From an optimization exercise on the open Yosys and OpenROAD flow, aimed at small area; shortcuts taken in it are not production practice. Where RTL was checked, it was by simulation tests only, not by an equivalence proof against the original. Some runs may be left out. An edit can pass the tests and still lose a function that they never use. Function not checked in runs 3 to 5: the RTL went through the layout flow alone.

==> flow/design.v, too long to show whole: its modules and the start of the top module <==
// module ADD_step3: 49 lines
// module int_compare: 15 lines
// module right_shift: 8 lines
// module mul_26b: 1162 lines
// module cpa_hi: 131 lines
// module cpa_lo: 31 lines
// module adder_8b: 17 lines
// module subtract: 16 lines
// module rounder: 13 lines
// module left_shift: 17 lines
// module FPU_top_level: 96 lines
module FPU_top_level
(
 input         clk,
 input         nrst,
 input  [31:0] floating_point1,
 input  [31:0] floating_point2,
 input  [2:0]  frm,
 input  [6:0]  funct7,
 output [31:0] floating_point_out,
 output [4:0]  flags
 );
  // ...
==> flow/flow/run.sh <==
#!/bin/bash
# Own layout flow:
#  1. the standard synthesis (bash standard.sh synth);
#  2. flow/fixinv.py: full-adder polarity clean-up (removes inverters between
#     full adders; registers untouched);
#  3. flow/reabc.tcl: ABC re-maps the other combinational cells for area;
#     cells whose pre-placement slack is below KEEP_NS (flow/slack.tcl,
#     flow/keepmark.py) and all registers and adders are left as they are;
#  4. the standard layout, with the smallest buffer on the ports and without
#     keeping global placement's timing-driven buffers.
# Each step's full output goes to a log file in this folder.
set -euo pipefail
W=$(pwd)
R=$W/orfs/results/$FLOW_PLATFORM/FPU_top_level/base
export PLATFORM_DIR=$FLOW_HOME/platforms/$FLOW_PLATFORM
export LIB=$PLATFORM_DIR/lib/sky130_fd_sc_hd__tt_025C_1v80.lib
KEEP_NS=${KEEP_NS:-1.0}

bash standard.sh synth > synth.log 2>&1

cp "$R/1_2_yosys.v" "$W/1_2_yosys.standard.v"
python3 flow/fixinv.py "$W/1_2_yosys.standard.v" "$W/1_2_yosys.fixinv.v" > fixinv.log 2>&1
NETIN=$W/1_2_yosys.fixinv.v SLACKOUT=$W/slack.txt \
  openroad -no_init -exit flow/slack.tcl > slack.log 2>&1
python3 flow/keepmark.py mark "$W/1_2_yosys.fixinv.v" "$W/slack.txt" "$KEEP_NS" "$W/1_2_yosys.marked.v" > keepmark.log 2>&1
NETIN=$W/1_2_yosys.marked.v NETOUT=$W/1_2_yosys.reabc_marked.v \
  ABC_SCRIPT='+strash;dch;map,-a;topo;upsize;dnsize' \
  yosys -c flow/reabc.tcl > reabc.log 2>&1
python3 flow/keepmark.py unmark "$W/1_2_yosys.reabc_marked.v" "$W/1_2_yosys.reabc.v" >> keepmark.log 2>&1
cp "$W/1_2_yosys.reabc.v" "$R/1_2_yosys.v"
rm -f "$R/1_synth.odb" "$R/1_synth.sdc"

export BUFFER_PORTS_ARGS="-buffer_cell sky130_fd_sc_hd__buf_1"
export GPL_KEEP_OVERFLOW=0
bash standard.sh finish > layout.log 2>&1
==> flow/flow/fixinv.py <==
#!/usr/bin/env python3
"""Remove inverters around full-adder cells in a flat sky130 gate netlist.

A full adder is self-dual: fa(~a, ~b, ~c) = (~cout, ~sum).  The script picks,
for every fa cell, whether to implement it in true or complemented form so
that as few nets as possible need an inverter, then rebuilds the inverters.
Registers and every other cell are left as they are.

usage: fixinv.py IN.v OUT.v
"""
import re
import sys
import collections

src = open(sys.argv[1]).read()

m = re.search(r'\bmodule\s', src)
cell_re = re.compile(r'^\s*(sky130_fd_sc_hd__\w+)\s+(\\\S+\s|\S+)\s*\((.*?)\);\s*$', re.S | re.M)
pin_re = re.compile(r'\.(\w+)\(\s*(\\\S+\s|[^()\s]+)\s*\)')

OUTPINS = {'X', 'Y', 'Q', 'Q_N', 'SUM', 'COUT', 'HI', 'LO'}

cells = []  # [type, name, [(pin, net)], span]
for mm in cell_re.finditer(src):
    typ, name, body = mm.group(1), mm.group(2), mm.group(3)
    pins = [(p, n.strip()) for p, n in pin_re.findall(body)]
    cells.append([typ, name, pins, mm.span()])

# output ports of the module
hdr = src[:cells[0][3][0]] if cells else src
outputs = set()
for mm in re.finditer(r'^\s*output\s+(?:\[(\d+):(\d+)\]\s*)?(\\\S+\s|\w+)\s*;', src, re.M):
    nm = mm.group(3).strip()
    if mm.group(1):
        hi, lo = int(mm.group(1)), int(mm.group(2))
        for i in range(min(hi, lo), max(hi, lo) + 1):
            outputs.add(f'{nm}[{i}]')
    else:
        outputs.add(nm)


def is_inv(t):
    return re.match(r'sky130_fd_sc_hd__(clk)?inv_\d+$', t) is not None


def is_fa(t):
    return re.match(r'sky130_fd_sc_hd__fa_\d+$', t) is not None


driver = {}
for ci, (typ, name, pins, span) in enumerate(cells):
    for p, n in pins:
        if p in OUTPINS:
            driver[n] = (ci, p)

# inverters that may be removed: output does not drive a port
removable = set()
for ci, (typ, name, pins, span) in enumerate(cells):
    if is_inv(typ):
        y = dict(pins)['Y']
        if y not in outputs:
            removable.add(ci)


def root(n):
    par = 0
    seen = 0
    while n in driver and driver[n][0] in removable:
        n = dict(cells[driver[n][0]][2])['A']
        par ^= 1
        seen += 1
        if seen > 100:
            raise SystemExit('inverter loop')
    return n, par


# load requirements: list of (cell index, pin, source net, parity)
loads = []
for ci, (typ, name, pins, span) in enumerate(cells):
    if ci in removable:
        continue
    for p, n in pins:
        if p in OUTPINS or p == 'CLK':
            continue
        s, par = root(n)
        loads.append((ci, p, s, par))

fa_cells = [ci for ci, c in enumerate(cells) if is_fa(c[0])]
flip = collections.defaultdict(int)

# per source: loads that need it
by_src = collections.defaultdict(list)
for li, (ci, p, s, par) in enumerate(loads):
    by_src[s].append(li)


def phys(s):
    d = driver.get(s)
    if d and is_fa(cells[d[0]][0]):
        return flip[d[0]]
    return 0


def need(li):
    ci, p, s, par = loads[li]
    return par ^ (flip[ci] if is_fa(cells[ci][0]) else 0)


def src_cost(s):
    ph = phys(s)
    return 1 if any(need(li) != ph for li in by_src[s]) else 0


def touched(ci):
    srcs = set()
    for p, n in cells[ci][2]:
        if p in OUTPINS:
            srcs.add(n)
        elif p != 'CLK':
            srcs.add(root(n)[0])
    return srcs


tsets = {ci: list(touched(ci)) for ci in fa_cells}
before = sum(src_cost(s) for s in by_src)
import random
rng = random.Random(1)
cur = before
best = cur
best_flip = dict(flip)
T = 0.6
steps = 60 * len(fa_cells) + 1000
for k in range(steps):
    ci = fa_cells[rng.randrange(len(fa_cells))]
    ss = tsets[ci]
    c0 = sum(src_cost(s) for s in ss)
    flip[ci] ^= 1
    c1 = sum(src_cost(s) for s in ss)
    d = c1 - c0
    temp = T * (1 - k / steps) + 1e-3
    if d <= 0 or rng.random() < pow(2.718, -d / temp):
        cur += d
        if cur < best:
            best = cur
            best_flip = dict(flip)
    else:
        flip[ci] ^= 1
flip = collections.defaultdict(int, best_flip)
improved = True
while improved:
    improved = False
    for ci in fa_cells:
        ss = tsets[ci]
        c0 = sum(src_cost(s) for s in ss)
        flip[ci] ^= 1
        if sum(src_cost(s) for s in ss) < c0:
            improved = True
        else:
            flip[ci] ^= 1
after = sum(src_cost(s) for s in by_src)

# rebuild connections
newpin = {}  # (ci, pin) -> net
invs = []
ninv = 0
for s, lis in by_src.items():
    ph = phys(s)
    inv_net = None
    for li in lis:
        ci, p, _, _ = loads[li]
        if need(li) == ph:
            newpin[(ci, p)] = s
        else:
            if inv_net is None:
                ninv += 1
                inv_net = f'_fixinv_{ninv}_'
                invs.append((f'_fixinv_cell_{ninv}_', s, inv_net))
            newpin[(ci, p)] = inv_net

out = []
pos = 0
for ci, (typ, name, pins, span) in enumerate(cells):
    out.append(src[pos:span[0]])
    pos = span[1]
    if ci in removable:
        continue
    plist = []
    for p, n in pins:
        n2 = newpin.get((ci, p), n)
        if n2.startswith('\\') and not n2.endswith(' '):
            n2 += ' '
        plist.append(f'    .{p}({n2})')
    out.append(f'  {typ} {name.strip()} ' + ('' if name.strip().startswith('\\') is False else '') + '(\n' + ',\n'.join(plist) + '\n  );')
tail = src[pos:]
decl = ''.join(f'  wire {net};\n' for _, _, net in invs)
icells = ''.join(f'  sky130_fd_sc_hd__inv_1 {cn} (\n    .A({s}{" " if s.startswith(chr(92)) and not s.endswith(" ") else ""}),\n    .Y({net})\n  );\n'
                 for cn, s, net in invs)
endm = tail.rfind('endmodule')
tail = tail[:endm] + icells + tail[endm:]
text = ''.join(out) + tail
# declare new wires after the module header (before the first cell)
first = text.find('  sky130_fd_sc_hd__')
text = text[:first] + decl + text[first:]
open(sys.argv[2], 'w').write(text)
nrem = len(removable)
print(f'fixinv: {len(fa_cells)} fa cells, {sum(flip.values())} flipped; '
      f'inverted sources {before} -> {after}; inverters removed {nrem}, added {ninv}')
==> flow/flow/keepmark.py <==
#!/usr/bin/env python3
"""Mark timing-critical cells so that the ABC re-mapping leaves them alone.

usage: keepmark.py mark IN.v SLACK.txt THRESHOLD OUT.v
       keepmark.py unmark IN.v OUT.v

mark: every cell whose worst output slack (ns, from SLACK.txt: "name slack"
lines) is below THRESHOLD gets its type renamed to KEEP__<type>, and a
blackbox module for each such type is appended (ports taken from the
liberty file in $LIB).
unmark: renames KEEP__<type> back to <type> and drops the blackbox modules.
"""
import os
import re
import sys

mode = sys.argv[1]
cell_re = re.compile(r'^(\s*)(sky130_fd_sc_hd__\w+)(\s+)(\\\S+\s|\S+)(\s*\()', re.M)

if mode == 'mark':
    src = open(sys.argv[2]).read()
    slack = {}
    for line in open(sys.argv[3]):
        p = line.split()
        if len(p) == 2:
            slack[p[0]] = float(p[1])
    thr = float(sys.argv[4])
    used = set()

    def rep(m):
        typ, name = m.group(2), m.group(4).strip()
        key = name[1:] if name.startswith('\\') else name
        s = slack.get(key, 1e9)
        if s < thr and not re.search(r'__(df|fa_|ha_|conb)', typ):
            used.add(typ)
            return f'{m.group(1)}KEEP__{typ}{m.group(3)}{m.group(4)}{m.group(5)}'
        return m.group(0)

    out = cell_re.sub(rep, src)
    lib = open(os.environ['LIB']).read()
    mods = []
    for typ in sorted(used):
        i = lib.index(f'cell ("{typ}")') if f'cell ("{typ}")' in lib else lib.index(f'cell ({typ})')
        j = lib.find('\n    cell (', i + 10)
        body = lib[i:j if j > 0 else len(lib)]
        pins = re.findall(r'(?<![\w])pin \("?(\w+)"?\)\s*\{(.*?)direction\s*:\s*"?(\w+)"?', body, re.S)
        ports = [(p, d) for p, _, d in pins]
        decl = ', '.join(p for p, _ in ports)
        lines = [f'(* blackbox *)\nmodule KEEP__{typ} ({decl});']
        for p, d in ports:
            lines.append(f'  {"output" if d == "output" else "input"} {p};')
        lines.append('endmodule\n')
        mods.append('\n'.join(lines))
    open(sys.argv[5], 'w').write(out + '\n' + '\n'.join(mods))
    print(f'keepmark: {sum(1 for _ in re.finditer("KEEP__", out))} cells kept, {len(used)} types')
else:
    src = open(sys.argv[2]).read()
    src = re.sub(r'\(\* blackbox \*\)\s*module KEEP__.*?endmodule\s*', '', src, flags=re.S)
    src = re.sub(r'^(\s*)module\s+KEEP__\w+.*?endmodule\s*', '', src, flags=re.S | re.M)
    src = src.replace('KEEP__sky130', 'sky130')
    open(sys.argv[3], 'w').write(src)
==> flow/flow/reabc.tcl <==
# Re-map the combinational logic of the standard netlist for area.  Registers
# and full/half adders stay as they are (black boxes); every other cell is
# read as its liberty function and mapped again by ABC.
yosys read_liberty -ignore_miss_func $::env(LIB)
yosys blackbox sky130_fd_sc_hd__dfxtp_1 sky130_fd_sc_hd__dfrtp_1 sky130_fd_sc_hd__fa_1 sky130_fd_sc_hd__ha_1 sky130_fd_sc_hd__conb_1
yosys read_verilog $::env(NETIN)
yosys hierarchy -top $::env(FLOW_TOP)
yosys flatten
yosys opt -purge
yosys abc -liberty $::env(LIB) -dont_use sky130_fd_sc_hd__lpflow_bleeder_1 -dont_use sky130_fd_sc_hd__lpflow_clkbufkapwr_1 -dont_use sky130_fd_sc_hd__lpflow_clkbufkapwr_16 -dont_use sky130_fd_sc_hd__lpflow_clkbufkapwr_2 -dont_use sky130_fd_sc_hd__lpflow_clkbufkapwr_4 -dont_use sky130_fd_sc_hd__lpflow_clkbufkapwr_8 -dont_use sky130_fd_sc_hd__lpflow_clkinvkapwr_1 -dont_use sky130_fd_sc_hd__lpflow_clkinvkapwr_16 -dont_use sky130_fd_sc_hd__lpflow_clkinvkapwr_2 -dont_use sky130_fd_sc_hd__lpflow_clkinvkapwr_4 -dont_use sky130_fd_sc_hd__lpflow_clkinvkapwr_8 -dont_use sky130_fd_sc_hd__lpflow_decapkapwr_12 -dont_use sky130_fd_sc_hd__lpflow_decapkapwr_3 -dont_use sky130_fd_sc_hd__lpflow_decapkapwr_4 -dont_use sky130_fd_sc_hd__lpflow_decapkapwr_6 -dont_use sky130_fd_sc_hd__lpflow_decapkapwr_8 -dont_use sky130_fd_sc_hd__lpflow_inputiso0n_1 -dont_use sky130_fd_sc_hd__lpflow_inputiso0p_1 -dont_use sky130_fd_sc_hd__lpflow_inputiso1n_1 -dont_use sky130_fd_sc_hd__lpflow_inputiso1p_1 -dont_use sky130_fd_sc_hd__lpflow_inputisolatch_1 -dont_use sky130_fd_sc_hd__lpflow_isobufsrc_1 -dont_use sky130_fd_sc_hd__lpflow_isobufsrc_16 -dont_use sky130_fd_sc_hd__lpflow_isobufsrc_2 -dont_use sky130_fd_sc_hd__lpflow_isobufsrc_4 -dont_use sky130_fd_sc_hd__lpflow_isobufsrc_8 -dont_use sky130_fd_sc_hd__lpflow_isobufsrckapwr_16 -dont_use sky130_fd_sc_hd__lpflow_lsbuf_lh_hl_isowell_tap_1 -dont_use sky130_fd_sc_hd__lpflow_lsbuf_lh_hl_isowell_tap_2 -dont_use sky130_fd_sc_hd__lpflow_lsbuf_lh_hl_isowell_tap_4 -dont_use sky130_fd_sc_hd__lpflow_lsbuf_lh_isowell_4 -dont_use sky130_fd_sc_hd__lpflow_lsbuf_lh_isowell_tap_1 -dont_use sky130_fd_sc_hd__lpflow_lsbuf_lh_isowell_tap_2 -dont_use sky130_fd_sc_hd__lpflow_lsbuf_lh_isowell_tap_4 -dont_use sky130_fd_sc_hd__probe_p_8 -dont_use sky130_fd_sc_hd__probec_p_8  -script $::env(ABC_SCRIPT)
yosys opt_clean -purge
yosys rename -hide w:* i:* o:* %u %d
yosys rename -hide c:* t:sky130_fd_sc_hd__df* %d
yosys stat -liberty $::env(LIB)
yosys write_verilog -noattr $::env(NETOUT)
==> flow/flow/slack.tcl <==
# Worst output-pin slack of every cell of $NETIN, before placement.
read_lef $::env(PLATFORM_DIR)/lef/sky130_fd_sc_hd.tlef
read_lef $::env(PLATFORM_DIR)/lef/sky130_fd_sc_hd_merged.lef
read_liberty $::env(LIB)
read_verilog $::env(NETIN)
link_design $::env(FLOW_TOP)
read_sdc $::env(FLOW_SDC)
set f [open $::env(SLACKOUT) w]
foreach inst [get_cells *] {
  set worst 1e9
  foreach pin [get_pins -of_objects $inst -filter "direction == output"] {
    set s [get_property $pin slack_max]
    if {$s != "" && $s < $worst} { set worst $s }
  }
  puts $f "[get_name $inst] $worst"
}
close $f
==> flow/standard.sh <==
#!/bin/bash
# synth_recipe.tcl (not shown) runs the flow's synth.tcl, then flattens the netlist and writes it again
# the make line also repeats each setting of config.mk as NAME=value (left out here)
make -C /OpenROAD-flow-scripts/flow DESIGN_CONFIG=/design/flow/config.mk WORK_HOME=/design/flow/orfs CLKGATE_MAP_FILE= SYNTH_SCRIPT=/design/flow/synth_recipe.tcl "${@:-finish}"
==> flow/config.mk <==
export PLATFORM = sky130hd
export DESIGN_NAME = FPU_top_level
export DESIGN_NICKNAME = FPU_top_level
export VERILOG_FILES = /design/flow/design.v
export SDC_FILE = /design/flow/constraint.sdc
export NUM_CORES = 4
export LEC_CHECK = 0
export ABC_AREA = 1
export CAP_MARGIN = 20
export CORE_MARGIN = 2
export CORE_UTILIZATION = 50
export SLEW_MARGIN = 20
==> flow/constraint.sdc <==
create_clock -name core_clock -period 10.0 [get_ports {clk}]
set_input_delay 2.0000 -clock core_clock [delete_from_list [all_inputs] [get_ports {clk}]]
set_output_delay 2.0000 -clock core_clock [all_outputs]
set_load 0.01 [all_outputs]
Figure 1. Routing view (run 1).
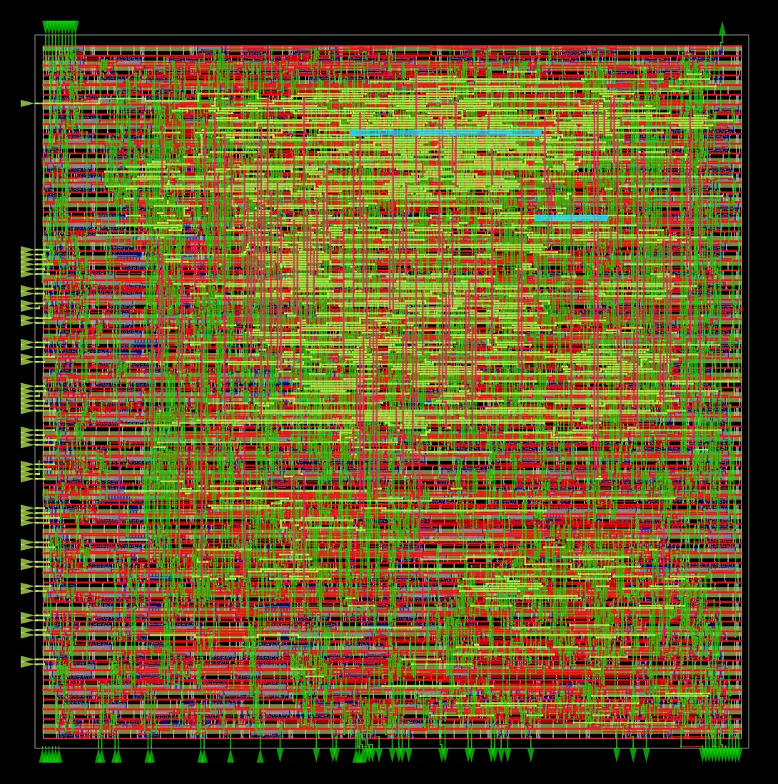
wire length on met2: 31.0 mm
DR top layer: met5
WL per Instance: 23.9 um
routed wl met3: 10.1 mm

Figure 2. Sequential cells grouped by signal name (run 1).
Bar = 50 um. Other sequential cells in the stronger grey, the rest of the logic in the fainter grey.
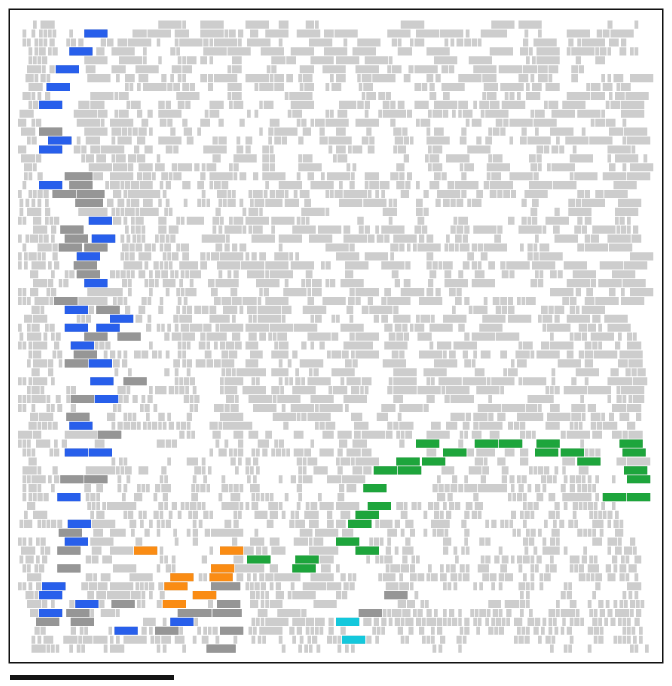
Key: r1_rmode = cyan [sequential cells 2]; r1_big = blue [sequential cells 32, where a vertical strip on the left]; r2_t = green [sequential cells 27]; r2_exp = orange [sequential cells 8, where bottom left]

Figure 3. Metal layers overlaid (run 1).
Two of the layers only.
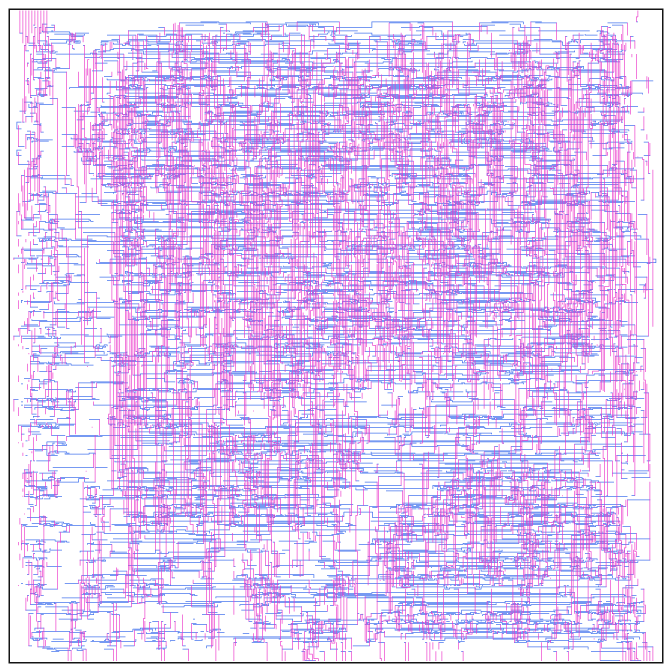
Key: M1 = blue [wire length 30.5 mm]; M2 = magenta [wire length 31.0 mm]
WL final: 75.3 mm
GRT Util Overall: 38.1%
vias: 20266

==> impl_metrics.json, run 1 <==
{
  "crit_arrival_ns": 9.96,
  "status": "timing/DRC/antenna clean",
  "gp_congestion": 0.991,
  "fin_ws_ns": 0.299,
  "route.detailed.drc": 0,
  "placement_rows": 71,
  "maxCapViolations": 0,
  "report.final.slew_viol_count": 0,
  "hold_class": "reg -> reg",
  "grt_max_degree": 83,
  "synthesis.instances": 2464,
  "reg2reg_slack_ns": 0.30,
  "chipWidth_um": 199,
  "io_buffers": 105,
  "grt_pass1_wl_mm": 112,
  "drive_gt1_share_pct": 6.94,
  "initial_utilization_pct": 50.6,
  "setup_violations": 0,
  "stdcell_count": 3149,
  "required_ns": 10.26,
  "skew_ns": 0.0148,
  "diodes": 0,
  "cts_buffers": 9,
  "slew_headroom_pct": 20.4,
  "hold_depth": 0,
  "gr-total-overflow": 0,
  "yosys_warnings": 1,
  "postSynthAreaPerCell_sq_um": 7.71,
  "num-fill-cells": 3670,
  "cts_sinks": 109,
  "dpl_worst_slack_ns": -1.89,
  "multi_input_area_sq_um": 16000,
  "placed_cells": 3092,
  "ff_latch_area_sq_um": 2220,
  "fin_nets": 3088,
  "crit_type": "reg -> reg",
  "final_antenna_net_count": 0,
  "hold_viol_final": 0,
  "startpoint_type": "flip-flop",
  "syn_area_sq_um": 19000,
  "synth_fp_nets": 2919,
  "fp.coreArea_sq_um": 37600,
  "slowest_stage": "nand2_1",
  "dr.pass1.iters": 6,
  "drt_iter0_drc": 2374,
  "tritoncts": "yes",
  "grt_pass1_vias": 18637,
  "critPathMostFrequentCell": "nand2_2",
  "htree_levels": 3,
  "slowest_delay_ns": 0.70,
  "ff2ff_path_depth": 47,
  "antenna_found_initial": 1,
  "dieArea_sq_um": 39600,
  "fin_crit_sh_pct": 97.0,
  "root_buffer": "clkbuf_16",
  "path_max_fanout": 19,
  "fmax_mhz": 103,
  "viasPerCell": 6.44,
  "worst_pin_slew_ns": 1.19,
  "clkLatencyLatePin_ns": 0.37,
  "pin_count": 113,
  "area_growth_pct": 12.6,
  "endpoint_kind": "flip-flop",
  "dp_hpwl_mm": 55.4,
  "setup_tns_ns": 0,
  "cts.path.max_buffers": 2,
  "period_minus_slack_ns": 9.70,
  "path_clk_slew_ns": 0.08,
  "die_h_um": 199
}
run 1: repair_timing:
action | CTS | global route
setup endpoints to repair | 51 | 35
hold endpoints to repair | 0 | 0
pin swaps | 4 | 30
buffers inserted | 8 | 27
resized for setup | 43 | 73
hold buffers | 0 | 0
cloned | 2 | 3
run 1: critical path, delay by kind of cell, from the launching register on:
family | cells | cell delay [ns]
buffers and inverters | 4 | 1.00
XOR/XNOR | 1 | 0.16
adder cells (fa/ha/maj) | 6 | 2.58
flip-flops | 1 | 0.38
AO/OA/AOI/OAI | 21 | 3.45
AND/OR/NAND/NOR | 15 | 2.00
run 1: metal layers:
layer / global-route usage, % / vias up / wire length (um)
met5: 1.02 / - / 69
met4: 15.8 / 4 / 3620
met3: 14.3 / 281 / 10100
met2: 53.8 / 1313 / 31000
met1: 51.9 / 9562 / 30500
li1: - / 9106 / -
run 1: cell usage in the layout, fill, tap and decap left out, types with 5 or more instances in the layout:
cell	instances
nand3_1	22
nor2_4	15
inv_2	9
o21ai_0	226
nor2_2	7
nor2_1	209
o21ai_2	5
clkbuf_16	9
inv_4	5
nor4_1	10
clkinv_2	6
nand2_2	15
a21oi_1	227
buf_8	9
a32oi_1	7
nor3_1	16
dfxtp_1	102
clkinvlp_4	6
nand4_1	22
a22oi_1	37
or2_2	5
a31oi_1	11
clkinv_1	287
o21bai_1	7
o22ai_1	151
o21a_1	28
xnor2_1	12
mux2i_1	12
o221ai_1	121
a221oi_1	6
buf_1	105
xor2_1	22
nand2_1	409
nand2_4	5
fa_1	280
ha_1	93
a21oi_2	8
buf_4	33
run 1: final cells by class:
cell class,instances,area share [%]
timing repair buffer,155,4.40
sequential,109,10.4
multi-input combinational,2043,75.0
tap,511,2.99
clock buffer,10,1.12
inverter,315,5.73
clock inverter,6,0.392
run 1: per-stage QoR:
step	util, %	instance area (sq um)	hold slack (ns)
global route	56.9	21400	0.345
floorplan	-	19000	0.310
detailed placement	54.2	20400	0.315
CTS	55.6	20900	0.332
finish	56.9	21400	0.331
global placement	53.3	20000	0.318
Figure 4. Layout detail (run 1).
Region (89, 50) to (109, 70) um. Cells in grey, sequential cells in the stronger grey; small squares are vias.
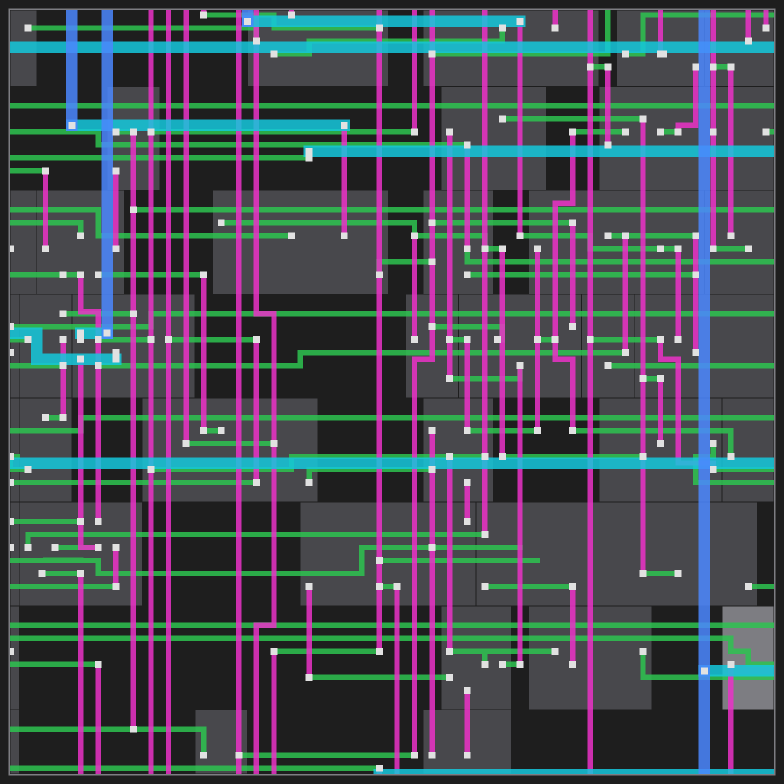

==> inputs of run 2 (changes only) <==
--- a/flow/flow/run.sh
+++ b/flow/flow/run.sh
@@ -24,7 +24,7 @@
   openroad -no_init -exit flow/slack.tcl > slack.log 2>&1
 python3 flow/keepmark.py mark "$W/1_2_yosys.fixinv.v" "$W/slack.txt" "$KEEP_NS" "$W/1_2_yosys.marked.v" > keepmark.log 2>&1
 NETIN=$W/1_2_yosys.marked.v NETOUT=$W/1_2_yosys.reabc_marked.v \
-  ABC_SCRIPT='+strash;dch;map,-a;topo;upsize;dnsize' \
+  ABC_SCRIPT='+strash;dch;map,-a;topo;buffer;upsize;dnsize' \
   yosys -c flow/reabc.tcl > reabc.log 2>&1
 python3 flow/keepmark.py unmark "$W/1_2_yosys.reabc_marked.v" "$W/1_2_yosys.reabc.v" >> keepmark.log 2>&1
 cp "$W/1_2_yosys.reabc.v" "$R/1_2_yosys.v"
--- a/flow/config.mk
+++ b/flow/config.mk
@@ -8,5 +8,5 @@
 export ABC_AREA = 1
 export CAP_MARGIN = 20
 export CORE_MARGIN = 2
-export CORE_UTILIZATION = 50
+export CORE_UTILIZATION = 40
 export SLEW_MARGIN = 20
Figure 5. Layout detail (run 2).
Region (103, 58) to (123, 78) um. Cells in grey, sequential cells in the stronger grey; small squares are vias.
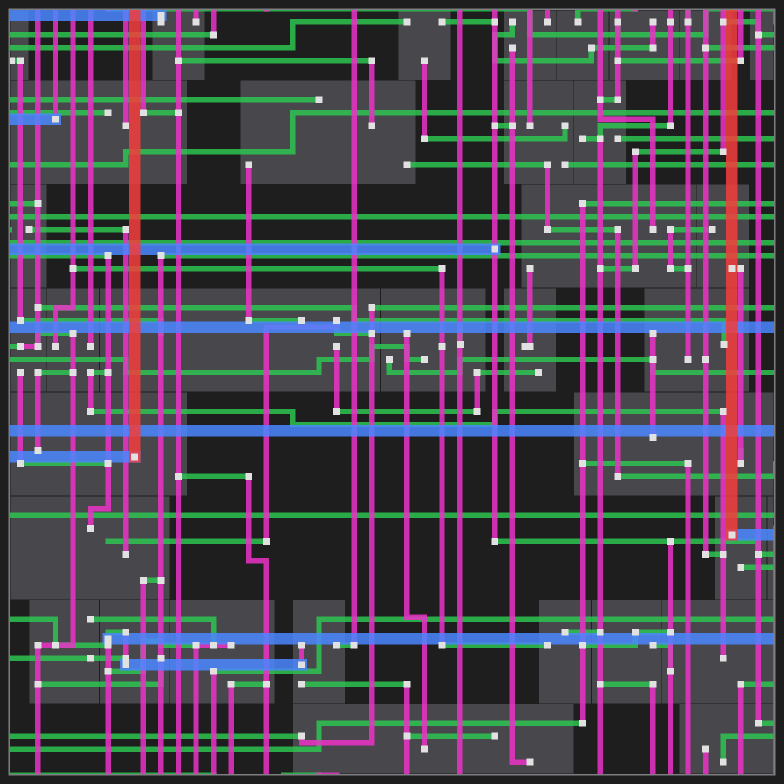
Key: M4 = red; M3 = blue; M1 = green; M2 = magenta
31 logic cells have their middle in the window. Most frequent: nand2_1 (6), fa_1 (6). Sequential cells in the window: 0.

Figure 6. Metal layers overlaid (run 2).
Two of the layers only.
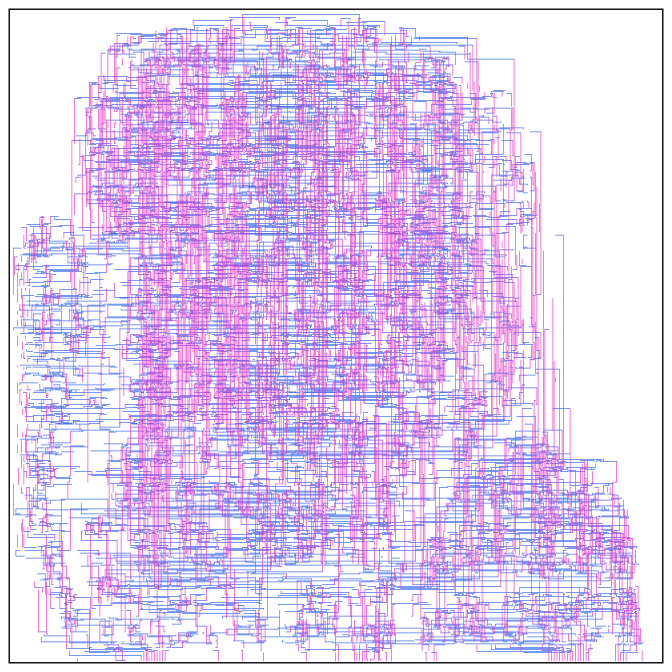
Key: M1 = blue [wire length 32.1 mm]; M2 = magenta [wire length 33.3 mm]
WL final: 77.6 mm
GRT Util Overall: 30.1%
vias: 20461
WL per Instance: 23.7 um

Figure 7. Routing view (run 2).
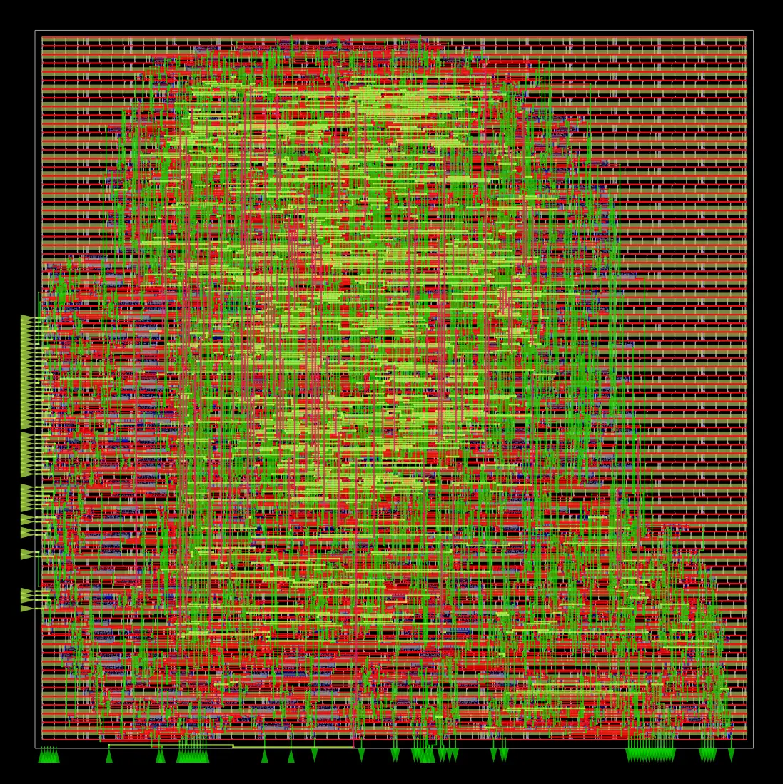
DR top layer: met4
routed wl met3: 8.75 mm
wire length on met2: 33.3 mm
wl on met1: 32.1 mm

Figure 8. Floorplan with the power grid (run 2).
Pins as bars on the die edge. Tap cells in grey.
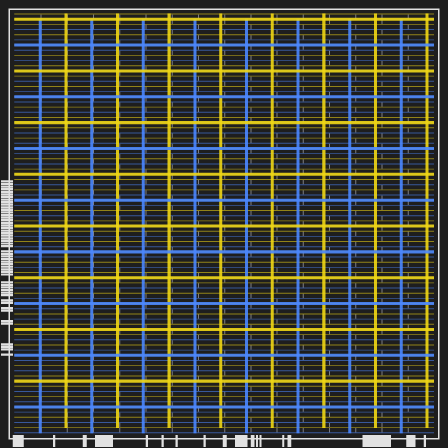
Key: VSS = blue; VDD = yellow
16 straps on met4. 622 tap cells. 113 signal pins sit on the boundary.

==> run 2 against run 1 <==
Compared with the run above:
- still clean
- routed wire length increased by 3.1%
- area after synthesis is 3.0% higher
- clock-buffer cell count fell by 1
- critical path depth is 17 lower
- via count grew 0.96%
- sequential cell count did not move
- largest cell class unchanged
==> impl_metrics.json, run 2 <==
{
  "status": "timing/DRC/antenna clean",
  "pin_count": 113,
  "critPathMostFrequentCell": "fa_1",
  "worst_pin_slew_ns": 1.20,
  "grt_max_degree": 72,
  "area_growth_pct": 10.2,
  "fmax_mhz": 105,
  "grt_pass1_wl_mm": 117,
  "report.final.slew_viol_count": 0,
  "root_buffer": "clkbuf_16",
  "skew_ns": 0.0132,
  "slowest_stage": "dfxtp_1",
  "chipWidth_um": 225,
  "hold_depth": 0,
  "initial_utilization_pct": 40.2,
  "slew_headroom_pct": 19.4,
  "path_max_fanout": 14,
  "endpoint_kind": "primary output",
  "mostFrequentLayoutCells": "nand2_1, inv_1, fa_1, a21oi_1, o21ai_0",
  "placed_cells": 3205,
  "route.detailed.drc": 0,
  "viasPerCell": 6.25,
  "period_minus_slack_ns": 9.56,
  "gr-total-overflow": 0,
  "crit_arrival_ns": 7.56,
  "fin_nets": 3104,
  "tritoncts": "yes",
  "startpoint_type": "flip-flop",
  "cts.path.max_buffers": 2,
  "grt_pass1_vias": 19640,
  "path_clk_slew_ns": 0.08,
  "maxCapViolations": 0,
  "drt_iter0_drc": 2695,
  "synth_fp_nets": 3071,
  "antenna_found_initial": 0,
  "setup_violations": 0,
  "fp.coreArea_sq_um": 48600,
  "stdcell_count": 3276,
  "drive_gt1_share_pct": 7.12,
  "ff2ff_path_depth": 54,
  "io_buffers": 105,
  "hold_viol_final": 0,
  "fin_crit_sh_pct": 95.6,
  "placement_rows": 81,
  "slowest_delay_ns": 0.45,
  "gp_congestion": 0.976,
  "dieArea_sq_um": 50700,
  "synthesis.instances": 2616,
  "syn_area_sq_um": 19600,
  "cts_buffers": 9,
  "crit_type": "reg -> out",
  "final_antenna_net_count": 0,
  "diodes": 0,
  "hold_class": "reg -> reg",
  "required_ns": 8.00,
  "cts_hold_buf": 0,
  "mostFrequentLayoutCell": "nand2_1",
  "htree_levels": 3,
  "yosys_warnings": 1,
  "clkLatencyLatePin_ns": 0.37,
  "postSynthAreaPerCell_sq_um": 7.48,
  "reg2reg_slack_ns": 0.46,
  "dp_hpwl_mm": 56.2,
  "dr.pass1.iters": 6,
  "die_h_um": 225,
  "cts_sinks": 109
}
## run 2: routing by layer
metal  track usage [%]  part of all wire, %  up-vias
li1                  -                    -     9097
met1              41.1                   41     9853
met2              45.1                   43     1278
met3              8.12                   11      233
met4              12.5                  4.4        0
met5                 0                    0        -
## run 2: repair_timing
action | CTS | global route
resized for setup | 32 | 63
endpoints found under the hold margin | 0 | 0
cloned | 5 | 1
setup buffers | 14 | 36
endpoints found under the setup margin | 41 | 35
pin swaps | 4 | 22
## run 2: cell type report
| class | instances | area [sq um] |
|---|---|---|
| clock buffers | 9 | 225 |
| clock inverters | 7 | 101 |
| fillers | 5015 | 27100 |
| inverters | 315 | 1220 |
| multi-input cells | 2042 | 16000 |
| flip-flops and latches | 109 | 2220 |
| well taps | 622 | 778 |
| repair buffers | 170 | 1040 |
| repair inverters | 2 | 10.0 |
## run 2: critical path, delay by kind of cell, from the launching register on
kind | cells | cell delay, ns
compound gates | 7 | 1.32
fa+ha+maj | 8 | 2.92
buf+inv | 5 | 0.86
flops | 1 | 0.45
simple gates | 10 | 1.64
## run 2: through the flow
| step | cell area, sq um | hold WS (ns) | setup slack [ns] | util [%] | setup TNS [ns] |
|---|---|---|---|---|---|
| global placement | 20100 | 0.320 | -4.48 | 41.4 | -147.54 |
| CTS | 21100 | 0.336 | 0.00887 | 43.3 | 0 |
| detailed placement | 20500 | 0.320 | -1.58 | 42.1 | -22.90 |
| floorplan | 19600 | 0.310 | 0.282 | - | 0 |
| global route | 21600 | 0.347 | -0.0760 | 44.3 | -0.179 |
| finish | 21600 | 0.331 | 0.444 | 44.3 | 0 |
Figure 9. Sequential cells grouped by signal name (run 2).
Bar = 50 um. Other sequential cells in the stronger grey, the rest of the logic in the fainter grey.
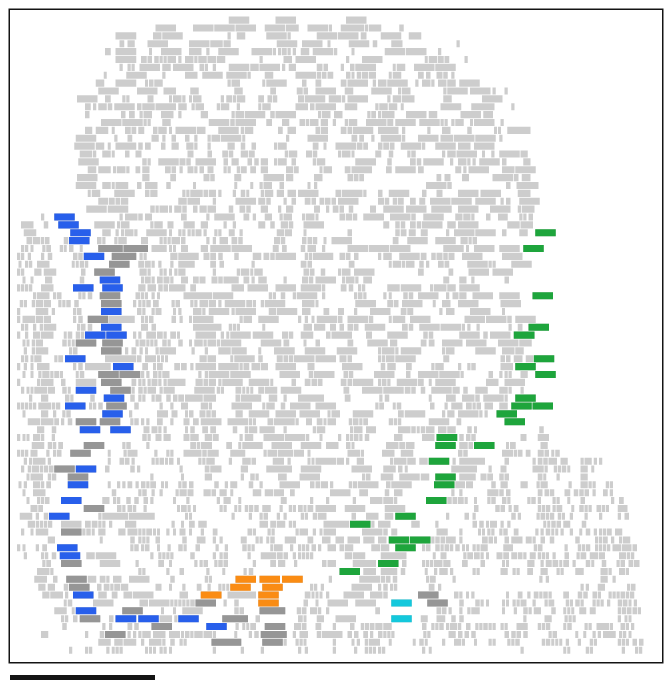

==> inputs of run 3 (changes only) <==
--- a/flow/design.v
+++ b/flow/design.v
@@ -73,89 +73,25 @@
 module mul_26b (
   input  [22:0] ma,
   input  [22:0] mb,
+  input  [12:1] rcin,
   output [47:0] x,
   output [47:0] y
 );
   wire [24:0] A = {2'b01, ma};
   wire [23:0] B = {1'b1, mb};
-  wire [11:0] rg, rp;
-  assign rg[0] = B[1] & B[0];
-  assign rp[0] = B[1];
-  assign rg[1] = B[3] & B[2];
-  assign rp[1] = B[3];
-  assign rg[2] = B[5] & B[4];
-  assign rp[2] = B[5];
-  assign rg[3] = B[7] & B[6];
-  assign rp[3] = B[7];
-  assign rg[4] = B[9] & B[8];
-  assign rp[4] = B[9];
-  assign rg[5] = B[11] & B[10];
-  assign rp[5] = B[11];
-  assign rg[6] = B[13] & B[12];
-  assign rp[6] = B[13];
-  assign rg[7] = B[15] & B[14];
-  assign rp[7] = B[15];
-  assign rg[8] = B[17] & B[16];
-  assign rp[8] = B[17];
-  assign rg[9] = B[19] & B[18];
-  assign rp[9] = B[19];
-  assign rg[10] = B[21] & B[20];
-  assign rp[10] = B[21];
-  assign rg[11] = B[23] & B[22];
-  assign rp[11] = B[23];
-  wire rG1_1 = rg[1] | (rp[1] & rg[0]);
-  wire rP1_1 = rp[1] & rp[0];
-  wire rG1_3 = rg[3] | (rp[3] & rg[2]);
-  wire rP1_3 = rp[3] & rp[2];
-  wire rG1_5 = rg[5] | (rp[5] & rg[4]);
-  wire rP1_5 = rp[5] & rp[4];
-  wire rG1_7 = rg[7] | (rp[7] & rg[6]);
-  wire rP1_7 = rp[7] & rp[6];
-  wire rG1_9 = rg[9] | (rp[9] & rg[8]);
-  wire rP1_9 = rp[9] & rp[8];
-  wire rG1_11 = rg[11] | (rp[11] & rg[10]);
-  wire rP1_11 = rp[11] & rp[10];
-  wire rG2_2 = rg[2] | (rp[2] & rG1_1);
-  wire rP2_2 = rp[2] & rP1_1;
-  wire rG2_3 = rG1_3 | (rP1_3 & rG1_1);
-  wire rP2_3 = rP1_3 & rP1_1;
-  wire rG2_6 = rg[6] | (rp[6] & rG1_5);
-  wire rP2_6 = rp[6] & rP1_5;
-  wire rG2_7 = rG1_7 | (rP1_7 & rG1_5);
-  wire rP2_7 = rP1_7 & rP1_5;
-  wire rG2_10 = rg[10] | (rp[10] & rG1_9);
-  wire rP2_10 = rp[10] & rP1_9;
-  wire rG2_11 = rG1_11 | (rP1_11 & rG1_9);
-  wire rP2_11 = rP1_11 & rP1_9;
-  wire rG3_4 = rg[4] | (rp[4] & rG2_3);
-  wire rP3_4 = rp[4] & rP2_3;
-  wire rG3_5 = rG1_5 | (rP1_5 & rG2_3);
-  wire rP3_5 = rP1_5 & rP2_3;
-  wire rG3_6 = rG2_6 | (rP2_6 & rG2_3);
-  wire rP3_6 = rP2_6 & rP2_3;
-  wire rG3_7 = rG2_7 | (rP2_7 & rG2_3);
-  wire rP3_7 = rP2_7 & rP2_3;
-  wire rG4_8 = rg[8] | (rp[8] & rG3_7);
-  wire rP4_8 = rp[8] & rP3_7;
-  wire rG4_9 = rG1_9 | (rP1_9 & rG3_7);
-  wire rP4_9 = rP1_9 & rP3_7;
-  wire rG4_10 = rG2_10 | (rP2_10 & rG3_7);
-  wire rP4_10 = rP2_10 & rP3_7;
-  wire rG4_11 = rG2_11 | (rP2_11 & rG3_7);
-  wire rP4_11 = rP2_11 & rP3_7;
   wire rc0 = 1'b0;
-  wire rc1 = rg[0];
-  wire rc2 = rG1_1;
-  wire rc3 = rG2_2;
-  wire rc4 = rG2_3;
-  wire rc5 = rG3_4;
-  wire rc6 = rG3_5;
-  wire rc7 = rG3_6;
-  wire rc8 = rG3_7;
-  wire rc9 = rG4_8;
-  wire rc10 = rG4_9;
-  wire rc11 = rG4_10;
-  wire rc12 = rG4_11;
+  wire rc1 = rcin[1];
+  wire rc2 = rcin[2];
+  wire rc3 = rcin[3];
+  wire rc4 = rcin[4];
+  wire rc5 = rcin[5];
+  wire rc6 = rcin[6];
+  wire rc7 = rcin[7];
+  wire rc8 = rcin[8];
+  wire rc9 = rcin[9];
+  wire rc10 = rcin[10];
+  wire rc11 = rcin[11];
+  wire rc12 = rcin[12];
   wire t0 = B[0] ^ rc0;
   wire one0 = ~B[1] & t0;
   wire neg0 = B[1] & t0;
@@ -1232,6 +1168,101 @@
   assign x[47] = fc296;
   assign y[47] = fs297;
 endmodule
+module recode_carries (
+  input  [22:0] mb,
+  output [12:1] rc
+);
+  wire [23:0] B = {1'b1, mb};
+  wire [11:0] rg, rp;
+  assign rg[0] = B[1] & B[0];
+  assign rp[0] = B[1];
+  assign rg[1] = B[3] & B[2];
+  assign rp[1] = B[3];
+  assign rg[2] = B[5] & B[4];
+  assign rp[2] = B[5];
+  assign rg[3] = B[7] & B[6];
+  assign rp[3] = B[7];
+  assign rg[4] = B[9] & B[8];
+  assign rp[4] = B[9];
+  assign rg[5] = B[11] & B[10];
+  assign rp[5] = B[11];
+  assign rg[6] = B[13] & B[12];
+  assign rp[6] = B[13];
+  assign rg[7] = B[15] & B[14];
+  assign rp[7] = B[15];
+  assign rg[8] = B[17] & B[16];
+  assign rp[8] = B[17];
+  assign rg[9] = B[19] & B[18];
+  assign rp[9] = B[19];
+  assign rg[10] = B[21] & B[20];
+  assign rp[10] = B[21];
+  assign rg[11] = B[23] & B[22];
+  assign rp[11] = B[23];
+  wire rG1_1 = rg[1] | (rp[1] & rg[0]);
+  wire rP1_1 = rp[1] & rp[0];
+  wire rG1_3 = rg[3] | (rp[3] & rg[2]);
+  wire rP1_3 = rp[3] & rp[2];
+  wire rG1_5 = rg[5] | (rp[5] & rg[4]);
+  wire rP1_5 = rp[5] & rp[4];
+  wire rG1_7 = rg[7] | (rp[7] & rg[6]);
+  wire rP1_7 = rp[7] & rp[6];
+  wire rG1_9 = rg[9] | (rp[9] & rg[8]);
+  wire rP1_9 = rp[9] & rp[8];
+  wire rG1_11 = rg[11] | (rp[11] & rg[10]);
+  wire rP1_11 = rp[11] & rp[10];
+  wire rG2_2 = rg[2] | (rp[2] & rG1_1);
+  wire rP2_2 = rp[2] & rP1_1;
+  wire rG2_3 = rG1_3 | (rP1_3 & rG1_1);
+  wire rP2_3 = rP1_3 & rP1_1;
+  wire rG2_6 = rg[6] | (rp[6] & rG1_5);
+  wire rP2_6 = rp[6] & rP1_5;
+  wire rG2_7 = rG1_7 | (rP1_7 & rG1_5);
+  wire rP2_7 = rP1_7 & rP1_5;
+  wire rG2_10 = rg[10] | (rp[10] & rG1_9);
+  wire rP2_10 = rp[10] & rP1_9;
+  wire rG2_11 = rG1_11 | (rP1_11 & rG1_9);
+  wire rP2_11 = rP1_11 & rP1_9;
+  wire rG3_4 = rg[4] | (rp[4] & rG2_3);
+  wire rP3_4 = rp[4] & rP2_3;
+  wire rG3_5 = rG1_5 | (rP1_5 & rG2_3);
+  wire rP3_5 = rP1_5 & rP2_3;
+  wire rG3_6 = rG2_6 | (rP2_6 & rG2_3);
+  wire rP3_6 = rP2_6 & rP2_3;
+  wire rG3_7 = rG2_7 | (rP2_7 & rG2_3);
+  wire rP3_7 = rP2_7 & rP2_3;
+  wire rG4_8 = rg[8] | (rp[8] & rG3_7);
+  wire rP4_8 = rp[8] & rP3_7;
+  wire rG4_9 = rG1_9 | (rP1_9 & rG3_7);
+  wire rP4_9 = rP1_9 & rP3_7;
+  wire rG4_10 = rG2_10 | (rP2_10 & rG3_7);
+  wire rP4_10 = rP2_10 & rP3_7;
+  wire rG4_11 = rG2_11 | (rP2_11 & rG3_7);
+  wire rP4_11 = rP2_11 & rP3_7;
+  wire rc1 = rg[0];
+  wire rc2 = rG1_1;
+  wire rc3 = rG2_2;
+  wire rc4 = rG2_3;
+  wire rc5 = rG3_4;
+  wire rc6 = rG3_5;
+  wire rc7 = rG3_6;
+  wire rc8 = rG3_7;
+  wire rc9 = rG4_8;
+  wire rc10 = rG4_9;
+  wire rc11 = rG4_10;
+  wire rc12 = rG4_11;
+  assign rc[1] = rc1;
+  assign rc[2] = rc2;
+  assign rc[3] = rc3;
+  assign rc[4] = rc4;
+  assign rc[5] = rc5;
+  assign rc[6] = rc6;
+  assign rc[7] = rc7;
+  assign rc[8] = rc8;
+  assign rc[9] = rc9;
+  assign rc[10] = rc10;
+  assign rc[11] = rc11;
+  assign rc[12] = rc12;
+endmodule
 module cpa_hi (
   input  [26:0] a,
   input  [26:0] b,
@@ -1484,12 +1515,16 @@
         default: rmode = 2'd0;
       endcase
    end
+   wire [12:1] rc;
+   recode_carries rcc (.mb(sml[22:0]), .rc(rc));
    reg  [31:0] r1_big, r1_small;
+   reg  [12:1] r1_rc;
    reg  [1:0]  r1_rmode;
    reg         r1_mul;
    always_ff @(posedge clk) begin
       r1_big   <= big;
       r1_small <= sml;
+      r1_rc    <= rc;
       r1_rmode <= rmode;
    end
    always_ff @(posedge clk, negedge nrst) begin
@@ -1508,7 +1543,7 @@
    wire [25:0] frac_sh;
    right_shift align (.fraction({1'b1, ms, 2'b00}), .shift_amount(esum[7:0]), .result(frac_sh));
    wire [47:0] px, py;
-   mul_26b mul (.ma(mb), .mb(ms), .x(px), .y(py));
+   mul_26b mul (.ma(mb), .mb(ms), .rcin(r1_rc), .x(px), .y(py));
    wire        pc21;
    cpa_lo lo (.a(px[20:0]), .b(py[20:0]), .ci(1'b0), .co(pc21));
    wire [26:0] ca = r1_mul ? px[47:21] : {2'b01, mb, 2'b00};
--- a/flow/flow/run.sh
+++ b/flow/flow/run.sh
@@ -14,7 +14,7 @@
 R=$W/orfs/results/$FLOW_PLATFORM/FPU_top_level/base
 export PLATFORM_DIR=$FLOW_HOME/platforms/$FLOW_PLATFORM
 export LIB=$PLATFORM_DIR/lib/sky130_fd_sc_hd__tt_025C_1v80.lib
-KEEP_NS=${KEEP_NS:-1.0}
+KEEP_NS=${KEEP_NS:--100}
 
 bash standard.sh synth > synth.log 2>&1
 
@@ -24,7 +24,7 @@
   openroad -no_init -exit flow/slack.tcl > slack.log 2>&1
 python3 flow/keepmark.py mark "$W/1_2_yosys.fixinv.v" "$W/slack.txt" "$KEEP_NS" "$W/1_2_yosys.marked.v" > keepmark.log 2>&1
 NETIN=$W/1_2_yosys.marked.v NETOUT=$W/1_2_yosys.reabc_marked.v \
-  ABC_SCRIPT='+strash;dch;map,-a;topo;buffer;upsize;dnsize' \
+  ABC_SCRIPT='+strash;dch;map,-a;topo;upsize;dnsize' \
   yosys -c flow/reabc.tcl > reabc.log 2>&1
 python3 flow/keepmark.py unmark "$W/1_2_yosys.reabc_marked.v" "$W/1_2_yosys.reabc.v" >> keepmark.log 2>&1
 cp "$W/1_2_yosys.reabc.v" "$R/1_2_yosys.v"
Figure 10. Sequential cells grouped by signal name (run 3).
Bar = 50 um. Other sequential cells in the stronger grey, the rest of the logic in the fainter grey.
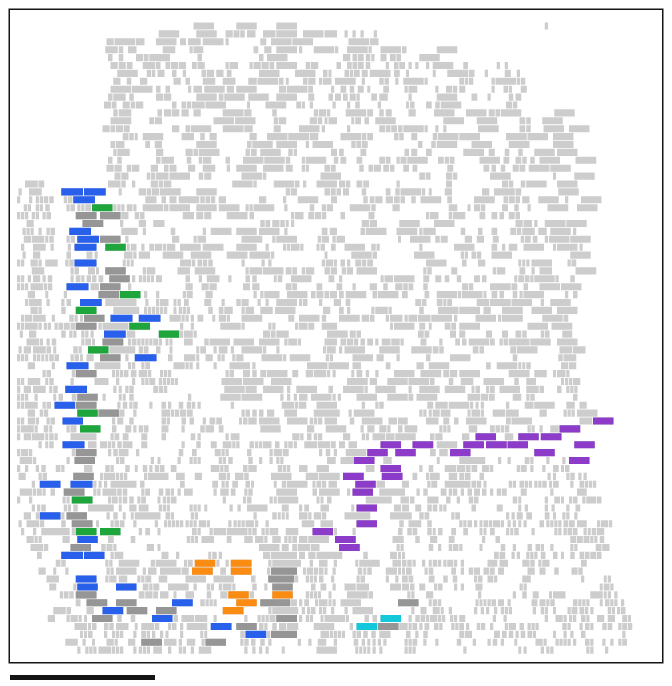
Key: r2_t = purple [sequential cells 27]; r1_rmode = cyan [sequential cells 2]; r1_big = blue [sequential cells 32]; r2_exp = orange [sequential cells 8]; r1_rc = green [sequential cells 12, where left middle]

Figure 11. Routing view (run 3).
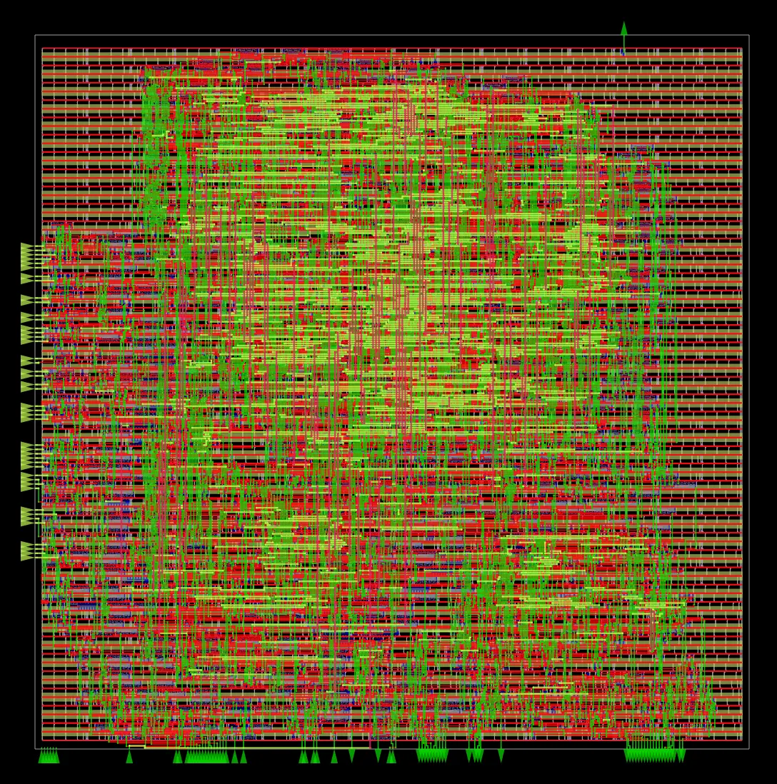
wl on met1: 32.8 mm
routed wl met3: 9.52 mm
wire length on met2: 33.4 mm
WL final: 79.4 mm

Figure 12. Layout detail (run 3).
Region (102, 57) to (122, 77) um. Cells in grey, sequential cells in the stronger grey; small squares are vias.
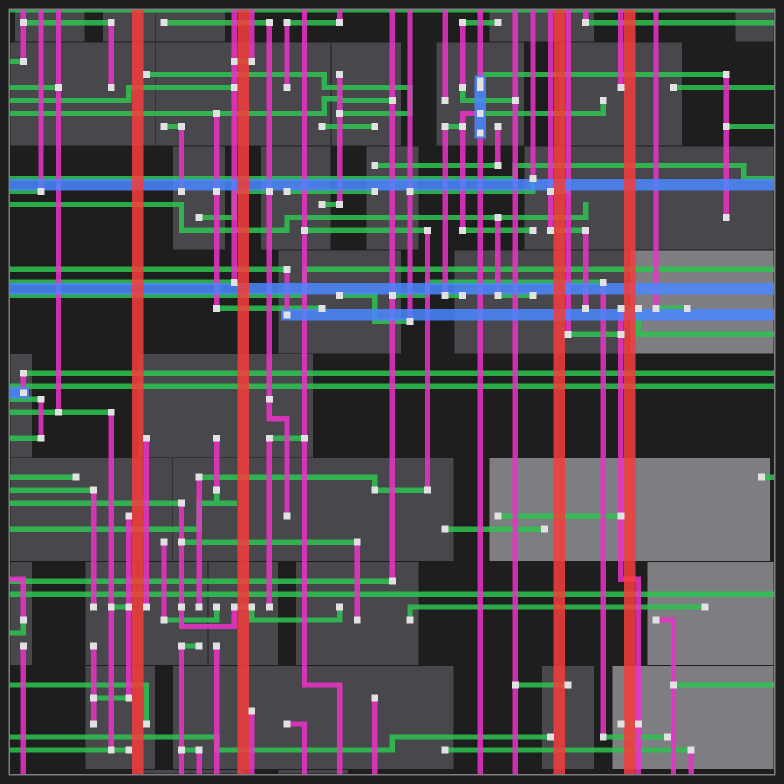
Key: M2 = magenta; M4 = red; M1 = green; M3 = blue
24 logic cells have their middle in the window. Most frequent: ha_1 (5). Sequential cells in the window: 3.

Figure 13. The whole layout, all layers (run 3).
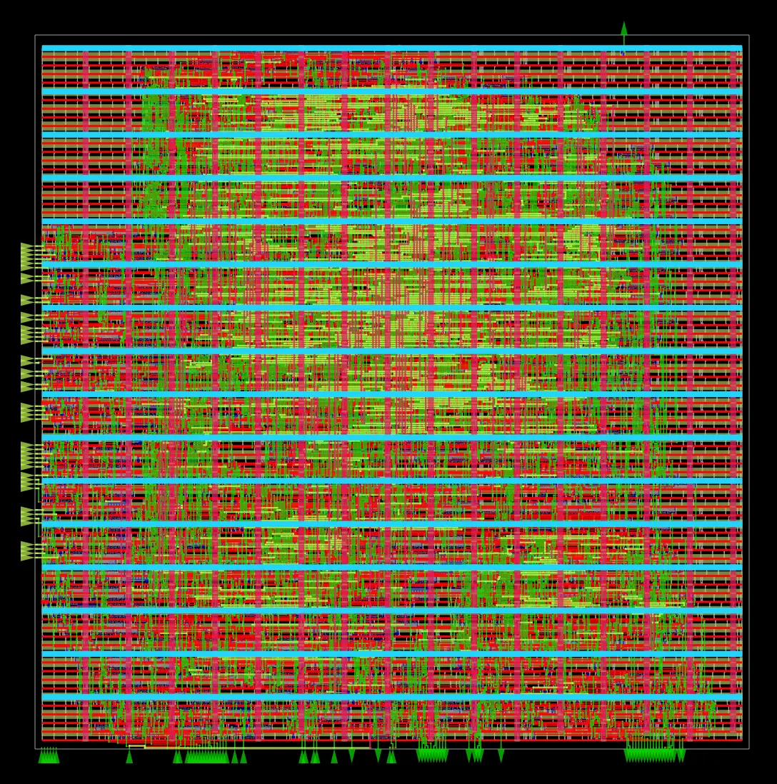
Layout Cells excl Fill: 3305
Horiz. Die Dim: 224 um
row count: 80
Die H: 224 um
Final Core Density: 45.4%

==> run 3 against run 2 <==
Compared with the run above:
- sequential cell count rose by 12
- synthesized cell count decreased by 3.5%
- routed wire length grew 2.4%
- die area down 0.63%
- sequential share of layout area is 1.1 points higher
- design area up 0.64%
- worst setup slack gained 0.019 ns
- clock-buffer cell count grew 10
- global-route usage rose by 1.1 points
- non-clock buffer count is 39 lower
- critical path type unchanged
==> impl_metrics.json, run 3 <==
{
  "fp.coreArea_sq_um": 47800,
  "mostFrequentLayoutCells": "nand2_1, clkinv_1, fa_1, o21ai_0, a21oi_1",
  "fin_nets": 3133,
  "dieArea_sq_um": 50400,
  "viasPerCell": 6.24,
  "ff2ff_path_depth": 36,
  "reg2reg_slack_ns": 0.47,
  "grt_max_degree": 124,
  "period_minus_slack_ns": 9.54,
  "yosys_warnings": 1,
  "required_ns": 8.00,
  "postSynthAreaPerCell_sq_um": 7.70,
  "wl_per_cell_um": 24.0,
  "crit_type": "reg -> out",
  "fin_area_sq_um": 21700,
  "setup_violations": 0,
  "routed-via-count": 20630,
  "hold_class": "reg -> reg",
  "clkLatencyLatePin_ns": 0.43,
  "cts_sinks": 121,
  "synth_fp_nets": 2980,
  "rsz0062_at_grt": "false",
  "slew_headroom_pct": 16.0,
  "cts_hold_buf": 0,
  "status": "timing/DRC/antenna clean",
  "startpoint_type": "flip-flop",
  "io_buffers": 105,
  "gp_congestion": 0.968,
  "initial_utilization_pct": 40.6,
  "slowest_stage": "fa_1",
  "drive_gt1_share_pct": 5.35,
  "skew_ns": 0.0132,
  "critPathMostFrequentCell": "fa_1",
  "gr-total-overflow": 0,
  "final_antenna_net_count": 0,
  "drt_iter0_drc": 2535,
  "root_buffer": "clkbuf_16",
  "synthesis.instances": 2524,
  "fin_crit_sh_pct": 95.4,
  "placed_cell_area_sq_um": 20900,
  "route.detailed.drc": 0,
  "num-fill-cells": 4891,
  "crit_arrival_ns": 7.54,
  "mostFrequentLayoutCell": "nand2_1",
  "area_growth_pct": 11.6,
  "grt_pass1_vias": 20049,
  "syn_area_sq_um": 19400,
  "diodes": 0,
  "cts.path.max_buffers": 2,
  "hold_depth": 0,
  "grtUsageTotal_pct": 31.2,
  "fmax_mhz": 105,
  "pin_count": 113,
  "slowest_delay_ns": 0.39,
  "antenna_found_initial": 0,
  "htree_levels": 4,
  "cts_buffers": 17,
  "dp_hpwl_mm": 57.8,
  "maxCapViolations": 0,
  "path_clk_slew_ns": 0.06,
  "worst_pin_slew_ns": 1.26,
  "report.final.slew_viol_count": 0,
  "dr.pass1.iters": 9,
  "tritoncts": "yes",
  "endpoint_kind": "primary output",
  "path_max_fanout": 21,
  "grt_pass1_wl_mm": 120,
  "hold_viol_final": 0
}
run 3: area by class of cell:
type / instances / area (sq um) / area share (%)
Clock inverter: 13 / 135 / 0.623
Inverter: 334 / 1270 / 5.86
Sequential cell: 121 / 2470 / 11.4
Multi-Input combinational cell: 2072 / 15900 / 73.4
Tap cell: 615 / 769 / 3.55
Timing Repair Buffer: 131 / 679 / 3.13
Clock buffer: 19 / 453 / 2.09
run 3: worst max-delay path: cells and delay by family, from the launching register on:
kind / cells / cell delay [ns]
and+or+nand+nor: 11 / 2.19
buffers and inverters: 7 / 1.19
DFF: 1 / 0.34
AOI/OAI and AO/OA: 6 / 0.89
adders and majority gates: 8 / 2.49
run 3: per-stage QoR:
step | util (%) | setup slack, ns | hold WS (ns) | setup TNS (ns) | instances
after floorplan | - | 0.0603 | 0.310 | 0 | 2524
after global placement | 43.1 | -1.84 | 0.318 | -48.61 | 3244
after detailed placement | 43.6 | -1.04 | 0.312 | -17.43 | 3255
after CTS | 45.0 | 0.0108 | 0.327 | 0 | 3291
after global routing | 45.4 | 0.00811 | 0.332 | 0 | 3305
final | 45.4 | 0.463 | 0.326 | 0 | 3305
run 3: what timing repair did:
action,CTS,global route
resized for setup,15,17
setup buffers,3,10
pin swaps,3,4
endpoints found under the setup margin,36,33
endpoints found under the hold margin,0,0
cloned,1,2
run 3: layer usage:
metal  GRT usage (%)  share of wire [%]  vias up  wire length [um]
li1                -                  -     9244                 -
met4            13.1                4.7        0              3720
met3            8.44                 12      266              9520
met5               0                  0        -                 0
met1            43.2                 41     9817             32800
met2            46.0                 42     1303             33400
==> inputs of run 4 (changes only) <==
--- a/flow/flow/run.sh
+++ b/flow/flow/run.sh
@@ -14,7 +14,7 @@
 R=$W/orfs/results/$FLOW_PLATFORM/FPU_top_level/base
 export PLATFORM_DIR=$FLOW_HOME/platforms/$FLOW_PLATFORM
 export LIB=$PLATFORM_DIR/lib/sky130_fd_sc_hd__tt_025C_1v80.lib
-KEEP_NS=${KEEP_NS:--100}
+KEEP_NS=${KEEP_NS:-1.0}
 
 bash standard.sh synth > synth.log 2>&1
 
Figure 14. Floorplan with the power grid (run 4).
Pins as bars on the die edge. Tap cells in grey.
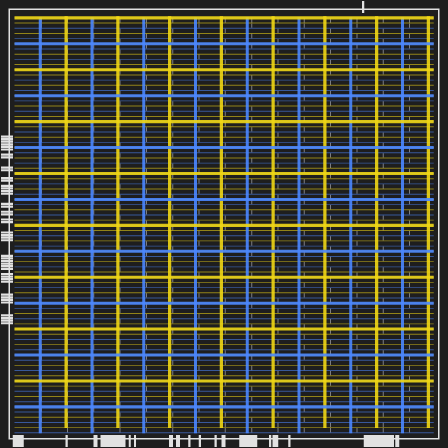
Key: VSS = blue; VDD = yellow
The core has 80 rows. 81 met1 rails follow the rows.

Figure 15. Metal layers overlaid (run 4).
Two of the layers only.
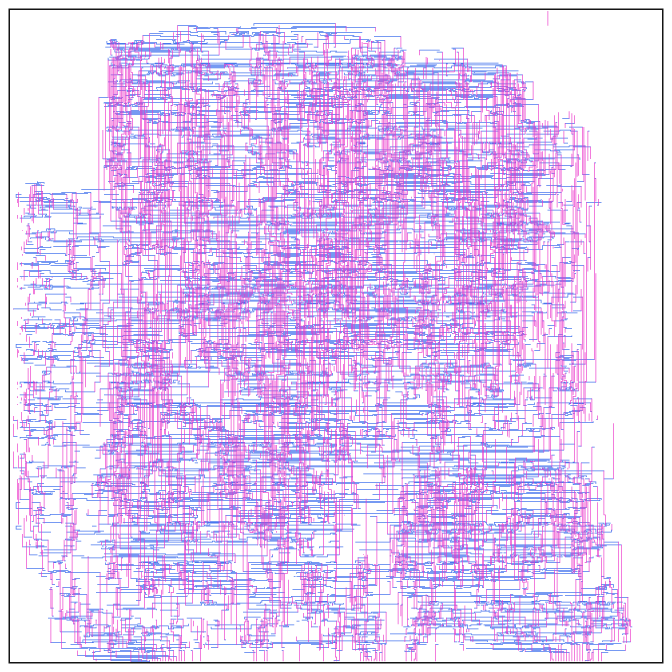
Key: M2 = magenta [wire length 33.4 mm]; M1 = blue [wire length 32.8 mm]

==> run 4 against run 3 <==
Compared with the run above:
- fmax is the same
- still clean
- largest cell class unchanged
- highest routed layer unchanged
- clock-buffer cell count is the same
- synthesized cell count is the same
- worst setup slack is the same
- design area is the same
==> impl_metrics.json, run 4 <==
{
  "root_buffer": "clkbuf_16",
  "placed_cells": 3255,
  "grtUsageTotal_pct": 31.2,
  "placed_cell_area_sq_um": 20900,
  "wl_per_cell_um": 24.0,
  "hold_viol_final": 0,
  "initial_utilization_pct": 40.6,
  "hold_depth": 0,
  "reg2reg_slack_ns": 0.47,
  "dieArea_sq_um": 50400,
  "ff2ff_path_depth": 36,
  "pin_count": 113,
  "maxCapViolations": 0,
  "gr-total-overflow": 0,
  "report.final.slew_viol_count": 0,
  "gp_congestion": 0.968,
  "use_met2_pct": 46.0,
  "fp.coreArea_sq_um": 47800,
  "skew_ns": 0.0132,
  "slowest_stage": "fa_1",
  "mostFrequentLayoutCell": "nand2_1",
  "status": "timing/DRC/antenna clean",
  "endpoint_kind": "primary output",
  "path_max_fanout": 21,
  "io_buffers": 105,
  "grt_max_degree": 124,
  "use_met3_pct": 8.44,
  "placement_rows": 80,
  "critPathMostFrequentCell": "fa_1",
  "wl_mm": 79.4,
  "hold_class": "reg -> reg",
  "path_clk_slew_ns": 0.06,
  "route.detailed.drc": 0,
  "cts_buffers": 17,
  "dr.pass1.iters": 9,
  "stdcell_count": 3305,
  "worst_pin_slew_ns": 1.26,
  "crit_type": "reg -> out",
  "viasPerCell": 6.24,
  "grt-busiest-layer": "met2",
  "setup_violations": 0,
  "fmax_mhz": 105,
  "antenna_found_initial": 0,
  "synthesis.instances": 2524,
  "diodes": 0,
  "postSynthAreaPerCell_sq_um": 7.70,
  "die_h_um": 224,
  "fin_area_sq_um": 21700,
  "cts.path.max_buffers": 2,
  "grt_pass1_wl_mm": 120,
  "required_ns": 8.00,
  "area_growth_pct": 11.6,
  "period_minus_slack_ns": 9.54,
  "fin_nets": 3133,
  "drt_iter0_drc": 2535,
  "crit_arrival_ns": 7.54,
  "setup_tns_ns": 0,
  "htree_levels": 4,
  "routed-via-count": 20630,
  "startpoint_type": "flip-flop",
  "yosys_warnings": 1,
  "chipWidth_um": 224,
  "mostFrequentLayoutCells": "nand2_1, clkinv_1, fa_1, o21ai_0, a21oi_1",
  "grt_use_met1_pct": 43.2,
  "cts_sinks": 121,
  "slew_headroom_pct": 16.0,
  "synth_fp_nets": 2980,
  "fin_crit_sh_pct": 95.4,
  "slowest_delay_ns": 0.39,
  "syn_area_sq_um": 19400,
  "rsz0062_at_grt": "false",
  "final_antenna_net_count": 0,
  "clkLatencyLatePin_ns": 0.43,
  "dp_hpwl_mm": 57.8,
  "fin_util_pct": 45.4,
  "cts_hold_buf": 0,
  "tritoncts": "yes",
  "drive_gt1_share_pct": 5.35,
  "grt_pass1_vias": 20049
}
-- run 4: repair_timing --
action                     CTS  global route
gates resized for setup     15            17
cloned                       1             2
pin swaps                    3             4
buffers inserted             3            10
setup endpoints to repair   36            33
-- run 4: layer usage --
metal | vias to the layer above | share of wire, %
met2 | 1303 | 42
met3 | 266 | 12
met1 | 9817 | 41
li1 | 9244 | -
met5 | - | 0
met4 | 0 | 4.7
-- run 4: worst max-delay path, delay by kind of cell (launching register included) --
kind                       cells  cell delay (ns)
adders and majority gates      8             2.49
and+or+nand+nor               11             2.19
buffers and inverters          7             1.19
AOI/OAI and AO/OA              6             0.89
DFF                            1             0.34
-- run 4: area by class of cell --
cell class / count / area, sq um
Timing Repair Buffer: 131 / 679
Sequential cell: 121 / 2470
Fill cell: 4891 / 26100
Tap cell: 615 / 769
Clock buffer: 19 / 453
Inverter: 334 / 1270
Multi-Input combinational cell: 2072 / 15900
Clock inverter: 13 / 135
-- run 4: per-stage QoR --
stage | hold slack, ns | setup slack, ns
2_1_floorplan | 0.310 | 0.0603
3_3_place_gp | 0.318 | -1.84
3_5_place_dp | 0.312 | -1.04
4_1_cts | 0.327 | 0.0108
5_1_grt | 0.332 | 0.00811
6_report | 0.326 | 0.463
==> run 5: too many edits to list; what changed since run 4 <==
flow/design.v: 1590 -> 1555 lines; modules unchanged: 9
  mul_26b: edited, 1098 -> 1162 lines
  FPU_top_level: edited, 100 -> 96 lines
  removed: recode_carries
==> module FPU_top_level as of run 5 <==
module FPU_top_level
(
 input         clk,
 input         nrst,
 input  [31:0] floating_point1,
 input  [31:0] floating_point2,
 input  [2:0]  frm,
 input  [6:0]  funct7,
 output [31:0] floating_point_out,
 output [4:0]  flags
 );
   wire        op_mul = funct7[1];
   wire        swap;
   int_compare cmp (.a(floating_point1[30:0]), .b(floating_point2[30:0]), .lt(swap));
   wire [31:0] big   = swap ? floating_point2 : floating_point1;
   wire [31:0] sml = swap ? floating_point1 : floating_point2;
   wire        rsign = op_mul ? (floating_point1[31] ^ floating_point2[31]) : big[31];
   reg  [1:0]  rmode;    
   always_comb begin
      case (frm)
        3'd0:    rmode = 2'd1;
        3'd2:    rmode = rsign ? 2'd2 : 2'd0;
        3'd3:    rmode = rsign ? 2'd0 : 2'd2;
        3'd4:    rmode = 2'd3;
        default: rmode = 2'd0;
      endcase
   end
   reg  [31:0] r1_big, r1_small;
   reg  [1:0]  r1_rmode;
   reg         r1_mul;
   always_ff @(posedge clk) begin
      r1_big   <= big;
      r1_small <= sml;
      r1_rmode <= rmode;
   end
   always_ff @(posedge clk, negedge nrst) begin
      if (!nrst) r1_mul <= 1'b0;
      else       r1_mul <= op_mul;
   end
   wire        sb = r1_big[31];
   wire        ss = r1_small[31];
   wire [7:0]  eb = r1_big[30:23];
   wire [7:0]  es = r1_small[30:23];
   wire [22:0] mb = r1_big[22:0];
   wire [22:0] ms = r1_small[22:0];
   wire        eff_sub = sb ^ ss;
   wire [8:0]  esum;
   adder_8b exp_add (.a(eb), .b(r1_mul ? es : ~es), .ci(~r1_mul), .s(esum));
   wire [25:0] frac_sh;
   right_shift align (.fraction({1'b1, ms, 2'b00}), .shift_amount(esum[7:0]), .result(frac_sh));
   wire [47:0] px, py;
   mul_26b mul (.ma(mb), .mb(ms), .x(px), .y(py));
   wire        pc21;
   cpa_lo lo (.a(px[20:0]), .b(py[20:0]), .ci(1'b0), .co(pc21));
   wire [26:0] ca = r1_mul ? px[47:21] : {2'b01, mb, 2'b00};
   wire [26:0] cb = r1_mul ? py[47:21] : ({1'b0, frac_sh} ^ {27{eff_sub}});
   wire        cc = r1_mul ? pc21 : eff_sub;
   wire [26:0] t;
   cpa_hi hi (.a(ca), .b(cb), .ci(cc), .s(t));
   wire [7:0]  mul_exp = {~esum[7], esum[6:0]};
   wire        mul_big = esum[8] & esum[7];      
   wire        mul_low = ~esum[8] & ~esum[7];    
   wire        mb_zero = (mb == 23'd0);
   wire        ms_zero = (ms == 23'd0);
   wire        big_inf = (eb == 8'hFF) & mb_zero;
   wire        sml_inf = (es == 8'hFF) & ms_zero;
   wire        sml_zero = (es == 8'h00) & ms_zero;
   wire        inv = r1_mul ? (big_inf & sml_zero) : (big_inf & sml_inf & eff_sub);
   reg  [26:0] r2_t;
   reg         r2_sign, r2_x;
   reg  [7:0]  r2_exp;
   reg  [1:0]  r2_rmode;
   reg         r2_mul, r2_y, r2_inv;
   always_ff @(posedge clk) begin
      r2_t     <= t;
      r2_sign  <= r1_mul ? eff_sub : sb;
      r2_exp   <= r1_mul ? mul_exp : eb;
      r2_x     <= r1_mul ? mul_big : eff_sub;
      r2_rmode <= r1_rmode;
   end
   always_ff @(posedge clk, negedge nrst) begin
      if (!nrst) begin
         r2_mul <= 1'b0;
         r2_y   <= 1'b0;
         r2_inv <= 1'b0;
      end else begin
         r2_mul <= r1_mul;
         r2_y   <= r1_mul & mul_low;
         r2_inv <= inv;
      end
   end
   ADD_step3 step3 (
      .mul(r2_mul), .x(r2_x), .y(r2_y), .inv(r2_inv), .rmode(r2_rmode),
      .exponent_in(r2_exp), .sign_in(r2_sign), .sum(r2_t),
      .floating_point_out(floating_point_out), .flags(flags));
endmodule
Figure 16. Sequential cells grouped by signal name (run 5).
Bar = 50 um. Other sequential cells in the stronger grey, the rest of the logic in the fainter grey.
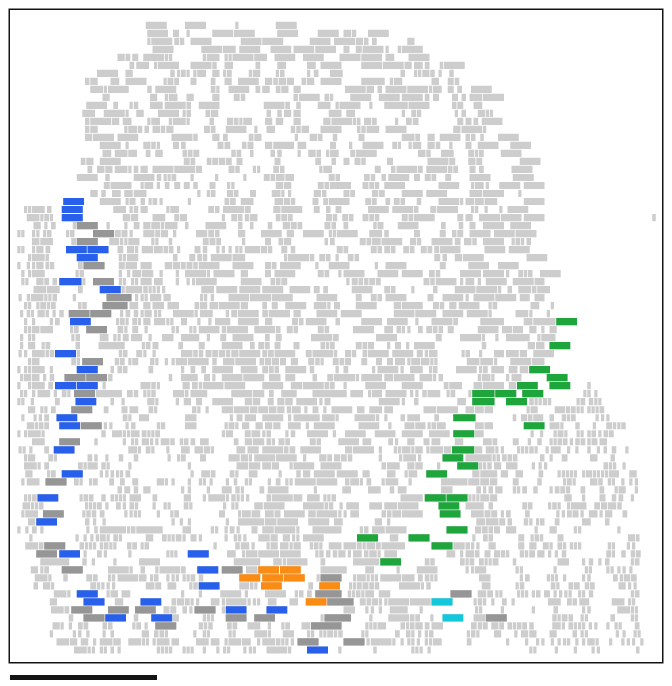
Key: r1_rmode = cyan [sequential cells 2]; r1_big = blue [sequential cells 32]; r2_t = green [sequential cells 27]; r2_exp = orange [sequential cells 8, where bottom middle]
Another 40 sequential cells are not coloured.
Final Core Density: 46.7%
Seq/total area: 10.2%
Reg area: 2220 sq um

Figure 17. The whole layout, all layers (run 5).
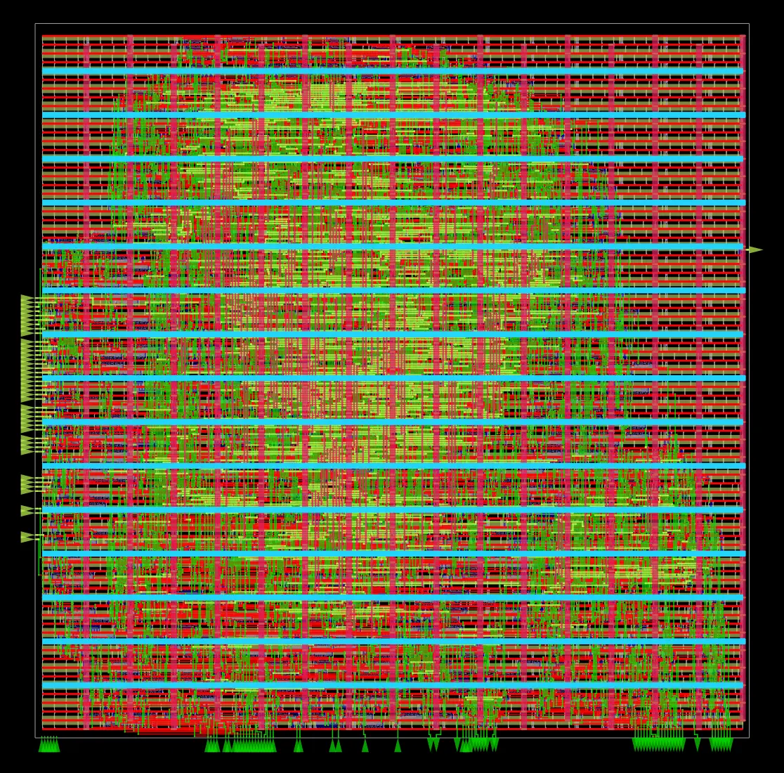
final instance area: 21800 sq um
Horiz. Die Dim: 221 um
Die H: 221 um
die area: 49000 sq um
WL final: 79.4 mm

==> run 5 against run 4 <==
Compared with the run above:
- critical path depth grew 1
- utilization rose by 1.3 points
- non-clock buffer count grew 43
- hold slack improved by 0.0049 ns
- fmax down 1.7%
- first-iteration DRC count grew 13%
- area after synthesis shrank 2.7%
- global-route usage is 0.15 points higher
- die area shrank 2.7%
- largest cell class unchanged
==> impl_metrics.json, run 5 <==
{
  "hold_viol_final": 0,
  "drive_gt1_share_pct": 9.01,
  "required_ns": 8.00,
  "tritoncts": "yes",
  "grt_pass1_wl_mm": 119,
  "fmax_mhz": 103,
  "stdcell_count": 3238,
  "mostFrequentLayoutCell": "nand2_1",
  "status": "timing/DRC/antenna clean",
  "clkLatencyLatePin_ns": 0.37,
  "endpoint_kind": "primary output",
  "fin_nets": 3082,
  "worst_pin_slew_ns": 1.25,
  "root_buffer": "clkbuf_16",
  "initial_utilization_pct": 40.5,
  "slowest_stage": "fa_1",
  "dr.pass1.iters": 7,
  "gr-total-overflow": 0,
  "cts.path.max_buffers": 2,
  "slowest_delay_ns": 0.42,
  "area_growth_pct": 15.2,
  "num-fill-cells": 4632,
  "io_buffers": 105,
  "route.detailed.drc": 0,
  "hold_class": "reg -> reg",
  "postSynthAreaPerCell_sq_um": 7.77,
  "reg2reg_slack_ns": 0.32,
  "antenna_found_initial": 0,
  "grt_pass1_vias": 19847,
  "ff2ff_path_depth": 42,
  "crit_arrival_ns": 7.70,
  "drt_iter0_drc": 2856,
  "diodes": 0,
  "yosys_warnings": 1,
  "synth_fp_nets": 2890,
  "htree_levels": 3,
  "report.final.slew_viol_count": 0,
  "mostFrequentLayoutCells": "nand2_1, fa_1, clkinv_1, a21oi_1, o21ai_0",
  "placed_cells": 3156,
  "fp.coreArea_sq_um": 46700,
  "placement_rows": 79,
  "startpoint_type": "flip-flop",
  "cts_buffers": 9,
  "fin_crit_sh_pct": 97.0,
  "viasPerCell": 6.38,
  "syn_area_sq_um": 18900,
  "pin_count": 113,
  "path_clk_slew_ns": 0.08,
  "skew_ns": 0.0117,
  "critPathMostFrequentCell": "fa_1",
  "crit_type": "reg -> out",
  "grt_max_degree": 81,
  "setup_violations": 0,
  "final_antenna_net_count": 0,
  "cts_hold_buf": 0,
  "hold_depth": 0,
  "cts_sinks": 109,
  "slew_headroom_pct": 16.3,
  "gp_congestion": 0.970,
  "synthesis.instances": 2434,
  "path_max_fanout": 13,
  "maxCapViolations": 0,
  "dp_hpwl_mm": 56.5,
  "period_minus_slack_ns": 9.70
}
Figure 18. Metal layers overlaid (run 5).
Two of the layers only.
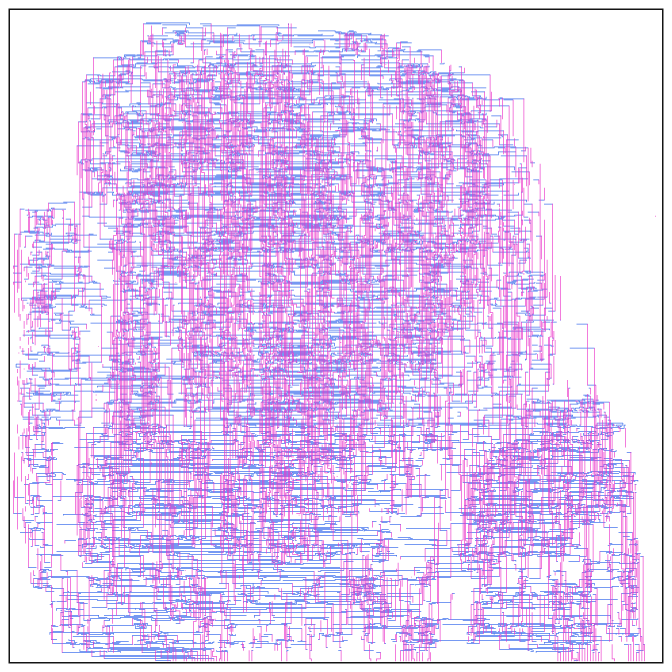
Key: M2 = magenta [wire length 33.7 mm]; M1 = blue [wire length 31.1 mm]
GRT Util Overall: 31.4%
vias: 20669

Figure 19. Routing view (run 5).
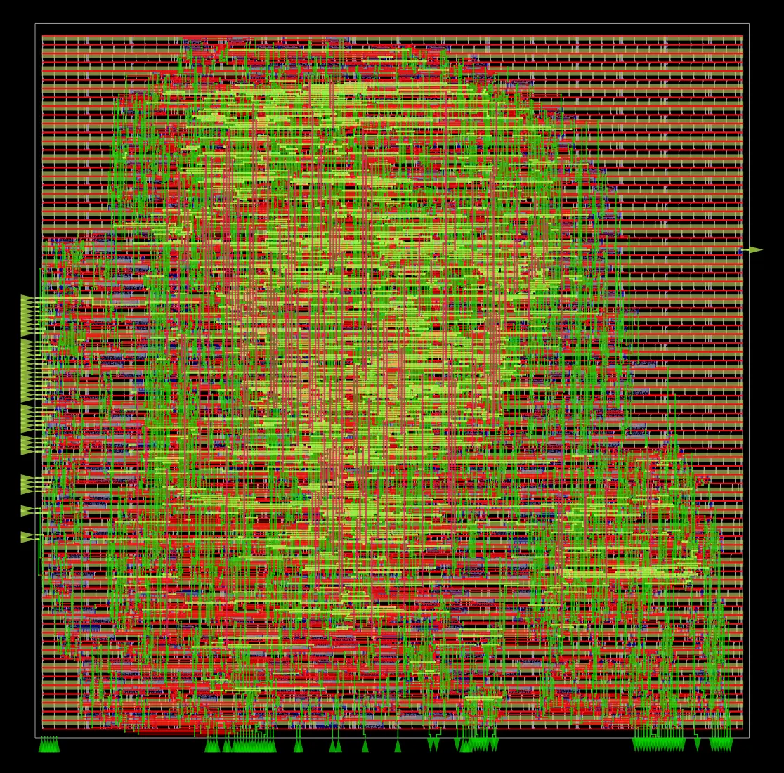
routed wl met3: 10.3 mm
WL per Instance: 24.5 um
wl on met1: 31.1 mm
wire length on met2: 33.7 mm

## run 5: per-layer routing
layer  GRT usage [%]  part of all wire, %
met2            47.4                   42
met4            13.5                  5.4
met5               0                    0
met1            41.5                   39
met3            9.84                   13
## run 5: final cells by class
type                            count  area (sq um)  area share [%]
Inverter                          302          1220            5.62
Timing Repair Buffer              174          1070            4.90
Clock buffer                        9           225            1.03
Sequential cell                   109          2220            10.2
Clock inverter                      7          57.6           0.264
Tap cell                          607           759            3.49
Multi-Input combinational cell   2030         16200            74.5
## run 5: repair_timing
item / 4_1_cts / 5_1_grt
buffers inserted: 24 / 33
pin swaps: 18 / 33
gates cloned: 6 / 2
endpoints found under the setup margin: 58 / 33
resized for setup: 101 / 83
## run 5: critical path: cells and delay by family, from the launching register on
family	cells	cell delay, ns
and+or+nand+nor	11	1.63
buffers and inverters	8	1.25
AOI/OAI and AO/OA	6	1.09
adders and majority gates	8	2.98
DFF	1	0.38
## run 5: stage by stage
step	setup WS, ns	util (%)	hold slack (ns)	TNS (ns)	instance area, sq um
floorplan	0.0101	-	0.310	0	18900
global placement	-3.01	43.0	0.317	-89.07	20100
detailed placement	-2.69	43.6	0.315	-79.73	20300
CTS	0.00411	45.4	0.334	0	21200
global route	-0.0706	46.7	0.351	-0.495	21800
finish	0.299	46.7	0.331	0	21800

-- afterwards: timing with drivers on the ports --
How much do the figures lean on ideal ports? The routed layouts below were timed once more, with nothing changed but the port constraints. Step 1 sets driving cells, clkbuf_16 on the clock port and buf_2 on the other inputs (assumed; they add their load-dependent delay and slew). Step 2, shift: input delay + t, output delay - t, t = (earliest + latest rising clock arrival at the registers) / 2. This alone moves slack from input paths to output paths. Three values: ideal, step 1, step 2; two values: the first two.
run | t, ns | setup WS [ns] | slew at the worst register clock pin (ns)
run 1 | 0.425 | 0.299 / 0.277 / 0.299 | 0.08 / 0.08
run 2 | 0.419 | 0.444 / 0.394 / 0.459 | 0.08 / 0.08
run 3 | 0.472 | 0.463 / 0.415 / 0.473 | 0.06 / 0.06
run 4 | 0.472 | 0.463 / 0.415 / 0.473 | 0.06 / 0.06
run 5 | 0.412 | 0.299 / 0.248 / 0.320 | 0.08 / 0.08
After both steps setup and hold are still met in every run listed.
